This is an optimization exercise on Yosys and OpenROAD, whose aim is small area and a short achievable clock period, not a production implementation. At most, simulation tests tie the RTL to the original design; equivalence was not proved. Not every run is shown, and edits may drop behaviour that the tests do not exercise. Function not checked in runs 1 to 4, 6 and 7: the RTL went through the layout flow alone.

Figure 1. Cells colored by class (run 1).
Scale: 2 px per um. Fill, decap, tap and diode cells in gray.
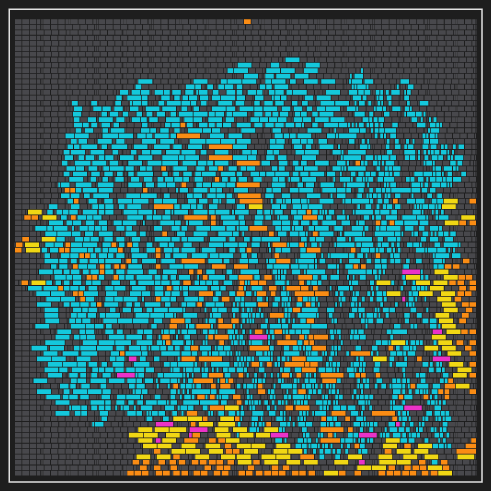
Figure 2. Signal wires on met3 (run 1).
Scale: 1.5 px per um.
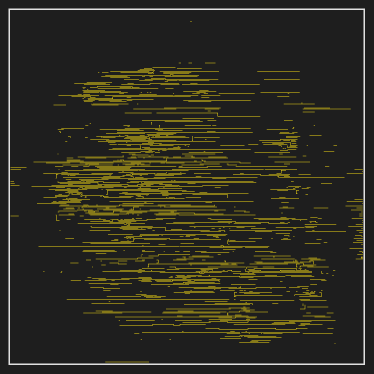
Figure 3. Pin map (run 1).
Scale: 2 px per um. Pins as bars across the die edge, other pins in gray.
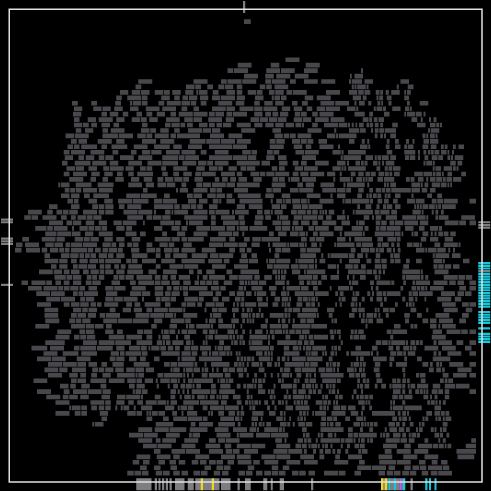
Figure 4. Nets reached from selected ports (run 1).
Scale: 1.5 px per um.
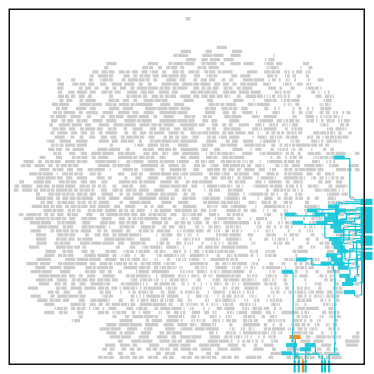
## flow/design.v in outline (module list and top-level ports)
// module fa: 10 lines
// module ha: 9 lines
// module benc: 17 lines
// module bpp: 10 lines
// module mac32: 628 lines
// module alu: 79 lines
// module alu_top: 32 lines
module alu_top(
    input                 clk,
    input        [31 : 0] A,
    input        [31 : 0] B,
    input        [3  : 0] aluop,
    output logic [31 : 0] alures,
    output logic          ZF,
    output logic          OF
);
  // ...
==> flow/flow/run.sh <==
#!/bin/bash
# The standard layout (standard.sh, standard synthesis unchanged), with the
# timing repair after CTS and global routing aiming for a larger setup margin on the
# worst path only.
set -euo pipefail
bash standard.sh SETUP_SLACK_MARGIN=10 TNS_END_PERCENT=0 finish > flow.log 2>&1
==> flow/standard.sh <==
#!/bin/bash
# synth_recipe.tcl (not shown) runs the flow's synth.tcl, then flattens the netlist and writes it again
# the make line also repeats each setting of config.mk as NAME=value (left out here)
make -C /OpenROAD-flow-scripts/flow DESIGN_CONFIG=/design/flow/config.mk WORK_HOME=/design/flow/orfs CLKGATE_MAP_FILE= SYNTH_SCRIPT=/design/flow/synth_recipe.tcl "${@:-finish}"
==> flow/config.mk <==
export PLATFORM = sky130hd
export DESIGN_NAME = alu_top
export DESIGN_NICKNAME = alu_top
export VERILOG_FILES = /design/flow/design.v
export SDC_FILE = /design/flow/constraint.sdc
export NUM_CORES = 4
export LEC_CHECK = 0
export CAP_MARGIN = 20
export CORE_MARGIN = 2
export CORE_UTILIZATION = 40
export SLEW_MARGIN = 20
export SYNTH_HIERARCHICAL = 1
==> flow/constraint.sdc <==
create_clock -name core_clock -period 15.0 [get_ports {clk}]
set_input_delay 3.0000 -clock core_clock [delete_from_list [all_inputs] [get_ports {clk}]]
set_output_delay 3.0000 -clock core_clock [all_outputs]
set_load 0.01 [all_outputs]
==> metrics.cfg, run 1 <==
[sta]
finClkSkew_ns = 0.0238
worst_slack_ns = 7.93
tightest_slew_ns = 1.12
finalCritPeriodShare_pct = 47.1
layout_min_cycle_time_ns = 7.07
slew_viol_final = 0

[critical_path]
r2r_slack_ns = 7.93
worst-path-buf-inv = 7
cp_common_cell = fa_2
worst-path-stages = 25
r2r_cells = 25
critical_path.top_delay_family = adder cells

[cells_and_area]
stdcell_area_sq_um = 26400
finalNetCount = 2839

[synthesis]
ys.flop_type = dfxtp_1
synth_warnings = 8
seq_area_frac_synth_pct = 9.51
yosys.area.top_type = fa_1

[cts]
clk_latency_ns = 0.39
clk_path_buf_depth = 2
cts.sinks = 102
cts_root_buf = clkbuf_16
cts_inserted_buffers = 9
path_clk_slew_ns = 0.07

[status]
status = finished clean

[placed_design]
place_congestion = 1.01
place_hpwl_um = 61100
pre_cts_ws_ns = 6.09

[job]
drv_cap = 0

[detailed_routing]
ant_nets = 0
drc = 0
avgViaCountPerCell = 6.44
vias = 20138
drt-initial-drc-count = 2792
wire_per_inst_um = 29.3

[global_route]
grt_first_pass_wirelength_um = 135000
grt_max_degree = 80
grt.overflow.total = 0

[floorplan]
coreArea_sq_um = 52800

[hold_path]
min_path_cells = 3

## Picture notes: Figure 1
Key: combinational and other logic = cyan [cells 2,029, share of their area 77%]; clock drivers and dummy loads = magenta [cells 16, share of their area 1.1%]; sequential cells = yellow [cells 102, share of their area 8.1%]; remaining buffers and delay cells = orange [cells 293, share of their area 14%]

## Picture notes: Figure 2
The layer holds 12% of the routed length. 421 nets have wire on it. The layer carries 11,200 um of wire. The longest straight run is 112 um.

## Picture notes: Figure 3
Key: aluop = yellow [pins 4, direction input, edge bottom]; OF = purple [pins 1, direction output, edge bottom]; alures = cyan [pins 32, direction output, edge 26 right, 6 bottom]

## Picture notes: Figure 4
Key: alures = cyan [bits 32, direction output, end cells 32, wire 883 um]; OF = orange [bits 1, direction output, end cells 1, wire 20.9 um]
IO Pins: 103
PortBufs: 102

[run 1: through the flow]
stage	hold WS (ns)	instances
floorplan	0.568	2296
global placement	0.719	2994
detailed placement	0.717	2994
CTS	0.734	3100
global route	0.775	3128
finish	0.755	3128
[run 1: cell type report]
type / count / area share, %
tap: 688 / 3.26
multi-input combinational: 1909 / 73.0
sequential: 102 / 7.80
inverter: 120 / 1.76
timing repair buffer: 293 / 13.1
clock buffer: 10 / 0.905
clock inverter: 6 / 0.166
[run 1: repair_timing]
action                                 4_1_cts  5_1_grt
endpoints found under the hold margin        0        0
setup endpoints to repair                   34       34
cloned                                      20        1
setup buffers                               70       27
gates resized for setup                    199       26
pin swaps                                   61       15
[run 1: kinds of logic after synthesis]
group / Yosys count / synth area share [%]
other: 2 / 0.0350
xor gates and xnor gates: 385 / 15.7
and+or+nand+nor: 450 / 10.1
muxes: 37 / 1.74
buffers and inverters: 286 / 6.32
DFF: 102 / 9.51
AOI/OAI and AO/OA: 635 / 27.2
adders and majority gates: 366 / 29.4
[run 1: layout by cell type, fill, tap and decap left out, drive strengths merged, types with 9 or more instances in the layout]
cell and instances:
xnor2 342, a22oi 272, fa 242, buf 176, nor2 166, inv 119
nand2 108, clkdlybuf4s50 102, dfxtp 102, o21ai 95, a21oi 94, ha 93
nor3 47, xor2 43, o22ai 38, conb 35, mux2i 35, maj3 31
nand3b 27, a31oi 23, nand4b 18, a21o 17, o221ai 17, o311ai 17
nand4 16, nand3 15, bufbuf 13, clkbuf 12, nand2b 11, o21a 9
nor4 9, a211oi 9
[run 1: layer usage]
layer,wire length (um),vias up
met3,11200,387
met4,5950,0
met5,0,-
li1,-,8283
met2,39700,1487
met1,34900,9981
[run 1: tightest hold or removal path, cell delays in order (launching register included)]
cell     delay, ns
dfxtp_1       0.41
nand2_1       0.10
mux2_2        0.14
o22ai_1       0.05
==> inputs of run 2 (changes only) <==
==> flow/flow/run.sh (replaced) <==
#!/bin/bash
# The standard layout (standard.sh, standard synthesis unchanged), with the
# timing repair after CTS and global routing aiming for a larger setup margin on the
# worst path only.
set -euo pipefail
bash standard.sh SETUP_SLACK_MARGIN=9 TNS_END_PERCENT=0 finish > flow.log 2>&1
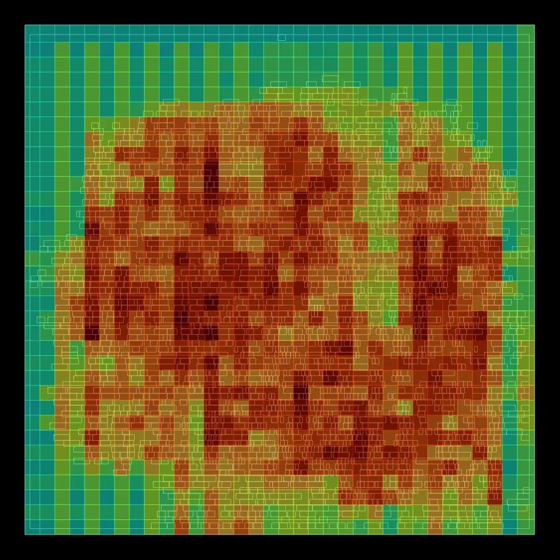
Figure 5: run 2, routing congestion map.
Util after Layout: 50.0%
drt wl/cell: 29.3 um

==> run 2 against run 1 <==
  * Still clean on timing, DRC and antenna
  * Worst setup slack stayed put
  * Wire length stayed put
  * Sequential cell count stayed put
  * First-iteration DRC count stayed put
  * Design area stayed put
  * Register-to-register slack hardly changed
  * Clock-buffer cell count stayed put
  * Critical path depth stayed put
  * Critical path type unchanged
  * Critical endpoint unchanged
  * Largest cell class unchanged
==> metrics.cfg, run 2 <==
[sta]
layout_min_cycle_time_ns = 7.07
tightest_slew_ns = 1.12
timing.hold.ws_ns = 0.755
finalCritPeriodShare_pct = 47.1
finClkSkew_ns = 0.0238
slew_viol_final = 0

[detailed_routing]
drc = 0
vias = 20138
drt-initial-drc-count = 2792
avgViaCountPerCell = 6.44

[cts]
cts_root_buf = clkbuf_16
cts.sinks = 102
path_clk_slew_ns = 0.07
clk_latency_ns = 0.39
cts_inserted_buffers = 9
clk_path_buf_depth = 2

[global_route]
grt_max_degree = 80
grt_first_pass_wirelength_um = 135000

[job]
drv_cap = 0

[cells_and_area]
final_common_cell = xnor2_1
final_cell_mix = xnor2_1, a22oi_2, fa_1
finalNetCount = 2839

[synthesis]
seq_area_frac_synth_pct = 9.51
synth_warnings = 8
ys.flop_type = dfxtp_1

[placed_design]
place_hpwl_um = 61100
port_buffers = 102
place_congestion = 1.01

[status]
status = finished clean

[critical_path]
r2r_cells = 25
worst-path-stages = 25
worst-path-buf-inv = 7
cp_common_cell = fa_2
r2r_slack_ns = 7.93

[hold_path]
min_path_cells = 3

[floorplan]
ios = 103

==> run 2: layout make-up <==
type,count,area share [%]
clock buffers,10,0.905
clock inverters,6,0.166
inverters,120,1.76
multi-input cells,1909,73.0
flip-flops and latches,102,7.80
well taps,688,3.26
repair buffers,293,13.1
==> run 2: metal layers <==
metal / GRT usage, % / up-vias / part of all wire [%] / wire [um]
li1: - / 8283 / - / -
met5: 0 / - / 0 / 0
met1: 41.7 / 9981 / 38 / 34900
met2: 50.0 / 1487 / 43 / 39700
met3: 8.98 / 387 / 12 / 11200
met4: 17.5 / 0 / 6.5 / 5950
==> run 2: what timing repair did <==
item / in CTS / in global routing
resized for setup: 199 / 26
hold buffers: 0 / 0
pin swaps: 61 / 15
endpoints found under the setup margin: 34 / 34
buffers inserted: 70 / 27
cloned: 20 / 1
==> run 2: kinds of logic after synthesis <==
logic type	count (synthesis)	synth area share [%]
AO/OA/AOI/OAI	635	27.2
multiplexers	37	1.74
buffers and inverters	286	6.32
flip-flops	102	9.51
XOR/XNOR	385	15.7
AND/OR/NAND/NOR	450	10.1
adder cells (fa/ha/maj)	366	29.4
other	2	0.0350
==> run 2: worst register-to-register path, stage by stage, from the launching register on <==
cell	delay, ns
dfxtp_4	0.38
inv_4	0.04
buf_8	0.12
nor3_4	0.22
buf_12	0.19
buf_16	0.16
nand2_4	0.06
o311ai_4	0.31
buf_6	0.17
bufbuf_16	0.29
a22oi_2	0.08
xnor2_2	0.16
fa_2	0.50
fa_2	0.56
fa_2	0.44
fa_2	0.36
fa_2	0.44
fa_2	0.64
inv_2	0.07
ha_4	0.30
xor2_2	0.20
nand4_1	0.13
nor4_2	0.31
nand4_1	0.24
o41ai_4	0.49
a41o_1	0.15
==> run 2: metrics by stage <==
stage,setup WS (ns),util [%],instance area [sq um],instances
final,7.93,50.0,26400,3128
after global routing,7.76,50.0,26400,3128
after CTS,8.07,49.4,26100,3100
after detailed placement,6.09,44.8,23600,2994
after global placement,6.10,44.8,23600,2994
after floorplan,5.69,-,21900,2296
==> inputs of run 3 (changes only) <==
--- a/flow/design.v
+++ b/flow/design.v
@@ -26,15 +26,30 @@
     input  b0,
     input  d1,
     input  d2,
-    input  c1,
     output one,
     output two,
     output neg
 );
-    assign one = m ? (b1 ^ b0) : (s ? d1 : c1);
+    assign one = m ? (b1 ^ b0) : (s & d1);
     assign two = m ? ((b2 & ~b1 & ~b0) | (~b2 & b1 & b0)) : (s & d2);
     assign neg = m & b2;
 endmodule
+module benc0(
+    input  m,
+    input  s,
+    input  b2,
+    input  b1,
+    input  d1,
+    input  d2,
+    input  c1,
+    output one,
+    output two,
+    output neg
+);
+    assign one = m ? b1 : (s ? d1 : c1);
+    assign two = m ? (b2 & ~b1) : (s & d2);
+    assign neg = m & b2;
+endmodule
 module bpp(
     input  one,
     input  two,
@@ -52,6 +67,7 @@
     input           s,
     input  [15 : 0] d1,
     input  [15 : 0] d2,
+    input           c1,
     input  [31 : 0] r,
     input           cin,
     output [31 : 0] x,
@@ -109,7 +125,7 @@
     wire c769, s770, c771, s772, c773, s774, c775, s776, c777, s778, c779, s780, c781, s782, c783, s784;
     wire c785, s786, c787, s788, c789, s790, c791, s792, c793, s794, c795, s796, c797, s798, c799, s800;
     wire c801, s802;
-    benc E0(.m(m), .s(s), .b2(b[1]), .b1(b[0]), .b0(1'b0), .d1(d1[0]), .d2(d2[0]), .c1(1'b1), .one(one[0]), .two(two[0]), .neg(neg[0]));
+    benc0 E0(.m(m), .s(s), .b2(b[1]), .b1(b[0]), .d1(d1[0]), .d2(d2[0]), .c1(c1), .one(one[0]), .two(two[0]), .neg(neg[0]));
     bpp P0_0(.one(one[0]), .two(two[0]), .neg(neg[0]), .a1(a[0]), .a0(1'b0), .pp(pp1));
     bpp P0_1(.one(one[0]), .two(two[0]), .neg(neg[0]), .a1(a[1]), .a0(a[0]), .pp(pp2));
     bpp P0_2(.one(one[0]), .two(two[0]), .neg(neg[0]), .a1(a[2]), .a0(a[1]), .pp(pp3));
@@ -142,7 +158,7 @@
     bpp P0_29(.one(one[0]), .two(two[0]), .neg(neg[0]), .a1(a[29]), .a0(a[28]), .pp(pp30));
     bpp P0_30(.one(one[0]), .two(two[0]), .neg(neg[0]), .a1(a[30]), .a0(a[29]), .pp(pp31));
     bpp P0_31(.one(one[0]), .two(two[0]), .neg(neg[0]), .a1(a[31]), .a0(a[30]), .pp(pp32));
-    benc E1(.m(m), .s(s), .b2(b[3]), .b1(b[2]), .b0(b[1]), .d1(d1[1]), .d2(d2[1]), .c1(1'b0), .one(one[1]), .two(two[1]), .neg(neg[1]));
+    benc E1(.m(m), .s(s), .b2(b[3]), .b1(b[2]), .b0(b[1]), .d1(d1[1]), .d2(d2[1]), .one(one[1]), .two(two[1]), .neg(neg[1]));
     bpp P1_0(.one(one[1]), .two(two[1]), .neg(neg[1]), .a1(a[0]), .a0(1'b0), .pp(pp33));
     bpp P1_1(.one(one[1]), .two(two[1]), .neg(neg[1]), .a1(a[1]), .a0(a[0]), .pp(pp34));
     bpp P1_2(.one(one[1]), .two(two[1]), .neg(neg[1]), .a1(a[2]), .a0(a[1]), .pp(pp35));
@@ -173,7 +189,7 @@
     bpp P1_27(.one(one[1]), .two(two[1]), .neg(neg[1]), .a1(a[27]), .a0(a[26]), .pp(pp60));
     bpp P1_28(.one(one[1]), .two(two[1]), .neg(neg[1]), .a1(a[28]), .a0(a[27]), .pp(pp61));
     bpp P1_29(.one(one[1]), .two(two[1]), .neg(neg[1]), .a1(a[29]), .a0(a[28]), .pp(pp62));
-    benc E2(.m(m), .s(s), .b2(b[5]), .b1(b[4]), .b0(b[3]), .d1(d1[2]), .d2(d2[2]), .c1(1'b0), .one(one[2]), .two(two[2]), .neg(neg[2]));
+    benc E2(.m(m), .s(s), .b2(b[5]), .b1(b[4]), .b0(b[3]), .d1(d1[2]), .d2(d2[2]), .one(one[2]), .two(two[2]), .neg(neg[2]));
     bpp P2_0(.one(one[2]), .two(two[2]), .neg(neg[2]), .a1(a[0]), .a0(1'b0), .pp(pp63));
     bpp P2_1(.one(one[2]), .two(two[2]), .neg(neg[2]), .a1(a[1]), .a0(a[0]), .pp(pp64));
     bpp P2_2(.one(one[2]), .two(two[2]), .neg(neg[2]), .a1(a[2]), .a0(a[1]), .pp(pp65));
@@ -202,7 +218,7 @@
     bpp P2_25(.one(one[2]), .two(two[2]), .neg(neg[2]), .a1(a[25]), .a0(a[24]), .pp(pp88));
     bpp P2_26(.one(one[2]), .two(two[2]), .neg(neg[2]), .a1(a[26]), .a0(a[25]), .pp(pp89));
     bpp P2_27(.one(one[2]), .two(two[2]), .neg(neg[2]), .a1(a[27]), .a0(a[26]), .pp(pp90));
-    benc E3(.m(m), .s(s), .b2(b[7]), .b1(b[6]), .b0(b[5]), .d1(d1[3]), .d2(d2[3]), .c1(1'b0), .one(one[3]), .two(two[3]), .neg(neg[3]));
+    benc E3(.m(m), .s(s), .b2(b[7]), .b1(b[6]), .b0(b[5]), .d1(d1[3]), .d2(d2[3]), .one(one[3]), .two(two[3]), .neg(neg[3]));
     bpp P3_0(.one(one[3]), .two(two[3]), .neg(neg[3]), .a1(a[0]), .a0(1'b0), .pp(pp91));
     bpp P3_1(.one(one[3]), .two(two[3]), .neg(neg[3]), .a1(a[1]), .a0(a[0]), .pp(pp92));
     bpp P3_2(.one(one[3]), .two(two[3]), .neg(neg[3]), .a1(a[2]), .a0(a[1]), .pp(pp93));
@@ -229,7 +245,7 @@
     bpp P3_23(.one(one[3]), .two(two[3]), .neg(neg[3]), .a1(a[23]), .a0(a[22]), .pp(pp114));
     bpp P3_24(.one(one[3]), .two(two[3]), .neg(neg[3]), .a1(a[24]), .a0(a[23]), .pp(pp115));
     bpp P3_25(.one(one[3]), .two(two[3]), .neg(neg[3]), .a1(a[25]), .a0(a[24]), .pp(pp116));
-    benc E4(.m(m), .s(s), .b2(b[9]), .b1(b[8]), .b0(b[7]), .d1(d1[4]), .d2(d2[4]), .c1(1'b0), .one(one[4]), .two(two[4]), .neg(neg[4]));
+    benc E4(.m(m), .s(s), .b2(b[9]), .b1(b[8]), .b0(b[7]), .d1(d1[4]), .d2(d2[4]), .one(one[4]), .two(two[4]), .neg(neg[4]));
     bpp P4_0(.one(one[4]), .two(two[4]), .neg(neg[4]), .a1(a[0]), .a0(1'b0), .pp(pp117));
     bpp P4_1(.one(one[4]), .two(two[4]), .neg(neg[4]), .a1(a[1]), .a0(a[0]), .pp(pp118));
     bpp P4_2(.one(one[4]), .two(two[4]), .neg(neg[4]), .a1(a[2]), .a0(a[1]), .pp(pp119));
@@ -254,7 +270,7 @@
     bpp P4_21(.one(one[4]), .two(two[4]), .neg(neg[4]), .a1(a[21]), .a0(a[20]), .pp(pp138));
     bpp P4_22(.one(one[4]), .two(two[4]), .neg(neg[4]), .a1(a[22]), .a0(a[21]), .pp(pp139));
     bpp P4_23(.one(one[4]), .two(two[4]), .neg(neg[4]), .a1(a[23]), .a0(a[22]), .pp(pp140));
-    benc E5(.m(m), .s(s), .b2(b[11]), .b1(b[10]), .b0(b[9]), .d1(d1[5]), .d2(d2[5]), .c1(1'b0), .one(one[5]), .two(two[5]), .neg(neg[5]));
+    benc E5(.m(m), .s(s), .b2(b[11]), .b1(b[10]), .b0(b[9]), .d1(d1[5]), .d2(d2[5]), .one(one[5]), .two(two[5]), .neg(neg[5]));
     bpp P5_0(.one(one[5]), .two(two[5]), .neg(neg[5]), .a1(a[0]), .a0(1'b0), .pp(pp141));
     bpp P5_1(.one(one[5]), .two(two[5]), .neg(neg[5]), .a1(a[1]), .a0(a[0]), .pp(pp142));
     bpp P5_2(.one(one[5]), .two(two[5]), .neg(neg[5]), .a1(a[2]), .a0(a[1]), .pp(pp143));
@@ -277,7 +293,7 @@
     bpp P5_19(.one(one[5]), .two(two[5]), .neg(neg[5]), .a1(a[19]), .a0(a[18]), .pp(pp160));
     bpp P5_20(.one(one[5]), .two(two[5]), .neg(neg[5]), .a1(a[20]), .a0(a[19]), .pp(pp161));
     bpp P5_21(.one(one[5]), .two(two[5]), .neg(neg[5]), .a1(a[21]), .a0(a[20]), .pp(pp162));
-    benc E6(.m(m), .s(s), .b2(b[13]), .b1(b[12]), .b0(b[11]), .d1(d1[6]), .d2(d2[6]), .c1(1'b0), .one(one[6]), .two(two[6]), .neg(neg[6]));
+    benc E6(.m(m), .s(s), .b2(b[13]), .b1(b[12]), .b0(b[11]), .d1(d1[6]), .d2(d2[6]), .one(one[6]), .two(two[6]), .neg(neg[6]));
     bpp P6_0(.one(one[6]), .two(two[6]), .neg(neg[6]), .a1(a[0]), .a0(1'b0), .pp(pp163));
     bpp P6_1(.one(one[6]), .two(two[6]), .neg(neg[6]), .a1(a[1]), .a0(a[0]), .pp(pp164));
     bpp P6_2(.one(one[6]), .two(two[6]), .neg(neg[6]), .a1(a[2]), .a0(a[1]), .pp(pp165));
@@ -298,7 +314,7 @@
     bpp P6_17(.one(one[6]), .two(two[6]), .neg(neg[6]), .a1(a[17]), .a0(a[16]), .pp(pp180));
     bpp P6_18(.one(one[6]), .two(two[6]), .neg(neg[6]), .a1(a[18]), .a0(a[17]), .pp(pp181));
     bpp P6_19(.one(one[6]), .two(two[6]), .neg(neg[6]), .a1(a[19]), .a0(a[18]), .pp(pp182));
-    benc E7(.m(m), .s(s), .b2(b[15]), .b1(b[14]), .b0(b[13]), .d1(d1[7]), .d2(d2[7]), .c1(1'b0), .one(one[7]), .two(two[7]), .neg(neg[7]));
+    benc E7(.m(m), .s(s), .b2(b[15]), .b1(b[14]), .b0(b[13]), .d1(d1[7]), .d2(d2[7]), .one(one[7]), .two(two[7]), .neg(neg[7]));
     bpp P7_0(.one(one[7]), .two(two[7]), .neg(neg[7]), .a1(a[0]), .a0(1'b0), .pp(pp183));
     bpp P7_1(.one(one[7]), .two(two[7]), .neg(neg[7]), .a1(a[1]), .a0(a[0]), .pp(pp184));
     bpp P7_2(.one(one[7]), .two(two[7]), .neg(neg[7]), .a1(a[2]), .a0(a[1]), .pp(pp185));
@@ -317,7 +333,7 @@
     bpp P7_15(.one(one[7]), .two(two[7]), .neg(neg[7]), .a1(a[15]), .a0(a[14]), .pp(pp198));
     bpp P7_16(.one(one[7]), .two(two[7]), .neg(neg[7]), .a1(a[16]), .a0(a[15]), .pp(pp199));
     bpp P7_17(.one(one[7]), .two(two[7]), .neg(neg[7]), .a1(a[17]), .a0(a[16]), .pp(pp200));
-    benc E8(.m(m), .s(s), .b2(b[17]), .b1(b[16]), .b0(b[15]), .d1(d1[8]), .d2(d2[8]), .c1(1'b0), .one(one[8]), .two(two[8]), .neg(neg[8]));
+    benc E8(.m(m), .s(s), .b2(b[17]), .b1(b[16]), .b0(b[15]), .d1(d1[8]), .d2(d2[8]), .one(one[8]), .two(two[8]), .neg(neg[8]));
     bpp P8_0(.one(one[8]), .two(two[8]), .neg(neg[8]), .a1(a[0]), .a0(1'b0), .pp(pp201));
     bpp P8_1(.one(one[8]), .two(two[8]), .neg(neg[8]), .a1(a[1]), .a0(a[0]), .pp(pp202));
     bpp P8_2(.one(one[8]), .two(two[8]), .neg(neg[8]), .a1(a[2]), .a0(a[1]), .pp(pp203));
@@ -334,7 +350,7 @@
     bpp P8_13(.one(one[8]), .two(two[8]), .neg(neg[8]), .a1(a[13]), .a0(a[12]), .pp(pp214));
     bpp P8_14(.one(one[8]), .two(two[8]), .neg(neg[8]), .a1(a[14]), .a0(a[13]), .pp(pp215));
     bpp P8_15(.one(one[8]), .two(two[8]), .neg(neg[8]), .a1(a[15]), .a0(a[14]), .pp(pp216));
-    benc E9(.m(m), .s(s), .b2(b[19]), .b1(b[18]), .b0(b[17]), .d1(d1[9]), .d2(d2[9]), .c1(1'b0), .one(one[9]), .two(two[9]), .neg(neg[9]));
+    benc E9(.m(m), .s(s), .b2(b[19]), .b1(b[18]), .b0(b[17]), .d1(d1[9]), .d2(d2[9]), .one(one[9]), .two(two[9]), .neg(neg[9]));
     bpp P9_0(.one(one[9]), .two(two[9]), .neg(neg[9]), .a1(a[0]), .a0(1'b0), .pp(pp217));
     bpp P9_1(.one(one[9]), .two(two[9]), .neg(neg[9]), .a1(a[1]), .a0(a[0]), .pp(pp218));
     bpp P9_2(.one(one[9]), .two(two[9]), .neg(neg[9]), .a1(a[2]), .a0(a[1]), .pp(pp219));
@@ -349,7 +365,7 @@
     bpp P9_11(.one(one[9]), .two(two[9]), .neg(neg[9]), .a1(a[11]), .a0(a[10]), .pp(pp228));
     bpp P9_12(.one(one[9]), .two(two[9]), .neg(neg[9]), .a1(a[12]), .a0(a[11]), .pp(pp229));
     bpp P9_13(.one(one[9]), .two(two[9]), .neg(neg[9]), .a1(a[13]), .a0(a[12]), .pp(pp230));
-    benc E10(.m(m), .s(s), .b2(b[21]), .b1(b[20]), .b0(b[19]), .d1(d1[10]), .d2(d2[10]), .c1(1'b0), .one(one[10]), .two(two[10]), .neg(neg[10]));
+    benc E10(.m(m), .s(s), .b2(b[21]), .b1(b[20]), .b0(b[19]), .d1(d1[10]), .d2(d2[10]), .one(one[10]), .two(two[10]), .neg(neg[10]));
     bpp P10_0(.one(one[10]), .two(two[10]), .neg(neg[10]), .a1(a[0]), .a0(1'b0), .pp(pp231));
     bpp P10_1(.one(one[10]), .two(two[10]), .neg(neg[10]), .a1(a[1]), .a0(a[0]), .pp(pp232));
     bpp P10_2(.one(one[10]), .two(two[10]), .neg(neg[10]), .a1(a[2]), .a0(a[1]), .pp(pp233));
@@ -362,7 +378,7 @@
     bpp P10_9(.one(one[10]), .two(two[10]), .neg(neg[10]), .a1(a[9]), .a0(a[8]), .pp(pp240));
     bpp P10_10(.one(one[10]), .two(two[10]), .neg(neg[10]), .a1(a[10]), .a0(a[9]), .pp(pp241));
     bpp P10_11(.one(one[10]), .two(two[10]), .neg(neg[10]), .a1(a[11]), .a0(a[10]), .pp(pp242));
-    benc E11(.m(m), .s(s), .b2(b[23]), .b1(b[22]), .b0(b[21]), .d1(d1[11]), .d2(d2[11]), .c1(1'b0), .one(one[11]), .two(two[11]), .neg(neg[11]));
+    benc E11(.m(m), .s(s), .b2(b[23]), .b1(b[22]), .b0(b[21]), .d1(d1[11]), .d2(d2[11]), .one(one[11]), .two(two[11]), .neg(neg[11]));
     bpp P11_0(.one(one[11]), .two(two[11]), .neg(neg[11]), .a1(a[0]), .a0(1'b0), .pp(pp243));
     bpp P11_1(.one(one[11]), .two(two[11]), .neg(neg[11]), .a1(a[1]), .a0(a[0]), .pp(pp244));
     bpp P11_2(.one(one[11]), .two(two[11]), .neg(neg[11]), .a1(a[2]), .a0(a[1]), .pp(pp245));
@@ -373,7 +389,7 @@
     bpp P11_7(.one(one[11]), .two(two[11]), .neg(neg[11]), .a1(a[7]), .a0(a[6]), .pp(pp250));
     bpp P11_8(.one(one[11]), .two(two[11]), .neg(neg[11]), .a1(a[8]), .a0(a[7]), .pp(pp251));
     bpp P11_9(.one(one[11]), .two(two[11]), .neg(neg[11]), .a1(a[9]), .a0(a[8]), .pp(pp252));
-    benc E12(.m(m), .s(s), .b2(b[25]), .b1(b[24]), .b0(b[23]), .d1(d1[12]), .d2(d2[12]), .c1(1'b0), .one(one[12]), .two(two[12]), .neg(neg[12]));
+    benc E12(.m(m), .s(s), .b2(b[25]), .b1(b[24]), .b0(b[23]), .d1(d1[12]), .d2(d2[12]), .one(one[12]), .two(two[12]), .neg(neg[12]));
     bpp P12_0(.one(one[12]), .two(two[12]), .neg(neg[12]), .a1(a[0]), .a0(1'b0), .pp(pp253));
     bpp P12_1(.one(one[12]), .two(two[12]), .neg(neg[12]), .a1(a[1]), .a0(a[0]), .pp(pp254));
     bpp P12_2(.one(one[12]), .two(two[12]), .neg(neg[12]), .a1(a[2]), .a0(a[1]), .pp(pp255));
@@ -382,19 +398,19 @@
     bpp P12_5(.one(one[12]), .two(two[12]), .neg(neg[12]), .a1(a[5]), .a0(a[4]), .pp(pp258));
     bpp P12_6(.one(one[12]), .two(two[12]), .neg(neg[12]), .a1(a[6]), .a0(a[5]), .pp(pp259));
     bpp P12_7(.one(one[12]), .two(two[12]), .neg(neg[12]), .a1(a[7]), .a0(a[6]), .pp(pp260));
-    benc E13(.m(m), .s(s), .b2(b[27]), .b1(b[26]), .b0(b[25]), .d1(d1[13]), .d2(d2[13]), .c1(1'b0), .one(one[13]), .two(two[13]), .neg(neg[13]));
+    benc E13(.m(m), .s(s), .b2(b[27]), .b1(b[26]), .b0(b[25]), .d1(d1[13]), .d2(d2[13]), .one(one[13]), .two(two[13]), .neg(neg[13]));
     bpp P13_0(.one(one[13]), .two(two[13]), .neg(neg[13]), .a1(a[0]), .a0(1'b0), .pp(pp261));
     bpp P13_1(.one(one[13]), .two(two[13]), .neg(neg[13]), .a1(a[1]), .a0(a[0]), .pp(pp262));
     bpp P13_2(.one(one[13]), .two(two[13]), .neg(neg[13]), .a1(a[2]), .a0(a[1]), .pp(pp263));
     bpp P13_3(.one(one[13]), .two(two[13]), .neg(neg[13]), .a1(a[3]), .a0(a[2]), .pp(pp264));
     bpp P13_4(.one(one[13]), .two(two[13]), .neg(neg[13]), .a1(a[4]), .a0(a[3]), .pp(pp265));
     bpp P13_5(.one(one[13]), .two(two[13]), .neg(neg[13]), .a1(a[5]), .a0(a[4]), .pp(pp266));
-    benc E14(.m(m), .s(s), .b2(b[29]), .b1(b[28]), .b0(b[27]), .d1(d1[14]), .d2(d2[14]), .c1(1'b0), .one(one[14]), .two(two[14]), .neg(neg[14]));
+    benc E14(.m(m), .s(s), .b2(b[29]), .b1(b[28]), .b0(b[27]), .d1(d1[14]), .d2(d2[14]), .one(one[14]), .two(two[14]), .neg(neg[14]));
     bpp P14_0(.one(one[14]), .two(two[14]), .neg(neg[14]), .a1(a[0]), .a0(1'b0), .pp(pp267));
     bpp P14_1(.one(one[14]), .two(two[14]), .neg(neg[14]), .a1(a[1]), .a0(a[0]), .pp(pp268));
     bpp P14_2(.one(one[14]), .two(two[14]), .neg(neg[14]), .a1(a[2]), .a0(a[1]), .pp(pp269));
     bpp P14_3(.one(one[14]), .two(two[14]), .neg(neg[14]), .a1(a[3]), .a0(a[2]), .pp(pp270));
-    benc E15(.m(m), .s(s), .b2(b[31]), .b1(b[30]), .b0(b[29]), .d1(d1[15]), .d2(d2[15]), .c1(1'b0), .one(one[15]), .two(two[15]), .neg(neg[15]));
+    benc E15(.m(m), .s(s), .b2(b[31]), .b1(b[30]), .b0(b[29]), .d1(d1[15]), .d2(d2[15]), .one(one[15]), .two(two[15]), .neg(neg[15]));
     bpp P15_0(.one(one[15]), .two(two[15]), .neg(neg[15]), .a1(a[0]), .a0(1'b0), .pp(pp271));
     bpp P15_1(.one(one[15]), .two(two[15]), .neg(neg[15]), .a1(a[1]), .a0(a[0]), .pp(pp272));
     ha H1(.x(neg[11]), .y(r[22]), .s(s273), .c(c274));
@@ -682,11 +698,12 @@
     output logic          ZF,
     output logic          OF
 );
-    logic          m, addm, shm, rv, sub;
+    logic m, addm, shm, rv, sub, lgm;
     assign m    = aluop[3] & ~aluop[2] & ~aluop[1];
     assign addm = aluop[3] & (aluop[2] | aluop[1]);
     assign shm  = ~aluop[3] & aluop[2] & (aluop[1] | aluop[0]);
     assign rv   = ~aluop[3] & aluop[2] & aluop[1];
+    assign lgm  = ~aluop[3] & ~(aluop[2] & (aluop[1] | aluop[0]));
     assign sub  = aluop[2];
     logic [15 : 0] d1, d2;
     genvar i;
@@ -694,64 +711,51 @@
         assign d1[i] = (B[4:1] == i) & ~B[0];
         assign d2[i] = (B[4:1] == i) & B[0];
     end endgenerate
+    logic [3 : 0]  tt;
+    logic [31 : 0] lres;
+    always_comb begin
+        case (aluop[2:0])
+            3'b000:  tt = 4'b1000;
+            3'b001:  tt = 4'b1110;
+            3'b010:  tt = 4'b0110;
+            3'b011:  tt = 4'b0111;
+            default: tt = 4'b0011;
+        endcase
+    end
+    generate for (i = 0; i < 32; i++) begin : g_log
+        assign lres[i] = A[i] ? (B[i] ? tt[3] : tt[2]) : (B[i] ? tt[1] : tt[0]);
+    end endgenerate
     logic [31 : 0] rev_a, ma, r;
     generate for (i = 0; i < 32; i++) begin : g_rev
         assign rev_a[i] = A[31 - i];
     end endgenerate
     assign ma = rv ? rev_a : A;
-    assign r  = {32{addm}} & (B ^ {32{sub}});
-    logic [31 : 0] x, y, S, rev_s;
-    mac32 U_mac(.a(ma), .b(B), .m(m), .s(shm), .d1(d1), .d2(d2), .r(r), .cin(addm & sub), .x(x), .y(y));
+    assign r  = ({32{addm}} & (B ^ {32{sub}})) | ({32{lgm}} & lres);
+    logic [31 : 0] x, y, S;
+    mac32 U_mac(.a(ma), .b(B), .m(m), .s(shm), .d1(d1), .d2(d2), .c1(addm), .r(r),
+                .cin(addm & sub), .x(x), .y(y));
     assign S = x + y;
-    generate for (i = 0; i < 32; i++) begin : g_revs
-        assign rev_s[i] = S[31 - i];
-    end endgenerate
     logic [31 : 0] px, ox;
     logic          zS;
     assign px = x ^ y;
     assign ox = x | y;
     assign zS = ~px[0] & ((px[31 : 1] ^ ox[30 : 0]) == 31'b0);
-    logic bx31, ovf, lt;
+    logic bx31, lt, lts;
     assign bx31 = B[31] ^ sub;
-    assign ovf  = (A[31] == bx31) & (S[31] != A[31]);
     assign lt   = (A[31] ^ B[31]) ? (aluop[0] ? B[31] : A[31]) : S[31];
+    assign lts  = aluop[3] & aluop[2] & aluop[1];           
     logic          sfill;
     logic [31 : 0] fmask;
     assign sfill = rv & aluop[0] & A[31];
     assign fmask = {32{sfill}} & ~(32'hffffffff >> B[4:0]);
-    logic [3 : 0]  tt;
-    logic [31 : 0] lres;
-    always_comb begin
-        case (aluop[2:0])
-            3'b000:  tt = 4'b1000;
-            3'b001:  tt = 4'b1110;
-            3'b010:  tt = 4'b0110;
-            3'b011:  tt = 4'b0111;
-            default: tt = 4'b0011;
-        endcase
-    end
-    generate for (i = 0; i < 32; i++) begin : g_log
-        assign lres[i] = A[i] ? (B[i] ? tt[3] : tt[2]) : (B[i] ? tt[1] : tt[0]);
+    generate for (i = 0; i < 32; i++) begin : g_res
+        if (i == 0)
+            assign alures[i] = lts ? lt : (rv ? S[31 - i] | fmask[i] : S[i]);
+        else
+            assign alures[i] = ~lts & (rv ? S[31 - i] | fmask[i] : S[i]);
     end endgenerate
-    logic selS, selR, selL, selG;
-    assign selS = aluop[3] & ~(aluop[2] & aluop[1]);        
-    assign selL = aluop[3] & aluop[2] & aluop[1];           
-    assign selR = rv;                                       
-    assign selG = ~aluop[3] & ~(aluop[2] & (aluop[1] | aluop[0]));   
-    logic [31 : 0] other;
-    assign other = ({32{selG}} & lres) | fmask | {31'b0, selL & lt};
-    always_comb begin
-        if (selS | (aluop == 4'b0101)) alures = S;
-        else if (selR)                 alures = rev_s | fmask;
-        else                           alures = other;
-    end
-    always_comb begin
-        if (selS | (aluop == 4'b0101)) ZF = zS;
-        else if (selR)                 ZF = zS & ~sfill;
-        else if (selL)                 ZF = ~lt;
-        else                           ZF = (lres == 32'b0);
-    end
-    assign OF = ((aluop == 4'b1010) | (aluop == 4'b1100)) & ovf;
+    assign ZF = lts ? ~lt : (zS & ~sfill);
+    assign OF = ((aluop == 4'b1010) | (aluop == 4'b1100)) & (A[31] == bx31) & (S[31] != A[31]);
 endmodule
 `timescale 1ns / 1ps
 module alu_top(
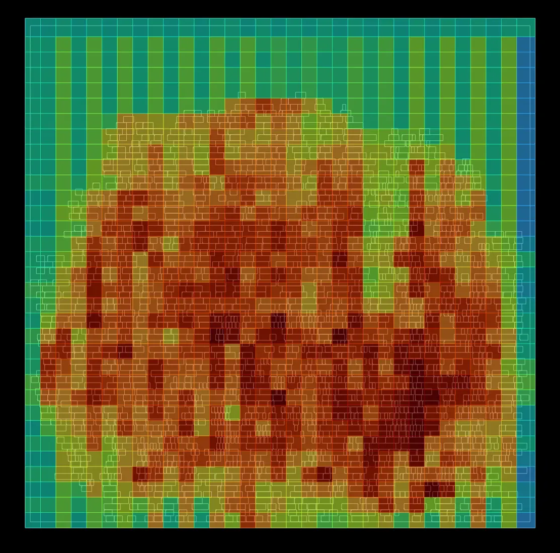
Figure 6: run 3, routing congestion map.
M1 GR Usage: 39.6%
gr busiest metal: met2
met3 Use GR: 8.47%
drt wl/cell: 28.7 um

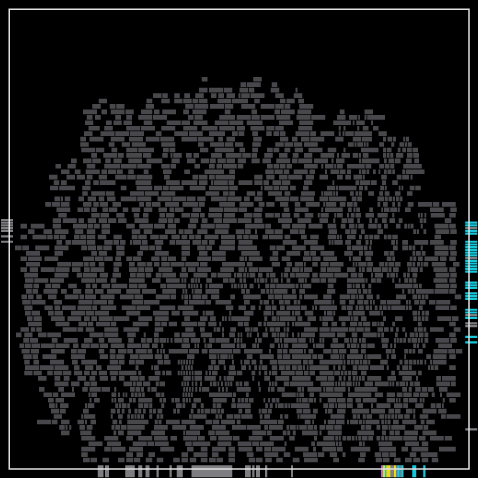
Figure 7: run 3, pin map.
Scale: 2 px per um. Pins as bars across the die edge, other pins in gray.
Key: alures = cyan [pins 32, direction output, edge 26 right, 6 bottom]; aluop = yellow [pins 4, direction input, edge bottom]; OF = purple [pins 1, direction output, edge bottom]
All pins by edge: 64 bottom, 32 right, 7 left.
Die Height: 229 um
Die Span X: 229 um

==> run 3 against run 2 <==
  * First-iteration DRC count shrank 9.8%
  * Core utilization shrank 0.64 points
  * Clock-buffer cell count grew 2
  * Clock skew shrank 0.0070 ns
  * Worst hold slack gained 0.060 ns
  * Cell count shrank 7.1%
==> metrics.cfg, run 3 <==
[cts]
clk_latency_ns = 0.39
cts_hold_buf = 0
cts_root_buf = clkbuf_16
cts.sinks = 102
clk_path_buf_depth = 2
cts_inserted_buffers = 9
path_clk_slew_ns = 0.07

[synthesis]
synth_edf_count = 0
muxShareOfSynthArea_pct = 0.895
synth_simple_gate_area_share_pct = 9.20
yosys.area_share.adder_pct = 29.6
synth_top_family_by_area = adder cells
yosys.area.top_type = fa_1
ys.flop_type = dfxtp_1
synth-xor-area-share_pct = 15.0
seq_area_frac_synth_pct = 10.1
synth_compound_area_share_pct = 29.6
synth_warnings = 8

[floorplan]
coreArea_sq_um = 50100
ios = 103

[detailed_routing]
vias = 18570
avgViaCountPerCell = 6.39
drc = 0
ant_nets = 0
drt-initial-drc-count = 2518

[global_route]
grt.overflow.total = 0
grt_first_pass_wirelength_um = 123000
use_met2_pct = 48.0
grt_max_degree = 36

[sta]
finClkSkew_ns = 0.0168
slew_viol_final = 0
finalCritPeriodShare_pct = 47.8
layout_min_cycle_time_ns = 7.18
tightest_slew_ns = 0.867

[critical_path]
cp_common_cell = fa_1
r2r_cells = 31
r2r_slack_ns = 7.82

[cells_and_area]
final_common_cell = xnor2_1
final_cell_mix = xnor2_1, a22oi_2, fa_1
finalNetCount = 2634

[placed_design]
place_congestion = 0.979
place_hpwl_um = 53800

[hold_path]
min_path_cells = 3

[status]
status = finished clean

[job]
drv_cap = 0

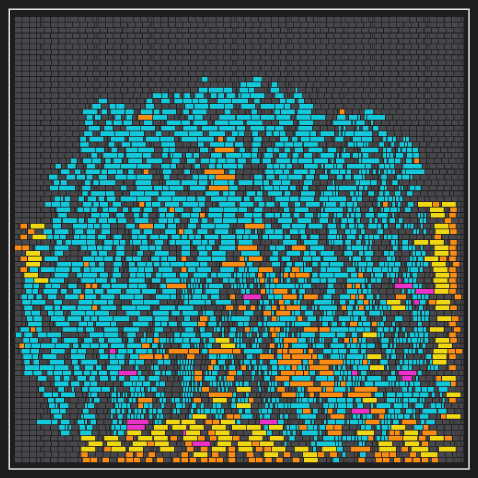
Figure 8: run 3, cells colored by class.
Scale: 2 px per um. Fill, decap, tap and diode cells in gray.
Key: clock drivers and dummy loads = magenta [cells 16, share of their area 1.3%]; sequential cells = yellow [cells 102, share of their area 8.6%]; combinational and other logic = cyan [cells 1,860, share of their area 77%]; remaining buffers and delay cells = orange [cells 257, share of their area 13%]

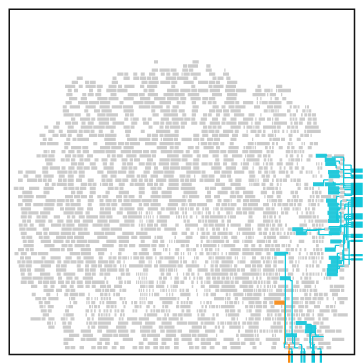
Figure 9: run 3, nets reached from selected ports.
Scale: 1.5 px per um.
Key: alures = cyan [bits 32, direction output, end cells 32, wire 674 um]; OF = orange [bits 1, direction output, end cells 1, wire 33.2 um]

-- run 3: changes by cell type after synthesis, sizes merged, moves of 19 or more --
cell / change
a21oi: +60
xnor2: -31
nor3: -19
nand2: +73
nor2: -78
o21ai: -39
buf: -23
o31a: +19
inv: -34
maj3: -31
-- run 3: area by class of cell --
cell class                      count  area, sq um  area share [%]
Clock buffer                       12          246           0.997
Clock inverter                      4         55.1           0.223
Inverter                           86          342            1.38
Multi-Input combinational cell   1774        18100            73.0
Sequential cell                   102         2060            8.33
Tap cell                          672          841            3.40
Timing Repair Buffer              257         3130            12.7
-- run 3: repair_timing --
item,in CTS,in global routing
setup buffers,68,4
gates cloned,20,0
endpoints found under the setup margin,34,34
pin swaps,78,35
resized for setup,223,32
-- run 3: routing by layer --
layer,up-vias,part of all wire (%)
met5,-,0
li1,7690,-
met2,1314,44
met4,0,7.3
met1,9216,38
met3,350,11
-- run 3: cells by family after synthesis --
logic type / Yosys count
buffers and inverters: 238
AND/OR/NAND/NOR: 401
flip-flops: 102
XOR/XNOR: 347
other: 1
adder cells (fa/ha/maj): 335
multiplexers: 18
AO/OA/AOI/OAI: 656
-- run 3: worst max-delay path, delay by kind of cell (launching register included) --
family                     cells  cell delay, ns
adders and majority gates      7            3.21
and+or+nand+nor                4            0.65
buffers and inverters         11            1.33
DFF                            1            0.36
xor gates and xnor gates       1            0.14
AOI/OAI and AO/OA              7            1.17
muxes                          1            0.18
-- run 3: per-stage QoR --
step                      util (%)  setup WS (ns)  cells  area, sq um  hold slack (ns)
after floorplan                  -           5.77   2113        20500            0.700
after global placement        44.3           6.50   2799        22200            0.774
after detailed placement      44.3           6.36   2799        22200            0.791
after CTS                     49.0           8.10   2903        24500            0.822
after global routing          49.4           7.64   2907        24700            0.855
final                         49.4           7.82   2907        24700            0.815
==> inputs of run 4 (changes only) <==
--- a/flow/design.v
+++ b/flow/design.v
@@ -19,8 +19,7 @@
     assign c = x & y;
 endmodule
 module benc(
-    input  m,
-    input  s,
+    input  [3 : 0] op,
     input  b2,
     input  b1,
     input  b0,
@@ -30,23 +29,26 @@
     output two,
     output neg
 );
+    wire m = op[3] & ~op[2] & ~op[1];
+    wire s = ~op[3] & op[2] & (op[1] | op[0]);
     assign one = m ? (b1 ^ b0) : (s & d1);
     assign two = m ? ((b2 & ~b1 & ~b0) | (~b2 & b1 & b0)) : (s & d2);
     assign neg = m & b2;
 endmodule
 module benc0(
-    input  m,
-    input  s,
+    input  [3 : 0] op,
     input  b2,
     input  b1,
     input  d1,
     input  d2,
-    input  c1,
     output one,
     output two,
     output neg
 );
-    assign one = m ? b1 : (s ? d1 : c1);
+    wire m = op[3] & ~op[2] & ~op[1];
+    wire s = ~op[3] & op[2] & (op[1] | op[0]);
+    wire c = op[3] & (op[2] | op[1]);
+    assign one = m ? b1 : (s ? d1 : c);
     assign two = m ? (b2 & ~b1) : (s & d2);
     assign neg = m & b2;
 endmodule
@@ -63,11 +65,9 @@
 module mac32(
     input  [31 : 0] a,
     input  [31 : 0] b,
-    input           m,
-    input           s,
+    input  [3 : 0]  op,
     input  [15 : 0] d1,
     input  [15 : 0] d2,
-    input           c1,
     input  [31 : 0] r,
     input           cin,
     output [31 : 0] x,
@@ -125,7 +125,7 @@
     wire c769, s770, c771, s772, c773, s774, c775, s776, c777, s778, c779, s780, c781, s782, c783, s784;
     wire c785, s786, c787, s788, c789, s790, c791, s792, c793, s794, c795, s796, c797, s798, c799, s800;
     wire c801, s802;
-    benc0 E0(.m(m), .s(s), .b2(b[1]), .b1(b[0]), .d1(d1[0]), .d2(d2[0]), .c1(c1), .one(one[0]), .two(two[0]), .neg(neg[0]));
+    benc0 E0(.op(op), .b2(b[1]), .b1(b[0]), .d1(d1[0]), .d2(d2[0]), .one(one[0]), .two(two[0]), .neg(neg[0]));
     bpp P0_0(.one(one[0]), .two(two[0]), .neg(neg[0]), .a1(a[0]), .a0(1'b0), .pp(pp1));
     bpp P0_1(.one(one[0]), .two(two[0]), .neg(neg[0]), .a1(a[1]), .a0(a[0]), .pp(pp2));
     bpp P0_2(.one(one[0]), .two(two[0]), .neg(neg[0]), .a1(a[2]), .a0(a[1]), .pp(pp3));
@@ -158,7 +158,7 @@
     bpp P0_29(.one(one[0]), .two(two[0]), .neg(neg[0]), .a1(a[29]), .a0(a[28]), .pp(pp30));
     bpp P0_30(.one(one[0]), .two(two[0]), .neg(neg[0]), .a1(a[30]), .a0(a[29]), .pp(pp31));
     bpp P0_31(.one(one[0]), .two(two[0]), .neg(neg[0]), .a1(a[31]), .a0(a[30]), .pp(pp32));
-    benc E1(.m(m), .s(s), .b2(b[3]), .b1(b[2]), .b0(b[1]), .d1(d1[1]), .d2(d2[1]), .one(one[1]), .two(two[1]), .neg(neg[1]));
+    benc E1(.op(op), .b2(b[3]), .b1(b[2]), .b0(b[1]), .d1(d1[1]), .d2(d2[1]), .one(one[1]), .two(two[1]), .neg(neg[1]));
     bpp P1_0(.one(one[1]), .two(two[1]), .neg(neg[1]), .a1(a[0]), .a0(1'b0), .pp(pp33));
     bpp P1_1(.one(one[1]), .two(two[1]), .neg(neg[1]), .a1(a[1]), .a0(a[0]), .pp(pp34));
     bpp P1_2(.one(one[1]), .two(two[1]), .neg(neg[1]), .a1(a[2]), .a0(a[1]), .pp(pp35));
@@ -189,7 +189,7 @@
     bpp P1_27(.one(one[1]), .two(two[1]), .neg(neg[1]), .a1(a[27]), .a0(a[26]), .pp(pp60));
     bpp P1_28(.one(one[1]), .two(two[1]), .neg(neg[1]), .a1(a[28]), .a0(a[27]), .pp(pp61));
     bpp P1_29(.one(one[1]), .two(two[1]), .neg(neg[1]), .a1(a[29]), .a0(a[28]), .pp(pp62));
-    benc E2(.m(m), .s(s), .b2(b[5]), .b1(b[4]), .b0(b[3]), .d1(d1[2]), .d2(d2[2]), .one(one[2]), .two(two[2]), .neg(neg[2]));
+    benc E2(.op(op), .b2(b[5]), .b1(b[4]), .b0(b[3]), .d1(d1[2]), .d2(d2[2]), .one(one[2]), .two(two[2]), .neg(neg[2]));
     bpp P2_0(.one(one[2]), .two(two[2]), .neg(neg[2]), .a1(a[0]), .a0(1'b0), .pp(pp63));
     bpp P2_1(.one(one[2]), .two(two[2]), .neg(neg[2]), .a1(a[1]), .a0(a[0]), .pp(pp64));
     bpp P2_2(.one(one[2]), .two(two[2]), .neg(neg[2]), .a1(a[2]), .a0(a[1]), .pp(pp65));
@@ -218,7 +218,7 @@
     bpp P2_25(.one(one[2]), .two(two[2]), .neg(neg[2]), .a1(a[25]), .a0(a[24]), .pp(pp88));
     bpp P2_26(.one(one[2]), .two(two[2]), .neg(neg[2]), .a1(a[26]), .a0(a[25]), .pp(pp89));
     bpp P2_27(.one(one[2]), .two(two[2]), .neg(neg[2]), .a1(a[27]), .a0(a[26]), .pp(pp90));
-    benc E3(.m(m), .s(s), .b2(b[7]), .b1(b[6]), .b0(b[5]), .d1(d1[3]), .d2(d2[3]), .one(one[3]), .two(two[3]), .neg(neg[3]));
+    benc E3(.op(op), .b2(b[7]), .b1(b[6]), .b0(b[5]), .d1(d1[3]), .d2(d2[3]), .one(one[3]), .two(two[3]), .neg(neg[3]));
     bpp P3_0(.one(one[3]), .two(two[3]), .neg(neg[3]), .a1(a[0]), .a0(1'b0), .pp(pp91));
     bpp P3_1(.one(one[3]), .two(two[3]), .neg(neg[3]), .a1(a[1]), .a0(a[0]), .pp(pp92));
     bpp P3_2(.one(one[3]), .two(two[3]), .neg(neg[3]), .a1(a[2]), .a0(a[1]), .pp(pp93));
@@ -245,7 +245,7 @@
     bpp P3_23(.one(one[3]), .two(two[3]), .neg(neg[3]), .a1(a[23]), .a0(a[22]), .pp(pp114));
     bpp P3_24(.one(one[3]), .two(two[3]), .neg(neg[3]), .a1(a[24]), .a0(a[23]), .pp(pp115));
     bpp P3_25(.one(one[3]), .two(two[3]), .neg(neg[3]), .a1(a[25]), .a0(a[24]), .pp(pp116));
-    benc E4(.m(m), .s(s), .b2(b[9]), .b1(b[8]), .b0(b[7]), .d1(d1[4]), .d2(d2[4]), .one(one[4]), .two(two[4]), .neg(neg[4]));
+    benc E4(.op(op), .b2(b[9]), .b1(b[8]), .b0(b[7]), .d1(d1[4]), .d2(d2[4]), .one(one[4]), .two(two[4]), .neg(neg[4]));
     bpp P4_0(.one(one[4]), .two(two[4]), .neg(neg[4]), .a1(a[0]), .a0(1'b0), .pp(pp117));
     bpp P4_1(.one(one[4]), .two(two[4]), .neg(neg[4]), .a1(a[1]), .a0(a[0]), .pp(pp118));
     bpp P4_2(.one(one[4]), .two(two[4]), .neg(neg[4]), .a1(a[2]), .a0(a[1]), .pp(pp119));
@@ -270,7 +270,7 @@
     bpp P4_21(.one(one[4]), .two(two[4]), .neg(neg[4]), .a1(a[21]), .a0(a[20]), .pp(pp138));
     bpp P4_22(.one(one[4]), .two(two[4]), .neg(neg[4]), .a1(a[22]), .a0(a[21]), .pp(pp139));
     bpp P4_23(.one(one[4]), .two(two[4]), .neg(neg[4]), .a1(a[23]), .a0(a[22]), .pp(pp140));
-    benc E5(.m(m), .s(s), .b2(b[11]), .b1(b[10]), .b0(b[9]), .d1(d1[5]), .d2(d2[5]), .one(one[5]), .two(two[5]), .neg(neg[5]));
+    benc E5(.op(op), .b2(b[11]), .b1(b[10]), .b0(b[9]), .d1(d1[5]), .d2(d2[5]), .one(one[5]), .two(two[5]), .neg(neg[5]));
     bpp P5_0(.one(one[5]), .two(two[5]), .neg(neg[5]), .a1(a[0]), .a0(1'b0), .pp(pp141));
     bpp P5_1(.one(one[5]), .two(two[5]), .neg(neg[5]), .a1(a[1]), .a0(a[0]), .pp(pp142));
     bpp P5_2(.one(one[5]), .two(two[5]), .neg(neg[5]), .a1(a[2]), .a0(a[1]), .pp(pp143));
@@ -293,7 +293,7 @@
     bpp P5_19(.one(one[5]), .two(two[5]), .neg(neg[5]), .a1(a[19]), .a0(a[18]), .pp(pp160));
     bpp P5_20(.one(one[5]), .two(two[5]), .neg(neg[5]), .a1(a[20]), .a0(a[19]), .pp(pp161));
     bpp P5_21(.one(one[5]), .two(two[5]), .neg(neg[5]), .a1(a[21]), .a0(a[20]), .pp(pp162));
-    benc E6(.m(m), .s(s), .b2(b[13]), .b1(b[12]), .b0(b[11]), .d1(d1[6]), .d2(d2[6]), .one(one[6]), .two(two[6]), .neg(neg[6]));
+    benc E6(.op(op), .b2(b[13]), .b1(b[12]), .b0(b[11]), .d1(d1[6]), .d2(d2[6]), .one(one[6]), .two(two[6]), .neg(neg[6]));
     bpp P6_0(.one(one[6]), .two(two[6]), .neg(neg[6]), .a1(a[0]), .a0(1'b0), .pp(pp163));
     bpp P6_1(.one(one[6]), .two(two[6]), .neg(neg[6]), .a1(a[1]), .a0(a[0]), .pp(pp164));
     bpp P6_2(.one(one[6]), .two(two[6]), .neg(neg[6]), .a1(a[2]), .a0(a[1]), .pp(pp165));
@@ -314,7 +314,7 @@
     bpp P6_17(.one(one[6]), .two(two[6]), .neg(neg[6]), .a1(a[17]), .a0(a[16]), .pp(pp180));
     bpp P6_18(.one(one[6]), .two(two[6]), .neg(neg[6]), .a1(a[18]), .a0(a[17]), .pp(pp181));
     bpp P6_19(.one(one[6]), .two(two[6]), .neg(neg[6]), .a1(a[19]), .a0(a[18]), .pp(pp182));
-    benc E7(.m(m), .s(s), .b2(b[15]), .b1(b[14]), .b0(b[13]), .d1(d1[7]), .d2(d2[7]), .one(one[7]), .two(two[7]), .neg(neg[7]));
+    benc E7(.op(op), .b2(b[15]), .b1(b[14]), .b0(b[13]), .d1(d1[7]), .d2(d2[7]), .one(one[7]), .two(two[7]), .neg(neg[7]));
     bpp P7_0(.one(one[7]), .two(two[7]), .neg(neg[7]), .a1(a[0]), .a0(1'b0), .pp(pp183));
     bpp P7_1(.one(one[7]), .two(two[7]), .neg(neg[7]), .a1(a[1]), .a0(a[0]), .pp(pp184));
     bpp P7_2(.one(one[7]), .two(two[7]), .neg(neg[7]), .a1(a[2]), .a0(a[1]), .pp(pp185));
@@ -333,7 +333,7 @@
     bpp P7_15(.one(one[7]), .two(two[7]), .neg(neg[7]), .a1(a[15]), .a0(a[14]), .pp(pp198));
     bpp P7_16(.one(one[7]), .two(two[7]), .neg(neg[7]), .a1(a[16]), .a0(a[15]), .pp(pp199));
     bpp P7_17(.one(one[7]), .two(two[7]), .neg(neg[7]), .a1(a[17]), .a0(a[16]), .pp(pp200));
-    benc E8(.m(m), .s(s), .b2(b[17]), .b1(b[16]), .b0(b[15]), .d1(d1[8]), .d2(d2[8]), .one(one[8]), .two(two[8]), .neg(neg[8]));
+    benc E8(.op(op), .b2(b[17]), .b1(b[16]), .b0(b[15]), .d1(d1[8]), .d2(d2[8]), .one(one[8]), .two(two[8]), .neg(neg[8]));
     bpp P8_0(.one(one[8]), .two(two[8]), .neg(neg[8]), .a1(a[0]), .a0(1'b0), .pp(pp201));
     bpp P8_1(.one(one[8]), .two(two[8]), .neg(neg[8]), .a1(a[1]), .a0(a[0]), .pp(pp202));
     bpp P8_2(.one(one[8]), .two(two[8]), .neg(neg[8]), .a1(a[2]), .a0(a[1]), .pp(pp203));
@@ -350,7 +350,7 @@
     bpp P8_13(.one(one[8]), .two(two[8]), .neg(neg[8]), .a1(a[13]), .a0(a[12]), .pp(pp214));
     bpp P8_14(.one(one[8]), .two(two[8]), .neg(neg[8]), .a1(a[14]), .a0(a[13]), .pp(pp215));
     bpp P8_15(.one(one[8]), .two(two[8]), .neg(neg[8]), .a1(a[15]), .a0(a[14]), .pp(pp216));
-    benc E9(.m(m), .s(s), .b2(b[19]), .b1(b[18]), .b0(b[17]), .d1(d1[9]), .d2(d2[9]), .one(one[9]), .two(two[9]), .neg(neg[9]));
+    benc E9(.op(op), .b2(b[19]), .b1(b[18]), .b0(b[17]), .d1(d1[9]), .d2(d2[9]), .one(one[9]), .two(two[9]), .neg(neg[9]));
     bpp P9_0(.one(one[9]), .two(two[9]), .neg(neg[9]), .a1(a[0]), .a0(1'b0), .pp(pp217));
     bpp P9_1(.one(one[9]), .two(two[9]), .neg(neg[9]), .a1(a[1]), .a0(a[0]), .pp(pp218));
     bpp P9_2(.one(one[9]), .two(two[9]), .neg(neg[9]), .a1(a[2]), .a0(a[1]), .pp(pp219));
@@ -365,7 +365,7 @@
     bpp P9_11(.one(one[9]), .two(two[9]), .neg(neg[9]), .a1(a[11]), .a0(a[10]), .pp(pp228));
     bpp P9_12(.one(one[9]), .two(two[9]), .neg(neg[9]), .a1(a[12]), .a0(a[11]), .pp(pp229));
     bpp P9_13(.one(one[9]), .two(two[9]), .neg(neg[9]), .a1(a[13]), .a0(a[12]), .pp(pp230));
-    benc E10(.m(m), .s(s), .b2(b[21]), .b1(b[20]), .b0(b[19]), .d1(d1[10]), .d2(d2[10]), .one(one[10]), .two(two[10]), .neg(neg[10]));
+    benc E10(.op(op), .b2(b[21]), .b1(b[20]), .b0(b[19]), .d1(d1[10]), .d2(d2[10]), .one(one[10]), .two(two[10]), .neg(neg[10]));
     bpp P10_0(.one(one[10]), .two(two[10]), .neg(neg[10]), .a1(a[0]), .a0(1'b0), .pp(pp231));
     bpp P10_1(.one(one[10]), .two(two[10]), .neg(neg[10]), .a1(a[1]), .a0(a[0]), .pp(pp232));
     bpp P10_2(.one(one[10]), .two(two[10]), .neg(neg[10]), .a1(a[2]), .a0(a[1]), .pp(pp233));
@@ -378,7 +378,7 @@
     bpp P10_9(.one(one[10]), .two(two[10]), .neg(neg[10]), .a1(a[9]), .a0(a[8]), .pp(pp240));
     bpp P10_10(.one(one[10]), .two(two[10]), .neg(neg[10]), .a1(a[10]), .a0(a[9]), .pp(pp241));
     bpp P10_11(.one(one[10]), .two(two[10]), .neg(neg[10]), .a1(a[11]), .a0(a[10]), .pp(pp242));
-    benc E11(.m(m), .s(s), .b2(b[23]), .b1(b[22]), .b0(b[21]), .d1(d1[11]), .d2(d2[11]), .one(one[11]), .two(two[11]), .neg(neg[11]));
+    benc E11(.op(op), .b2(b[23]), .b1(b[22]), .b0(b[21]), .d1(d1[11]), .d2(d2[11]), .one(one[11]), .two(two[11]), .neg(neg[11]));
     bpp P11_0(.one(one[11]), .two(two[11]), .neg(neg[11]), .a1(a[0]), .a0(1'b0), .pp(pp243));
     bpp P11_1(.one(one[11]), .two(two[11]), .neg(neg[11]), .a1(a[1]), .a0(a[0]), .pp(pp244));
     bpp P11_2(.one(one[11]), .two(two[11]), .neg(neg[11]), .a1(a[2]), .a0(a[1]), .pp(pp245));
@@ -389,7 +389,7 @@
     bpp P11_7(.one(one[11]), .two(two[11]), .neg(neg[11]), .a1(a[7]), .a0(a[6]), .pp(pp250));
     bpp P11_8(.one(one[11]), .two(two[11]), .neg(neg[11]), .a1(a[8]), .a0(a[7]), .pp(pp251));
     bpp P11_9(.one(one[11]), .two(two[11]), .neg(neg[11]), .a1(a[9]), .a0(a[8]), .pp(pp252));
-    benc E12(.m(m), .s(s), .b2(b[25]), .b1(b[24]), .b0(b[23]), .d1(d1[12]), .d2(d2[12]), .one(one[12]), .two(two[12]), .neg(neg[12]));
+    benc E12(.op(op), .b2(b[25]), .b1(b[24]), .b0(b[23]), .d1(d1[12]), .d2(d2[12]), .one(one[12]), .two(two[12]), .neg(neg[12]));
     bpp P12_0(.one(one[12]), .two(two[12]), .neg(neg[12]), .a1(a[0]), .a0(1'b0), .pp(pp253));
     bpp P12_1(.one(one[12]), .two(two[12]), .neg(neg[12]), .a1(a[1]), .a0(a[0]), .pp(pp254));
     bpp P12_2(.one(one[12]), .two(two[12]), .neg(neg[12]), .a1(a[2]), .a0(a[1]), .pp(pp255));
@@ -398,19 +398,19 @@
     bpp P12_5(.one(one[12]), .two(two[12]), .neg(neg[12]), .a1(a[5]), .a0(a[4]), .pp(pp258));
     bpp P12_6(.one(one[12]), .two(two[12]), .neg(neg[12]), .a1(a[6]), .a0(a[5]), .pp(pp259));
     bpp P12_7(.one(one[12]), .two(two[12]), .neg(neg[12]), .a1(a[7]), .a0(a[6]), .pp(pp260));
-    benc E13(.m(m), .s(s), .b2(b[27]), .b1(b[26]), .b0(b[25]), .d1(d1[13]), .d2(d2[13]), .one(one[13]), .two(two[13]), .neg(neg[13]));
+    benc E13(.op(op), .b2(b[27]), .b1(b[26]), .b0(b[25]), .d1(d1[13]), .d2(d2[13]), .one(one[13]), .two(two[13]), .neg(neg[13]));
     bpp P13_0(.one(one[13]), .two(two[13]), .neg(neg[13]), .a1(a[0]), .a0(1'b0), .pp(pp261));
     bpp P13_1(.one(one[13]), .two(two[13]), .neg(neg[13]), .a1(a[1]), .a0(a[0]), .pp(pp262));
     bpp P13_2(.one(one[13]), .two(two[13]), .neg(neg[13]), .a1(a[2]), .a0(a[1]), .pp(pp263));
     bpp P13_3(.one(one[13]), .two(two[13]), .neg(neg[13]), .a1(a[3]), .a0(a[2]), .pp(pp264));
     bpp P13_4(.one(one[13]), .two(two[13]), .neg(neg[13]), .a1(a[4]), .a0(a[3]), .pp(pp265));
     bpp P13_5(.one(one[13]), .two(two[13]), .neg(neg[13]), .a1(a[5]), .a0(a[4]), .pp(pp266));
-    benc E14(.m(m), .s(s), .b2(b[29]), .b1(b[28]), .b0(b[27]), .d1(d1[14]), .d2(d2[14]), .one(one[14]), .two(two[14]), .neg(neg[14]));
+    benc E14(.op(op), .b2(b[29]), .b1(b[28]), .b0(b[27]), .d1(d1[14]), .d2(d2[14]), .one(one[14]), .two(two[14]), .neg(neg[14]));
     bpp P14_0(.one(one[14]), .two(two[14]), .neg(neg[14]), .a1(a[0]), .a0(1'b0), .pp(pp267));
     bpp P14_1(.one(one[14]), .two(two[14]), .neg(neg[14]), .a1(a[1]), .a0(a[0]), .pp(pp268));
     bpp P14_2(.one(one[14]), .two(two[14]), .neg(neg[14]), .a1(a[2]), .a0(a[1]), .pp(pp269));
     bpp P14_3(.one(one[14]), .two(two[14]), .neg(neg[14]), .a1(a[3]), .a0(a[2]), .pp(pp270));
-    benc E15(.m(m), .s(s), .b2(b[31]), .b1(b[30]), .b0(b[29]), .d1(d1[15]), .d2(d2[15]), .one(one[15]), .two(two[15]), .neg(neg[15]));
+    benc E15(.op(op), .b2(b[31]), .b1(b[30]), .b0(b[29]), .d1(d1[15]), .d2(d2[15]), .one(one[15]), .two(two[15]), .neg(neg[15]));
     bpp P15_0(.one(one[15]), .two(two[15]), .neg(neg[15]), .a1(a[0]), .a0(1'b0), .pp(pp271));
     bpp P15_1(.one(one[15]), .two(two[15]), .neg(neg[15]), .a1(a[1]), .a0(a[0]), .pp(pp272));
     ha H1(.x(neg[11]), .y(r[22]), .s(s273), .c(c274));
@@ -698,10 +698,8 @@
     output logic          ZF,
     output logic          OF
 );
-    logic m, addm, shm, rv, sub, lgm;
-    assign m    = aluop[3] & ~aluop[2] & ~aluop[1];
+    logic addm, rv, sub, lgm;
     assign addm = aluop[3] & (aluop[2] | aluop[1]);
-    assign shm  = ~aluop[3] & aluop[2] & (aluop[1] | aluop[0]);
     assign rv   = ~aluop[3] & aluop[2] & aluop[1];
     assign lgm  = ~aluop[3] & ~(aluop[2] & (aluop[1] | aluop[0]));
     assign sub  = aluop[2];
@@ -732,8 +730,8 @@
     assign ma = rv ? rev_a : A;
     assign r  = ({32{addm}} & (B ^ {32{sub}})) | ({32{lgm}} & lres);
     logic [31 : 0] x, y, S;
-    mac32 U_mac(.a(ma), .b(B), .m(m), .s(shm), .d1(d1), .d2(d2), .c1(addm), .r(r),
-                .cin(addm & sub), .x(x), .y(y));
+    mac32 U_mac(.a(ma), .b(B), .op(aluop), .d1(d1), .d2(d2), .r(r), .cin(addm & sub),
+                .x(x), .y(y));
     assign S = x + y;
     logic [31 : 0] px, ox;
     logic          zS;
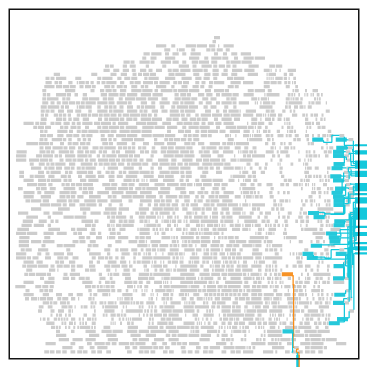
Figure 10: run 4, nets reached from selected ports.
Scale: 1.5 px per um.
Key: alures = cyan [bits 32, direction output, end cells 32, wire 831 um]; OF = orange [bits 1, direction output, end cells 1, wire 57.7 um]

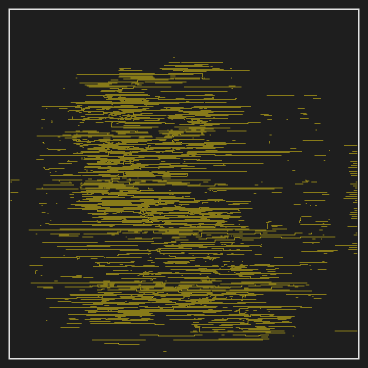
Figure 11: run 4, signal wires on met3.
Scale: 1.5 px per um.
500 nets have wire on it. The layer carries 14,400 um of wire.

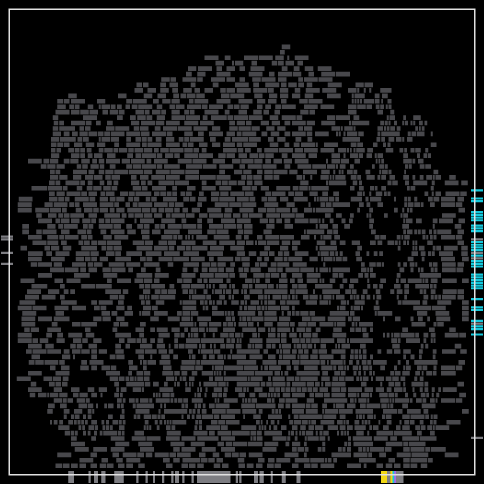
Figure 12: run 4, pin map.
Scale: 2 px per um. Pins as bars across the die edge, other pins in gray.
Key: aluop = yellow [pins 4, direction input, edge bottom]; OF = purple [pins 1, direction output, edge bottom]; alures = cyan [pins 32, direction output, edge 31 right, 1 bottom]

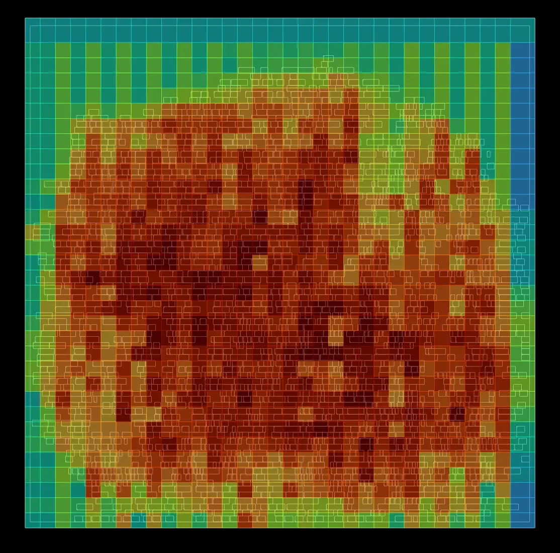
Figure 13: run 4, routing congestion map.
M1 GR Usage: 44.9%
met3 Use GR: 14.6%

==> run 4 against run 3 <==
  * Still clean on timing, DRC and antenna
  * Die area up 2.5%
  * Clock-buffer cell count down 1
  * Clock skew up 0.0023 ns
  * Global-route usage up 7.3 points
  * Cell count up 8.0%
  * Critical path type unchanged
  * Critical endpoint is now OF$_DFF_P_
==> metrics.cfg, run 4 <==
[cells_and_area]
final_cell_mix = xnor2_1, a22oi_2, buf_4
final_common_cell = xnor2_1
finalNonFillerCells = 3139

[synthesis]
seq_area_frac_synth_pct = 9.82
yosys.area.top_type = fa_1
synth_edf_count = 0

[critical_path]
critical_path.top_delay_family = adder cells
r2r_slack_ns = 8.32

[detailed_routing]
vias = 20987
ant_nets = 0
drc = 0
avgViaCountPerCell = 6.69

[sta]
finalCritPeriodShare_pct = 44.6
slew_viol_final = 0
tightest_slew_ns = 0.983
finClkSkew_ns = 0.0191

[cts]
cts_inserted_buffers = 9
clk_path_buf_depth = 2
cts_root_buf = clkbuf_16
clk_latency_ns = 0.39
cts.sinks = 102

[global_route]
grt_first_pass_wirelength_um = 149000
grt_max_degree = 49
grt.overflow.total = 0

[status]
status = finished clean

[placed_design]
place_hpwl_um = 58500
place_congestion = 0.956
dp.cells = 2839

[floorplan]
coreArea_sq_um = 51300

[job]
drv_cap = 0

run 4: cell types whose count changed in the layout (fill, tap and decap cells not counted), moves of 15 or more:
| cell | change |
|---|---|
| nand2_8 | +20 |
| nand2_1 | -48 |
| buf_6 | -18 |
| nand4b_1 | -15 |
| a22o_4 | +31 |
| buf_4 | +129 |
| nor3b_2 | +18 |
run 4: logic make-up (layout without fill, tap and decap cells):
group                    after synthesis  count (layout)  synth area share, %
AND/OR/NAND/NOR                      447             461                 11.2
flip-flops                           102             102                 9.82
XOR/XNOR                             342             342                 14.4
buffers and inverters                223             477                 5.19
multiplexers                           3               3                0.144
AO/OA/AOI/OAI                        710             723                 30.3
other                                  1              16               0.0180
adder cells (fa/ha/maj)              335             335                 28.9
run 4: area by class of cell:
cell class                      instances  area, sq um
Clock buffer                           11          243
Clock inverter                          5         82.6
Fill cell                            4559        23900
Inverter                               78          295
Multi-Input combinational cell       1880        19600
Sequential cell                       102         2080
Tap cell                              680          851
Timing Repair Buffer                  383         4220
run 4: metrics by stage:
step                hold slack [ns]  util (%)  worst slack (ns)  area (sq um)
finish                        0.724      53.4              8.32         27400
detailed placement            0.567      44.1              7.10         22600
floorplan                     0.586         -              8.54         21500
global placement              0.563      44.1              7.15         22600
global route                  0.745      53.4              8.14         27400
CTS                           0.714      51.9              8.49         26600
run 4: timing repair:
item                                    4_1_cts  5_1_grt
endpoints found under the setup margin       34       34
gates resized for setup                     251       49
hold buffers                                  0        0
buffers inserted                            191       47
cloned                                       41        5
pin swaps                                    69       41
run 4: layer usage:
| layer | track usage, % | vias up | routed length (um) |
|---|---|---|---|
| met5 | 2.39 | - | 0 |
| met4 | 28.3 | 0 | 11000 |
| met3 | 14.6 | 623 | 14400 |
| met2 | 57.9 | 1738 | 43700 |
| met1 | 44.9 | 10251 | 37000 |
| li1 | - | 8375 | - |
==> inputs of run 5 (changes only) <==
--- a/flow/design.v
+++ b/flow/design.v
@@ -62,6 +62,14 @@
 );
     assign pp = ((one & a1) | (two & a0)) ^ neg;
 endmodule
+module bpp0(
+    input  one,
+    input  neg,
+    input  a1,
+    output pp
+);
+    assign pp = (one & a1) ^ neg;
+endmodule
 module mac32(
     input  [31 : 0] a,
     input  [31 : 0] b,
@@ -126,7 +134,7 @@
     wire c785, s786, c787, s788, c789, s790, c791, s792, c793, s794, c795, s796, c797, s798, c799, s800;
     wire c801, s802;
     benc0 E0(.op(op), .b2(b[1]), .b1(b[0]), .d1(d1[0]), .d2(d2[0]), .one(one[0]), .two(two[0]), .neg(neg[0]));
-    bpp P0_0(.one(one[0]), .two(two[0]), .neg(neg[0]), .a1(a[0]), .a0(1'b0), .pp(pp1));
+    bpp0 P0_0(.one(one[0]), .neg(neg[0]), .a1(a[0]), .pp(pp1));
     bpp P0_1(.one(one[0]), .two(two[0]), .neg(neg[0]), .a1(a[1]), .a0(a[0]), .pp(pp2));
     bpp P0_2(.one(one[0]), .two(two[0]), .neg(neg[0]), .a1(a[2]), .a0(a[1]), .pp(pp3));
     bpp P0_3(.one(one[0]), .two(two[0]), .neg(neg[0]), .a1(a[3]), .a0(a[2]), .pp(pp4));
@@ -159,7 +167,7 @@
     bpp P0_30(.one(one[0]), .two(two[0]), .neg(neg[0]), .a1(a[30]), .a0(a[29]), .pp(pp31));
     bpp P0_31(.one(one[0]), .two(two[0]), .neg(neg[0]), .a1(a[31]), .a0(a[30]), .pp(pp32));
     benc E1(.op(op), .b2(b[3]), .b1(b[2]), .b0(b[1]), .d1(d1[1]), .d2(d2[1]), .one(one[1]), .two(two[1]), .neg(neg[1]));
-    bpp P1_0(.one(one[1]), .two(two[1]), .neg(neg[1]), .a1(a[0]), .a0(1'b0), .pp(pp33));
+    bpp0 P1_0(.one(one[1]), .neg(neg[1]), .a1(a[0]), .pp(pp33));
     bpp P1_1(.one(one[1]), .two(two[1]), .neg(neg[1]), .a1(a[1]), .a0(a[0]), .pp(pp34));
     bpp P1_2(.one(one[1]), .two(two[1]), .neg(neg[1]), .a1(a[2]), .a0(a[1]), .pp(pp35));
     bpp P1_3(.one(one[1]), .two(two[1]), .neg(neg[1]), .a1(a[3]), .a0(a[2]), .pp(pp36));
@@ -190,7 +198,7 @@
     bpp P1_28(.one(one[1]), .two(two[1]), .neg(neg[1]), .a1(a[28]), .a0(a[27]), .pp(pp61));
     bpp P1_29(.one(one[1]), .two(two[1]), .neg(neg[1]), .a1(a[29]), .a0(a[28]), .pp(pp62));
     benc E2(.op(op), .b2(b[5]), .b1(b[4]), .b0(b[3]), .d1(d1[2]), .d2(d2[2]), .one(one[2]), .two(two[2]), .neg(neg[2]));
-    bpp P2_0(.one(one[2]), .two(two[2]), .neg(neg[2]), .a1(a[0]), .a0(1'b0), .pp(pp63));
+    bpp0 P2_0(.one(one[2]), .neg(neg[2]), .a1(a[0]), .pp(pp63));
     bpp P2_1(.one(one[2]), .two(two[2]), .neg(neg[2]), .a1(a[1]), .a0(a[0]), .pp(pp64));
     bpp P2_2(.one(one[2]), .two(two[2]), .neg(neg[2]), .a1(a[2]), .a0(a[1]), .pp(pp65));
     bpp P2_3(.one(one[2]), .two(two[2]), .neg(neg[2]), .a1(a[3]), .a0(a[2]), .pp(pp66));
@@ -219,7 +227,7 @@
     bpp P2_26(.one(one[2]), .two(two[2]), .neg(neg[2]), .a1(a[26]), .a0(a[25]), .pp(pp89));
     bpp P2_27(.one(one[2]), .two(two[2]), .neg(neg[2]), .a1(a[27]), .a0(a[26]), .pp(pp90));
     benc E3(.op(op), .b2(b[7]), .b1(b[6]), .b0(b[5]), .d1(d1[3]), .d2(d2[3]), .one(one[3]), .two(two[3]), .neg(neg[3]));
-    bpp P3_0(.one(one[3]), .two(two[3]), .neg(neg[3]), .a1(a[0]), .a0(1'b0), .pp(pp91));
+    bpp0 P3_0(.one(one[3]), .neg(neg[3]), .a1(a[0]), .pp(pp91));
     bpp P3_1(.one(one[3]), .two(two[3]), .neg(neg[3]), .a1(a[1]), .a0(a[0]), .pp(pp92));
     bpp P3_2(.one(one[3]), .two(two[3]), .neg(neg[3]), .a1(a[2]), .a0(a[1]), .pp(pp93));
     bpp P3_3(.one(one[3]), .two(two[3]), .neg(neg[3]), .a1(a[3]), .a0(a[2]), .pp(pp94));
@@ -246,7 +254,7 @@
     bpp P3_24(.one(one[3]), .two(two[3]), .neg(neg[3]), .a1(a[24]), .a0(a[23]), .pp(pp115));
     bpp P3_25(.one(one[3]), .two(two[3]), .neg(neg[3]), .a1(a[25]), .a0(a[24]), .pp(pp116));
     benc E4(.op(op), .b2(b[9]), .b1(b[8]), .b0(b[7]), .d1(d1[4]), .d2(d2[4]), .one(one[4]), .two(two[4]), .neg(neg[4]));
-    bpp P4_0(.one(one[4]), .two(two[4]), .neg(neg[4]), .a1(a[0]), .a0(1'b0), .pp(pp117));
+    bpp0 P4_0(.one(one[4]), .neg(neg[4]), .a1(a[0]), .pp(pp117));
     bpp P4_1(.one(one[4]), .two(two[4]), .neg(neg[4]), .a1(a[1]), .a0(a[0]), .pp(pp118));
     bpp P4_2(.one(one[4]), .two(two[4]), .neg(neg[4]), .a1(a[2]), .a0(a[1]), .pp(pp119));
     bpp P4_3(.one(one[4]), .two(two[4]), .neg(neg[4]), .a1(a[3]), .a0(a[2]), .pp(pp120));
@@ -271,7 +279,7 @@
     bpp P4_22(.one(one[4]), .two(two[4]), .neg(neg[4]), .a1(a[22]), .a0(a[21]), .pp(pp139));
     bpp P4_23(.one(one[4]), .two(two[4]), .neg(neg[4]), .a1(a[23]), .a0(a[22]), .pp(pp140));
     benc E5(.op(op), .b2(b[11]), .b1(b[10]), .b0(b[9]), .d1(d1[5]), .d2(d2[5]), .one(one[5]), .two(two[5]), .neg(neg[5]));
-    bpp P5_0(.one(one[5]), .two(two[5]), .neg(neg[5]), .a1(a[0]), .a0(1'b0), .pp(pp141));
+    bpp0 P5_0(.one(one[5]), .neg(neg[5]), .a1(a[0]), .pp(pp141));
     bpp P5_1(.one(one[5]), .two(two[5]), .neg(neg[5]), .a1(a[1]), .a0(a[0]), .pp(pp142));
     bpp P5_2(.one(one[5]), .two(two[5]), .neg(neg[5]), .a1(a[2]), .a0(a[1]), .pp(pp143));
     bpp P5_3(.one(one[5]), .two(two[5]), .neg(neg[5]), .a1(a[3]), .a0(a[2]), .pp(pp144));
@@ -294,7 +302,7 @@
     bpp P5_20(.one(one[5]), .two(two[5]), .neg(neg[5]), .a1(a[20]), .a0(a[19]), .pp(pp161));
     bpp P5_21(.one(one[5]), .two(two[5]), .neg(neg[5]), .a1(a[21]), .a0(a[20]), .pp(pp162));
     benc E6(.op(op), .b2(b[13]), .b1(b[12]), .b0(b[11]), .d1(d1[6]), .d2(d2[6]), .one(one[6]), .two(two[6]), .neg(neg[6]));
-    bpp P6_0(.one(one[6]), .two(two[6]), .neg(neg[6]), .a1(a[0]), .a0(1'b0), .pp(pp163));
+    bpp0 P6_0(.one(one[6]), .neg(neg[6]), .a1(a[0]), .pp(pp163));
     bpp P6_1(.one(one[6]), .two(two[6]), .neg(neg[6]), .a1(a[1]), .a0(a[0]), .pp(pp164));
     bpp P6_2(.one(one[6]), .two(two[6]), .neg(neg[6]), .a1(a[2]), .a0(a[1]), .pp(pp165));
     bpp P6_3(.one(one[6]), .two(two[6]), .neg(neg[6]), .a1(a[3]), .a0(a[2]), .pp(pp166));
@@ -315,7 +323,7 @@
     bpp P6_18(.one(one[6]), .two(two[6]), .neg(neg[6]), .a1(a[18]), .a0(a[17]), .pp(pp181));
     bpp P6_19(.one(one[6]), .two(two[6]), .neg(neg[6]), .a1(a[19]), .a0(a[18]), .pp(pp182));
     benc E7(.op(op), .b2(b[15]), .b1(b[14]), .b0(b[13]), .d1(d1[7]), .d2(d2[7]), .one(one[7]), .two(two[7]), .neg(neg[7]));
-    bpp P7_0(.one(one[7]), .two(two[7]), .neg(neg[7]), .a1(a[0]), .a0(1'b0), .pp(pp183));
+    bpp0 P7_0(.one(one[7]), .neg(neg[7]), .a1(a[0]), .pp(pp183));
     bpp P7_1(.one(one[7]), .two(two[7]), .neg(neg[7]), .a1(a[1]), .a0(a[0]), .pp(pp184));
     bpp P7_2(.one(one[7]), .two(two[7]), .neg(neg[7]), .a1(a[2]), .a0(a[1]), .pp(pp185));
     bpp P7_3(.one(one[7]), .two(two[7]), .neg(neg[7]), .a1(a[3]), .a0(a[2]), .pp(pp186));
@@ -334,7 +342,7 @@
     bpp P7_16(.one(one[7]), .two(two[7]), .neg(neg[7]), .a1(a[16]), .a0(a[15]), .pp(pp199));
     bpp P7_17(.one(one[7]), .two(two[7]), .neg(neg[7]), .a1(a[17]), .a0(a[16]), .pp(pp200));
     benc E8(.op(op), .b2(b[17]), .b1(b[16]), .b0(b[15]), .d1(d1[8]), .d2(d2[8]), .one(one[8]), .two(two[8]), .neg(neg[8]));
-    bpp P8_0(.one(one[8]), .two(two[8]), .neg(neg[8]), .a1(a[0]), .a0(1'b0), .pp(pp201));
+    bpp0 P8_0(.one(one[8]), .neg(neg[8]), .a1(a[0]), .pp(pp201));
     bpp P8_1(.one(one[8]), .two(two[8]), .neg(neg[8]), .a1(a[1]), .a0(a[0]), .pp(pp202));
     bpp P8_2(.one(one[8]), .two(two[8]), .neg(neg[8]), .a1(a[2]), .a0(a[1]), .pp(pp203));
     bpp P8_3(.one(one[8]), .two(two[8]), .neg(neg[8]), .a1(a[3]), .a0(a[2]), .pp(pp204));
@@ -351,7 +359,7 @@
     bpp P8_14(.one(one[8]), .two(two[8]), .neg(neg[8]), .a1(a[14]), .a0(a[13]), .pp(pp215));
     bpp P8_15(.one(one[8]), .two(two[8]), .neg(neg[8]), .a1(a[15]), .a0(a[14]), .pp(pp216));
     benc E9(.op(op), .b2(b[19]), .b1(b[18]), .b0(b[17]), .d1(d1[9]), .d2(d2[9]), .one(one[9]), .two(two[9]), .neg(neg[9]));
-    bpp P9_0(.one(one[9]), .two(two[9]), .neg(neg[9]), .a1(a[0]), .a0(1'b0), .pp(pp217));
+    bpp0 P9_0(.one(one[9]), .neg(neg[9]), .a1(a[0]), .pp(pp217));
     bpp P9_1(.one(one[9]), .two(two[9]), .neg(neg[9]), .a1(a[1]), .a0(a[0]), .pp(pp218));
     bpp P9_2(.one(one[9]), .two(two[9]), .neg(neg[9]), .a1(a[2]), .a0(a[1]), .pp(pp219));
     bpp P9_3(.one(one[9]), .two(two[9]), .neg(neg[9]), .a1(a[3]), .a0(a[2]), .pp(pp220));
@@ -366,7 +374,7 @@
     bpp P9_12(.one(one[9]), .two(two[9]), .neg(neg[9]), .a1(a[12]), .a0(a[11]), .pp(pp229));
     bpp P9_13(.one(one[9]), .two(two[9]), .neg(neg[9]), .a1(a[13]), .a0(a[12]), .pp(pp230));
     benc E10(.op(op), .b2(b[21]), .b1(b[20]), .b0(b[19]), .d1(d1[10]), .d2(d2[10]), .one(one[10]), .two(two[10]), .neg(neg[10]));
-    bpp P10_0(.one(one[10]), .two(two[10]), .neg(neg[10]), .a1(a[0]), .a0(1'b0), .pp(pp231));
+    bpp0 P10_0(.one(one[10]), .neg(neg[10]), .a1(a[0]), .pp(pp231));
     bpp P10_1(.one(one[10]), .two(two[10]), .neg(neg[10]), .a1(a[1]), .a0(a[0]), .pp(pp232));
     bpp P10_2(.one(one[10]), .two(two[10]), .neg(neg[10]), .a1(a[2]), .a0(a[1]), .pp(pp233));
     bpp P10_3(.one(one[10]), .two(two[10]), .neg(neg[10]), .a1(a[3]), .a0(a[2]), .pp(pp234));
@@ -379,7 +387,7 @@
     bpp P10_10(.one(one[10]), .two(two[10]), .neg(neg[10]), .a1(a[10]), .a0(a[9]), .pp(pp241));
     bpp P10_11(.one(one[10]), .two(two[10]), .neg(neg[10]), .a1(a[11]), .a0(a[10]), .pp(pp242));
     benc E11(.op(op), .b2(b[23]), .b1(b[22]), .b0(b[21]), .d1(d1[11]), .d2(d2[11]), .one(one[11]), .two(two[11]), .neg(neg[11]));
-    bpp P11_0(.one(one[11]), .two(two[11]), .neg(neg[11]), .a1(a[0]), .a0(1'b0), .pp(pp243));
+    bpp0 P11_0(.one(one[11]), .neg(neg[11]), .a1(a[0]), .pp(pp243));
     bpp P11_1(.one(one[11]), .two(two[11]), .neg(neg[11]), .a1(a[1]), .a0(a[0]), .pp(pp244));
     bpp P11_2(.one(one[11]), .two(two[11]), .neg(neg[11]), .a1(a[2]), .a0(a[1]), .pp(pp245));
     bpp P11_3(.one(one[11]), .two(two[11]), .neg(neg[11]), .a1(a[3]), .a0(a[2]), .pp(pp246));
@@ -390,7 +398,7 @@
     bpp P11_8(.one(one[11]), .two(two[11]), .neg(neg[11]), .a1(a[8]), .a0(a[7]), .pp(pp251));
     bpp P11_9(.one(one[11]), .two(two[11]), .neg(neg[11]), .a1(a[9]), .a0(a[8]), .pp(pp252));
     benc E12(.op(op), .b2(b[25]), .b1(b[24]), .b0(b[23]), .d1(d1[12]), .d2(d2[12]), .one(one[12]), .two(two[12]), .neg(neg[12]));
-    bpp P12_0(.one(one[12]), .two(two[12]), .neg(neg[12]), .a1(a[0]), .a0(1'b0), .pp(pp253));
+    bpp0 P12_0(.one(one[12]), .neg(neg[12]), .a1(a[0]), .pp(pp253));
     bpp P12_1(.one(one[12]), .two(two[12]), .neg(neg[12]), .a1(a[1]), .a0(a[0]), .pp(pp254));
     bpp P12_2(.one(one[12]), .two(two[12]), .neg(neg[12]), .a1(a[2]), .a0(a[1]), .pp(pp255));
     bpp P12_3(.one(one[12]), .two(two[12]), .neg(neg[12]), .a1(a[3]), .a0(a[2]), .pp(pp256));
@@ -399,19 +407,19 @@
     bpp P12_6(.one(one[12]), .two(two[12]), .neg(neg[12]), .a1(a[6]), .a0(a[5]), .pp(pp259));
     bpp P12_7(.one(one[12]), .two(two[12]), .neg(neg[12]), .a1(a[7]), .a0(a[6]), .pp(pp260));
     benc E13(.op(op), .b2(b[27]), .b1(b[26]), .b0(b[25]), .d1(d1[13]), .d2(d2[13]), .one(one[13]), .two(two[13]), .neg(neg[13]));
-    bpp P13_0(.one(one[13]), .two(two[13]), .neg(neg[13]), .a1(a[0]), .a0(1'b0), .pp(pp261));
+    bpp0 P13_0(.one(one[13]), .neg(neg[13]), .a1(a[0]), .pp(pp261));
     bpp P13_1(.one(one[13]), .two(two[13]), .neg(neg[13]), .a1(a[1]), .a0(a[0]), .pp(pp262));
     bpp P13_2(.one(one[13]), .two(two[13]), .neg(neg[13]), .a1(a[2]), .a0(a[1]), .pp(pp263));
     bpp P13_3(.one(one[13]), .two(two[13]), .neg(neg[13]), .a1(a[3]), .a0(a[2]), .pp(pp264));
     bpp P13_4(.one(one[13]), .two(two[13]), .neg(neg[13]), .a1(a[4]), .a0(a[3]), .pp(pp265));
     bpp P13_5(.one(one[13]), .two(two[13]), .neg(neg[13]), .a1(a[5]), .a0(a[4]), .pp(pp266));
     benc E14(.op(op), .b2(b[29]), .b1(b[28]), .b0(b[27]), .d1(d1[14]), .d2(d2[14]), .one(one[14]), .two(two[14]), .neg(neg[14]));
-    bpp P14_0(.one(one[14]), .two(two[14]), .neg(neg[14]), .a1(a[0]), .a0(1'b0), .pp(pp267));
+    bpp0 P14_0(.one(one[14]), .neg(neg[14]), .a1(a[0]), .pp(pp267));
     bpp P14_1(.one(one[14]), .two(two[14]), .neg(neg[14]), .a1(a[1]), .a0(a[0]), .pp(pp268));
     bpp P14_2(.one(one[14]), .two(two[14]), .neg(neg[14]), .a1(a[2]), .a0(a[1]), .pp(pp269));
     bpp P14_3(.one(one[14]), .two(two[14]), .neg(neg[14]), .a1(a[3]), .a0(a[2]), .pp(pp270));
     benc E15(.op(op), .b2(b[31]), .b1(b[30]), .b0(b[29]), .d1(d1[15]), .d2(d2[15]), .one(one[15]), .two(two[15]), .neg(neg[15]));
-    bpp P15_0(.one(one[15]), .two(two[15]), .neg(neg[15]), .a1(a[0]), .a0(1'b0), .pp(pp271));
+    bpp0 P15_0(.one(one[15]), .neg(neg[15]), .a1(a[0]), .pp(pp271));
     bpp P15_1(.one(one[15]), .two(two[15]), .neg(neg[15]), .a1(a[1]), .a0(a[0]), .pp(pp272));
     ha H1(.x(neg[11]), .y(r[22]), .s(s273), .c(c274));
     ha H2(.x(r[23]), .y(pp108), .s(s275), .c(c276));
==> flow/flow/run.sh (replaced) <==
#!/bin/bash
# The standard layout (standard.sh, standard synthesis unchanged), with the
# timing repair after CTS and global routing aiming for a larger setup margin on the
# worst path only, and the smallest buffer as the buffer on each port.
set -euo pipefail
bash standard.sh SETUP_SLACK_MARGIN=9 TNS_END_PERCENT=0 \
    "BUFFER_PORTS_ARGS=-buffer_cell sky130_fd_sc_hd__buf_1" finish > flow.log 2>&1
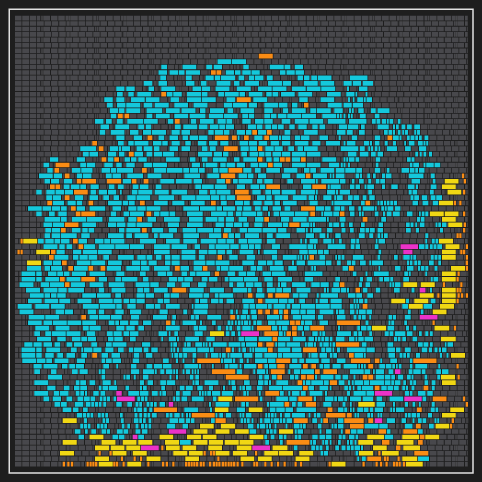
Figure 14: run 5, cells colored by class.
Scale: 2 px per um. Fill, decap, tap and diode cells in gray.
Key: remaining buffers and delay cells = orange [cells 277, share of their area 10%]; sequential cells = yellow [cells 102, share of their area 8.4%]; clock drivers and dummy loads = magenta [cells 16, share of their area 1.2%]; combinational and other logic = cyan [cells 1,942, share of their area 80%]

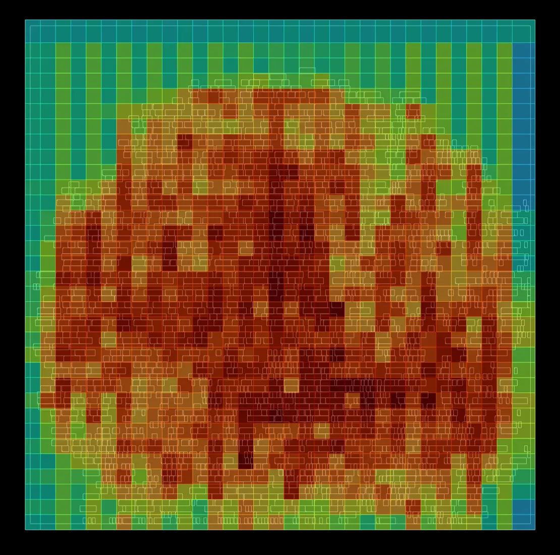
Figure 15: run 5, routing congestion map.
Util after Layout: 49.9%
met2 global-route usage: 55.5%

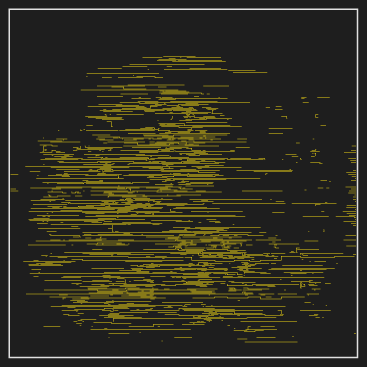
Figure 16: run 5, signal wires on met3.
Scale: 1.5 px per um.
The longest straight run is 151 um. 479 nets have wire on it. The layer holds 13% of the routed length. The wires run mostly horizontal. The layer carries 13,000 um of wire.
WL final: 98,200 um
via count: 20,172
met3 Use GR: 13.7%

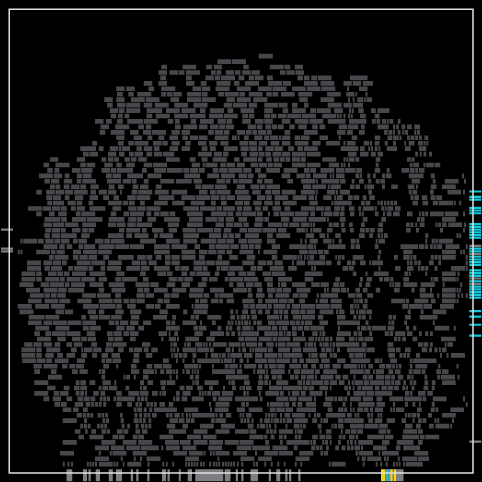
Figure 17: run 5, pin map.
Scale: 2 px per um. Pins as bars across the die edge, other pins in gray.
Key: alures = cyan [pins 32, direction output, edge 31 right, 1 bottom]; OF = purple [pins 1, direction output, edge bottom]; aluop = yellow [pins 4, direction input, edge bottom]
All pins by edge: 64 bottom, 36 right, 3 left.
Die Span X: 231 um
Die Height: 231 um

==> run 5 against run 4 <==
  * Clock skew is 0.0061 ns lower
  * Critical endpoint unchanged
  * Still clean
  * Synthesized cell count hardly changed
  * Critical path depth is 5 lower
==> metrics.cfg, run 5 <==
[floorplan]
coreArea_sq_um = 51200
rows = 83
dieArea_sq_um = 53400
ios = 103

[status]
status = finished clean

[detailed_routing]
drc = 0
avgViaCountPerCell = 6.69
drt-initial-drc-count = 2419
drt-pass1-iter-count = 6
wire_per_inst_um = 32.6
ant_nets = 0

[cells_and_area]
final_common_cell = xnor2_1
finalNetCount = 2736
synthToLayoutAreaGrowth_pct = 23.9
final_cell_mix = xnor2_1, a22oi_2, fa_1

[critical_path]
r2r_cells = 20
r2r_slack_ns = 8.32

[synthesis]
synth_top_cells_by_area = fa_1, a22oi_2, xnor2_1
ys.flop_type = dfxtp_1
synth_warnings = 8
synth-xor-area-share_pct = 14.5
seq_area_frac_synth_pct = 9.89
muxShareOfSynthArea_pct = 0.145
yosys.area.top_type = fa_1
synth_edf_count = 0
synth_top_family_by_area = compound AO/OA/AOI/OAI gates
yosys.area_share.adder_pct = 29.1
synth_compound_area_share_pct = 29.6
synth_simple_gate_area_share_pct = 11.6

[global_route]
grt_max_degree = 55
antenna_found_initial = 0
grt.overflow.total = 0
grt_first_pass_wirelength_um = 142000

[cts]
path_clk_slew_ns = 0.08
cts.sinks = 102
cts_inserted_buffers = 9
clk_latency_ns = 0.39
clk_path_buf_depth = 2
cts_root_buf = clkbuf_16
cts_hold_buf = 0

[placed_design]
pre_cts_ws_ns = 7.29
place_hpwl_um = 57500
place_congestion = 0.984
port_buffers = 102

[job]
drv_cap = 0

[sta]
tightest_slew_ns = 0.857
worst_slack_ns = 8.32
finalCritPeriodShare_pct = 44.5
slew_viol_final = 0
finClkSkew_ns = 0.0130
layout_min_cycle_time_ns = 6.68
hold_viol_final = 0
rsz0062_at_grt = yes
timing.hold.ws_ns = 0.729

[hold_path]
min_path_cells = 2

run 5: cell types whose count changed after synthesis, sizes merged:
cell	before	now
a22oi	273	257
nand2	164	180
conb	1	0
run 5: cell type report:
cell class / instances / area [sq um]
clock inverter: 6 / 52.6
inverter: 78 / 305
multi-input combinational: 1864 / 19600
clock buffer: 10 / 239
tap: 680 / 851
fill: 4646 / 25600
timing repair buffer: 277 / 2490
sequential: 102 / 2080
run 5: repair_timing:
action / CTS / global route
setup buffers: 129 / 13
gates resized for setup: 216 / 34
pin swaps: 66 / 15
endpoints found under the hold margin: 0 / 0
setup endpoints to repair: 34 / 34
cloned: 37 / 0
run 5: cell families (layout without fill, tap and decap cells):
kind of cell,after synthesis,count (layout)
DFF,102,102
adders and majority gates,335,335
muxes,3,3
and+or+nand+nor,463,478
buffers and inverters,223,371
xor gates and xnor gates,342,342
AOI/OAI and AO/OA,694,706
run 5: metal layers:
metal  vias to the layer above  share of wire (%)  GRT usage (%)
li1                       8110                  -              -
met4                         0                9.0           25.6
met2                      1627                 42           55.5
met1                      9976                 35           43.3
met3                       459                 13           13.7
met5                         -                  0              0
run 5: worst max-delay path: stages, from the launching register on:
cell and delay [ns]:
dfxtp_1 0.62, nand2_1 0.12, o22ai_2 0.46, a22o_4 0.30, buf_12 0.17, a22oi_2 0.08, xnor2_2 0.16, fa_1 0.58
fa_1 0.44, fa_1 0.47, fa_2 0.36, fa_1 0.46, fa_2 0.64, inv_1 0.10, ha_4 0.31, nand4_1 0.14
a21oi_2 0.25, inv_1 0.13, a41o_1 0.28, o22a_1 0.21, or3_1 0.29
run 5: stage by stage:
step	cell area (sq um)	instances
floorplan	21700	2162
global placement	22100	2822
detailed placement	22100	2822
CTS	25300	3004
global route	25600	3017
finish	25600	3017
==> inputs of run 6 (changes only) <==
--- a/flow/design.v
+++ b/flow/design.v
@@ -717,26 +717,29 @@
         assign d1[i] = (B[4:1] == i) & ~B[0];
         assign d2[i] = (B[4:1] == i) & B[0];
     end endgenerate
-    logic [3 : 0]  tt;
-    logic [31 : 0] lres;
+    logic [3 : 0] tt;
     always_comb begin
-        case (aluop[2:0])
-            3'b000:  tt = 4'b1000;
-            3'b001:  tt = 4'b1110;
-            3'b010:  tt = 4'b0110;
-            3'b011:  tt = 4'b0111;
-            default: tt = 4'b0011;
-        endcase
+        if (addm)
+            tt = sub ? 4'b0101 : 4'b1010;
+        else if (lgm) begin
+            case (aluop[2:0])
+                3'b000:  tt = 4'b1000;
+                3'b001:  tt = 4'b1110;
+                3'b010:  tt = 4'b0110;
+                3'b011:  tt = 4'b0111;
+                default: tt = 4'b0011;
+            endcase
+        end else
+            tt = 4'b0000;
     end
-    generate for (i = 0; i < 32; i++) begin : g_log
-        assign lres[i] = A[i] ? (B[i] ? tt[3] : tt[2]) : (B[i] ? tt[1] : tt[0]);
-    end endgenerate
     logic [31 : 0] rev_a, ma, r;
     generate for (i = 0; i < 32; i++) begin : g_rev
         assign rev_a[i] = A[31 - i];
     end endgenerate
     assign ma = rv ? rev_a : A;
-    assign r  = ({32{addm}} & (B ^ {32{sub}})) | ({32{lgm}} & lres);
+    generate for (i = 0; i < 32; i++) begin : g_r
+        assign r[i] = A[i] ? (B[i] ? tt[3] : tt[2]) : (B[i] ? tt[1] : tt[0]);
+    end endgenerate
     logic [31 : 0] x, y, S;
     mac32 U_mac(.a(ma), .b(B), .op(aluop), .d1(d1), .d2(d2), .r(r), .cin(addm & sub),
                 .x(x), .y(y));
==> flow/flow/run.sh (replaced) <==
#!/bin/bash
# The standard layout (standard.sh, standard synthesis unchanged), with the
# timing repair after CTS and global routing aiming for a larger setup margin on the
# worst path only, and the smallest buffer as the buffer on each port.
set -euo pipefail
bash standard.sh SETUP_SLACK_MARGIN=8 TNS_END_PERCENT=0 \
    "BUFFER_PORTS_ARGS=-buffer_cell sky130_fd_sc_hd__buf_1" finish > flow.log 2>&1
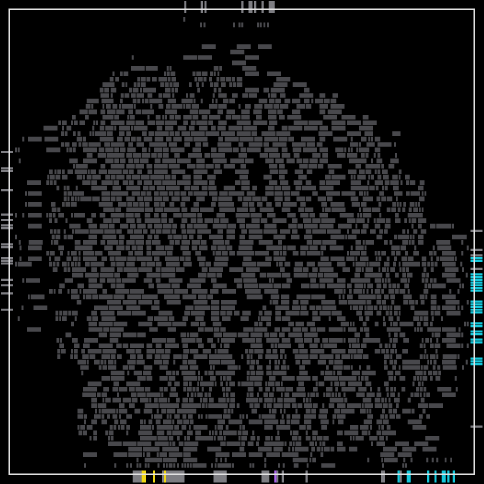
Figure 18: run 6, pin map.
Scale: 2 px per um. Pins as bars across the die edge, other pins in gray.
Key: aluop = yellow [pins 4, direction input, edge bottom]; alures = cyan [pins 32, direction output, edge 23 right, 9 bottom]; OF = purple [pins 1, direction output, edge bottom]
All pins by edge: 47 bottom, 28 right, 17 left, 11 top.

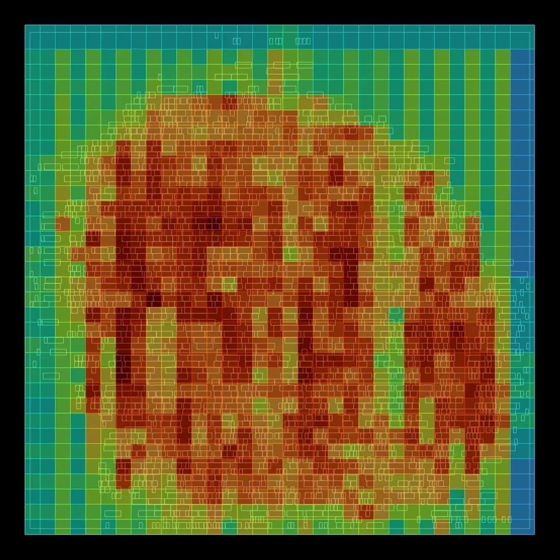
Figure 19: run 6, routing congestion map.
met3 Use GR: 6.63%
met2 global-route usage: 45.4%
gr usage total: 29.0%

==> run 6 against run 5 <==
  * Area after synthesis rose by 0.57%
  * Critical endpoint is now alures[0]$_DFF_P_
  * Core utilization decreased by 2.1 points
  * Worst hold slack worse by 0.021 ns
==> metrics.cfg, run 6 <==
[global_route]
grt.overflow.total = 0
grt_first_pass_wirelength_um = 117000
antenna_found_initial = 2

[placed_design]
place_hpwl_um = 52400
pre_cts_ws_ns = 6.15
dp.cells = 2826
place_congestion = 0.956
port_buffers = 102

[synthesis]
synth_warnings = 8
ys.flop_type = dfxtp_1
yosys.area.top_type = fa_1
synth_top_cells_by_area = fa_1, a22oi_2, xnor2_1
synth_edf_count = 0
seq_area_frac_synth_pct = 9.84

[detailed_routing]
drc = 0
wire_per_inst_um = 27.2
drt-initial-drc-count = 2134
ant_nets = 0
wl_um = 82100
drt-pass1-iter-count = 5
avgViaCountPerCell = 6.32
vias = 19079

[sta]
tightest_slew_ns = 1.11
finClkSkew_ns = 0.0169
slew_viol_final = 0
layout_min_cycle_time_ns = 7.04
hold_viol_final = 0
finalCritPeriodShare_pct = 46.9

[cts]
clk_path_buf_depth = 2
cts_inserted_buffers = 9
cts_root_buf = clkbuf_16
cts.sinks = 102
path_clk_slew_ns = 0.08
clk_latency_ns = 0.42
cts_hold_buf = 0

[critical_path]
critical_path.top_delay_family = adder cells
crit_path_max_incr_delay_ns = 0.64
r2r_slack_ns = 7.96
slowest_stage = fa_1
worst-path-buf-inv = 8
r2r_cells = 28
worst-path-stages = 28
cp_common_cell = fa_1

[cells_and_area]
fillerInstances = 4776
final_cell_mix = xnor2_1, a22oi_2, fa_1
ff_latch_area_sq_um = 2060
fin_util_pct = 47.9
finalNonFillerCells = 3019
final_common_cell = xnor2_1
multi_input_area_sq_um = 18500

[hold_path]
min_path_cells = 3

[floorplan]
dieArea_sq_um = 53700
ios = 103
coreArea_sq_um = 51300
die_h_um = 232
die_width_um = 232
rows = 83

[status]
status = finished clean

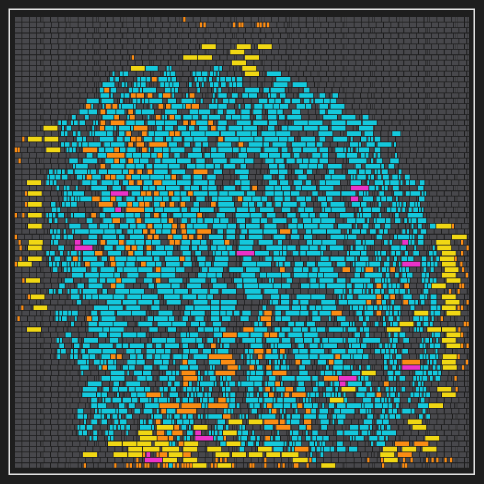
Figure 20: run 6, cells colored by class.
Scale: 2 px per um. Fill, decap, tap and diode cells in gray.
Key: sequential cells = yellow [cells 102, share of their area 8.7%]; clock drivers and dummy loads = magenta [cells 16, share of their area 1.2%]; combinational and other logic = cyan [cells 1,916, share of their area 80%]; remaining buffers and delay cells = orange [cells 305, share of their area 10%]

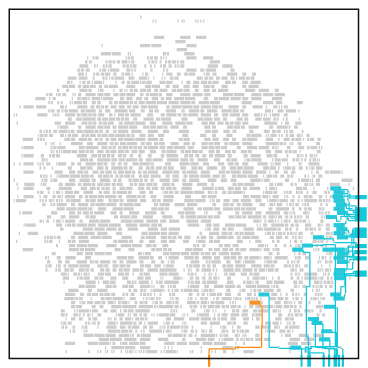
Figure 21: run 6, nets reached from selected ports.
Scale: 1.5 px per um.
Key: OF = orange [bits 1, direction output, end cells 1, wire 72.2 um]; alures = cyan [bits 32, direction output, end cells 32, wire 736 um]

[run 6: cell count changes after synthesis, moves of 10 or more]
cell      before  now
xnor2_1      315  298
o221ai_1      19    9
xor2_1        27   51
a21oi_1      152   84
o22ai_1       34   20
a211oi_1      24   58
inv_1         77   95
o21ai_0       52  147
nand2_1      180  158
buf_2          1   12
o31a_1        22    8
[run 6: layout make-up]
type | instances | area share [%]
Sequential cell | 102 | 8.41
Timing Repair Buffer | 305 | 10.1
Clock inverter | 7 | 0.250
Clock buffer | 9 | 0.917
Multi-Input combinational cell | 1820 | 75.4
Inverter | 96 | 1.47
Tap cell | 680 | 3.47
[run 6: layer usage]
layer  wire length (um)  global-route usage (%)  share of wire, %  up-vias
li1                   -                       -                 -     8052
met1              31700                    37.3                39     9508
met2              36700                    45.4                45     1235
met3               8810                    6.63                11      280
met4               4890                    15.0               6.0        4
met5                 30                       0             0.037        -
[run 6: repair_timing]
action                     4_1_cts  5_1_grt
setup endpoints to repair       34       26
buffers inserted                79       81
gates cloned                    10        7
pin swaps                       31       49
resized for setup              107      104
[run 6: cell families after synthesis]
logic type / after synthesis / share of synthesized area [%]
AO/OA/AOI/OAI: 715 / 30.1
AND/OR/NAND/NOR: 408 / 10.2
XOR/XNOR: 349 / 14.7
adder cells (fa/ha/maj): 335 / 28.9
buffers and inverters: 255 / 6.10
flip-flops: 102 / 9.84
multiplexers: 2 / 0.115
[run 6: per-stage QoR]
stage	hold WS [ns]	cell area, sq um
final	0.708	24500
after global routing	0.756	24500
after CTS	0.729	23300
after detailed placement	0.775	21700
after global placement	0.757	21700
after floorplan	0.680	21100
[run 6: worst register-to-register path: cells and delay by family (launching register included)]
family                   cells  cell delay [ns]
AO/OA/AOI/OAI                7             1.38
XOR/XNOR                     1             0.24
buffers and inverters        8             1.18
AND/OR/NAND/NOR              5             0.46
adder cells (fa/ha/maj)      7             3.16
flip-flops                   1             0.51
==> inputs of run 7 (changes only) <==
--- a/flow/design.v
+++ b/flow/design.v
@@ -743,10 +743,28 @@
     logic [31 : 0] x, y, S;
     mac32 U_mac(.a(ma), .b(B), .op(aluop), .d1(d1), .d2(d2), .r(r), .cin(addm & sub),
                 .x(x), .y(y));
-    assign S = x + y;
-    logic [31 : 0] px, ox;
-    logic          zS;
+    logic [31 : 0] px, gx, ox;
+    logic [31 : 0] pg [0 : 5];
+    logic [31 : 0] gg [0 : 5];
     assign px = x ^ y;
+    assign gx = x & y;
+    assign pg[0] = px;
+    assign gg[0] = gx;
+    genvar l;
+    generate for (l = 0; l < 5; l++) begin : g_lvl
+        for (i = 0; i < 32; i++) begin : g_bit
+            if (i & (1 << l)) begin : g_node
+                localparam integer J = ((i >> l) << l) - 1;
+                assign gg[l + 1][i] = gg[l][i] | (pg[l][i] & gg[l][J]);
+                assign pg[l + 1][i] = pg[l][i] & pg[l][J];
+            end else begin : g_pass
+                assign gg[l + 1][i] = gg[l][i];
+                assign pg[l + 1][i] = pg[l][i];
+            end
+        end
+    end endgenerate
+    assign S = px ^ {gg[5][30 : 0], 1'b0};
+    logic          zS;
     assign ox = x | y;
     assign zS = ~px[0] & ((px[31 : 1] ^ ox[30 : 0]) == 31'b0);
     logic bx31, lt, lts;
--- a/flow/config.mk
+++ b/flow/config.mk
@@ -7,6 +7,7 @@
 export LEC_CHECK = 0
 export CAP_MARGIN = 20
 export CORE_MARGIN = 2
-export CORE_UTILIZATION = 40
+export CORE_UTILIZATION = 60
+export PLACE_DENSITY = 0.7
 export SLEW_MARGIN = 20
 export SYNTH_HIERARCHICAL = 1
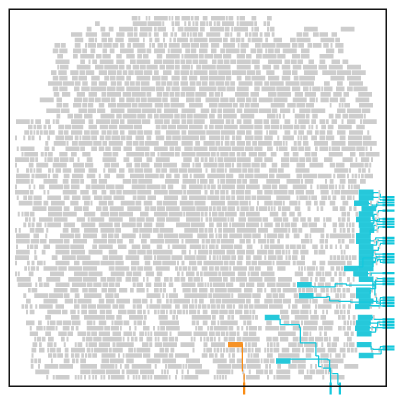
Figure 22: run 7, nets reached from selected ports.
Scale: 2 px per um.
Key: alures = cyan [bits 32, direction output, end cells 32, wire 411 um]; OF = orange [bits 1, direction output, end cells 1, wire 19.6 um]

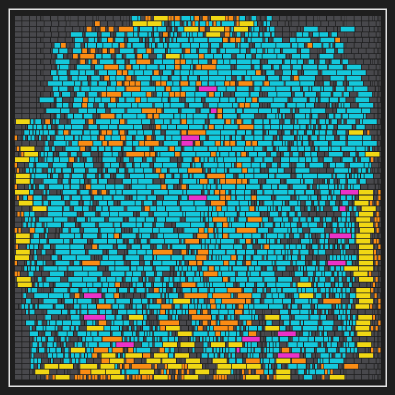
Figure 23: run 7, cells colored by class.
Scale: 2 px per um. Fill, decap, tap and diode cells in gray.
Key: remaining buffers and delay cells = orange [cells 331, share of their area 12%]; sequential cells = yellow [cells 102, share of their area 8.7%]; combinational and other logic = cyan [cells 1,846, share of their area 78%]; clock drivers and dummy loads = magenta [cells 16, share of their area 1.5%]
core footprint: 33,400 sq um
Final Cell Area: 24,300 sq um

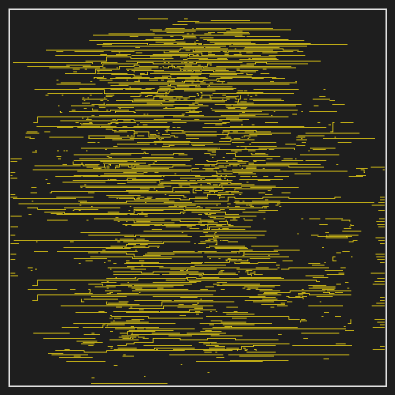
Figure 24: run 7, signal wires on met3.
Scale: 2 px per um.
The layer holds 15% of the routed length. The wires run mostly horizontal. The layer carries 13,100 um of wire.
via count: 19,782
met3 Use GR: 13.0%
WL final: 85,600 um

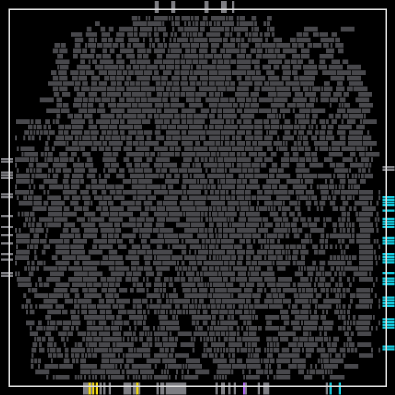
Figure 25: run 7, pin map.
Scale: 2 px per um. Pins as bars across the die edge, other pins in gray.
Key: OF = purple [pins 1, direction output, edge bottom]; aluop = yellow [pins 4, direction input, edge bottom]; alures = cyan [pins 32, direction output, edge 30 right, 2 bottom]
Die Span X: 188 um
Die Height: 188 um

==> run 7 against run 6 <==
  * Wire length increased by 4.3%
  * Critical endpoint is now ZF$_DFF_P_
  * Critical path type unchanged
  * Clock-buffer cell count unchanged
  * Clock skew about the same
  * Still clean
  * Worst hold slack improved by 0.0099 ns
  * Design area decreased by 1.1%
==> metrics.cfg, run 7 <==
[cts]
cts.sinks = 102
cts_root_buf = clkbuf_16
clk_latency_ns = 0.39
clk_path_buf_depth = 2
cts_hold_buf = 0
cts_inserted_buffers = 9

[placed_design]
place_area_sq_um = 21000
place_congestion = 0.994

[cells_and_area]
final_common_cell = xnor2_1
synthToLayoutAreaGrowth_pct = 19.9
finalNonFillerCells = 2745
ff_latch_area_sq_um = 2060
final_cell_mix = xnor2_1, a22oi_2, fa_1
fillerInstances = 2423

[job]
drv_cap = 0

[detailed_routing]
drc = 0
route.met3.wl_um = 13100
ant_nets = 0
drt-initial-drc-count = 3067
top_layer_used = met5
drt-pass1-iter-count = 9
avgViaCountPerCell = 7.21

[hold_path]
min_path_cells = 2

[status]
status = finished clean

[synthesis]
seq_area_frac_synth_pct = 10.1
synth_top_cells_by_area = fa_1, a22oi_2, xnor2_1
yosys.area.top_type = fa_1
synth_warnings = 10

[sta]
slew_viol_final = 0
finalCritPeriodShare_pct = 49.2
layout_min_cycle_time_ns = 7.38
hold_viol_final = 0
tightest_slew_ns = 0.994

[global_route]
grtUsageMet1_pct = 55.1
grt-busiest-layer = met2

[floorplan]
ios = 103

[critical_path]
r2r_cells = 22

[run 7: cell count changes after synthesis, moves of 16 or more]
| cell | change |
|---|---|
| nor2_1 | -18 |
| nand2_1 | -18 |
| xnor2_1 | +16 |
| xor2_1 | -21 |
[run 7: layout make-up]
class | instances | area share, %
multi-input combinational | 1750 | 74.5
clock buffer | 9 | 0.928
sequential | 102 | 8.48
clock inverter | 7 | 0.531
tap | 448 | 2.31
timing repair buffer | 331 | 11.8
inverter | 96 | 1.49
antenna | 2 | 0.0206
[run 7: cells by family after synthesis]
kind of cell    after synthesis  synth area share, %
buf+inv                     237                 5.72
fa+ha+maj                   339                 30.1
xor+xnor                    344                 14.9
simple gates                358                 9.40
flops                       102                 10.1
mux                           1               0.0494
compound gates              691                 29.8
[run 7: timing repair]
action	CTS	global route
buffers inserted	105	76
endpoints found under the setup margin	34	18
endpoints found under the hold margin	0	0
pin swaps	26	28
gates resized for setup	112	85
gates cloned	18	9
[run 7: metrics by stage]
| step | utilization, % | setup WS [ns] |
|---|---|---|
| 5_1_grt | 72.8 | 7.59 |
| 6_report | 72.8 | 7.62 |
| 2_1_floorplan | - | 7.97 |
| 3_3_place_gp | 62.9 | 6.74 |
| 3_5_place_dp | 62.9 | 6.50 |
| 4_1_cts | 69.2 | 8.00 |
[run 7: worst max-delay path, cell delays in order, from the launching register on]
cell	delay (ns)
dfxtp_1	0.36
buf_12	0.21
or3b_2	0.55
nor2_2	0.27
a22o_4	0.29
a22oi_2	0.10
xnor2_2	0.18
fa_1	0.80
fa_1	0.63
fa_1	0.49
fa_1	0.50
fa_1	0.57
inv_1	0.06
ha_2	0.34
a21oi_2	0.16
o21ai_2	0.09
a311o_1	0.36
a21oi_4	0.21
a211oi_4	0.11
o31a_1	0.33
nor3_4	0.25
o21ai_1	0.14
a31o_1	0.24

[afterwards: timing with drivers on the ports]
No port has a modelled driver above. Below, the same layouts with a new extraction and two added sets of constraints. Step 1 sets driving cells, clkbuf_16 on the clock port and buf_2 on the other inputs (assumed; they add their load-dependent delay and slew). Step 2 times the ports against the registers' clock, not the clock port: input delays grow and output delays shrink by t, the midpoint of the rising clock arrivals with the driver on. Three values: no drivers, after step 1, after step 2; two values: the first two.
| run | shift t [ns] | setup WS [ns] | worst setup path at the end |
|---|---|---|---|
| run 1 | 0.422 | 7.934 / 7.934 / 7.934 | register to register |
| run 2 | 0.422 | 7.934 / 7.934 / 7.934 | register to register |
| run 3 | 0.433 | 7.825 / 7.825 / 7.825 | register to register |
| run 4 | 0.440 | 8.317 / 8.317 / 8.317 | register to register |
| run 5 | 0.437 | 8.320 / 8.320 / 8.320 | register to register |
| run 6 | 0.468 | 7.960 / 7.960 / 7.960 | register to register |
| run 7 | 0.434 | 7.624 / 7.624 / 7.624 | register to register |
After both steps every run listed still meets setup and hold.
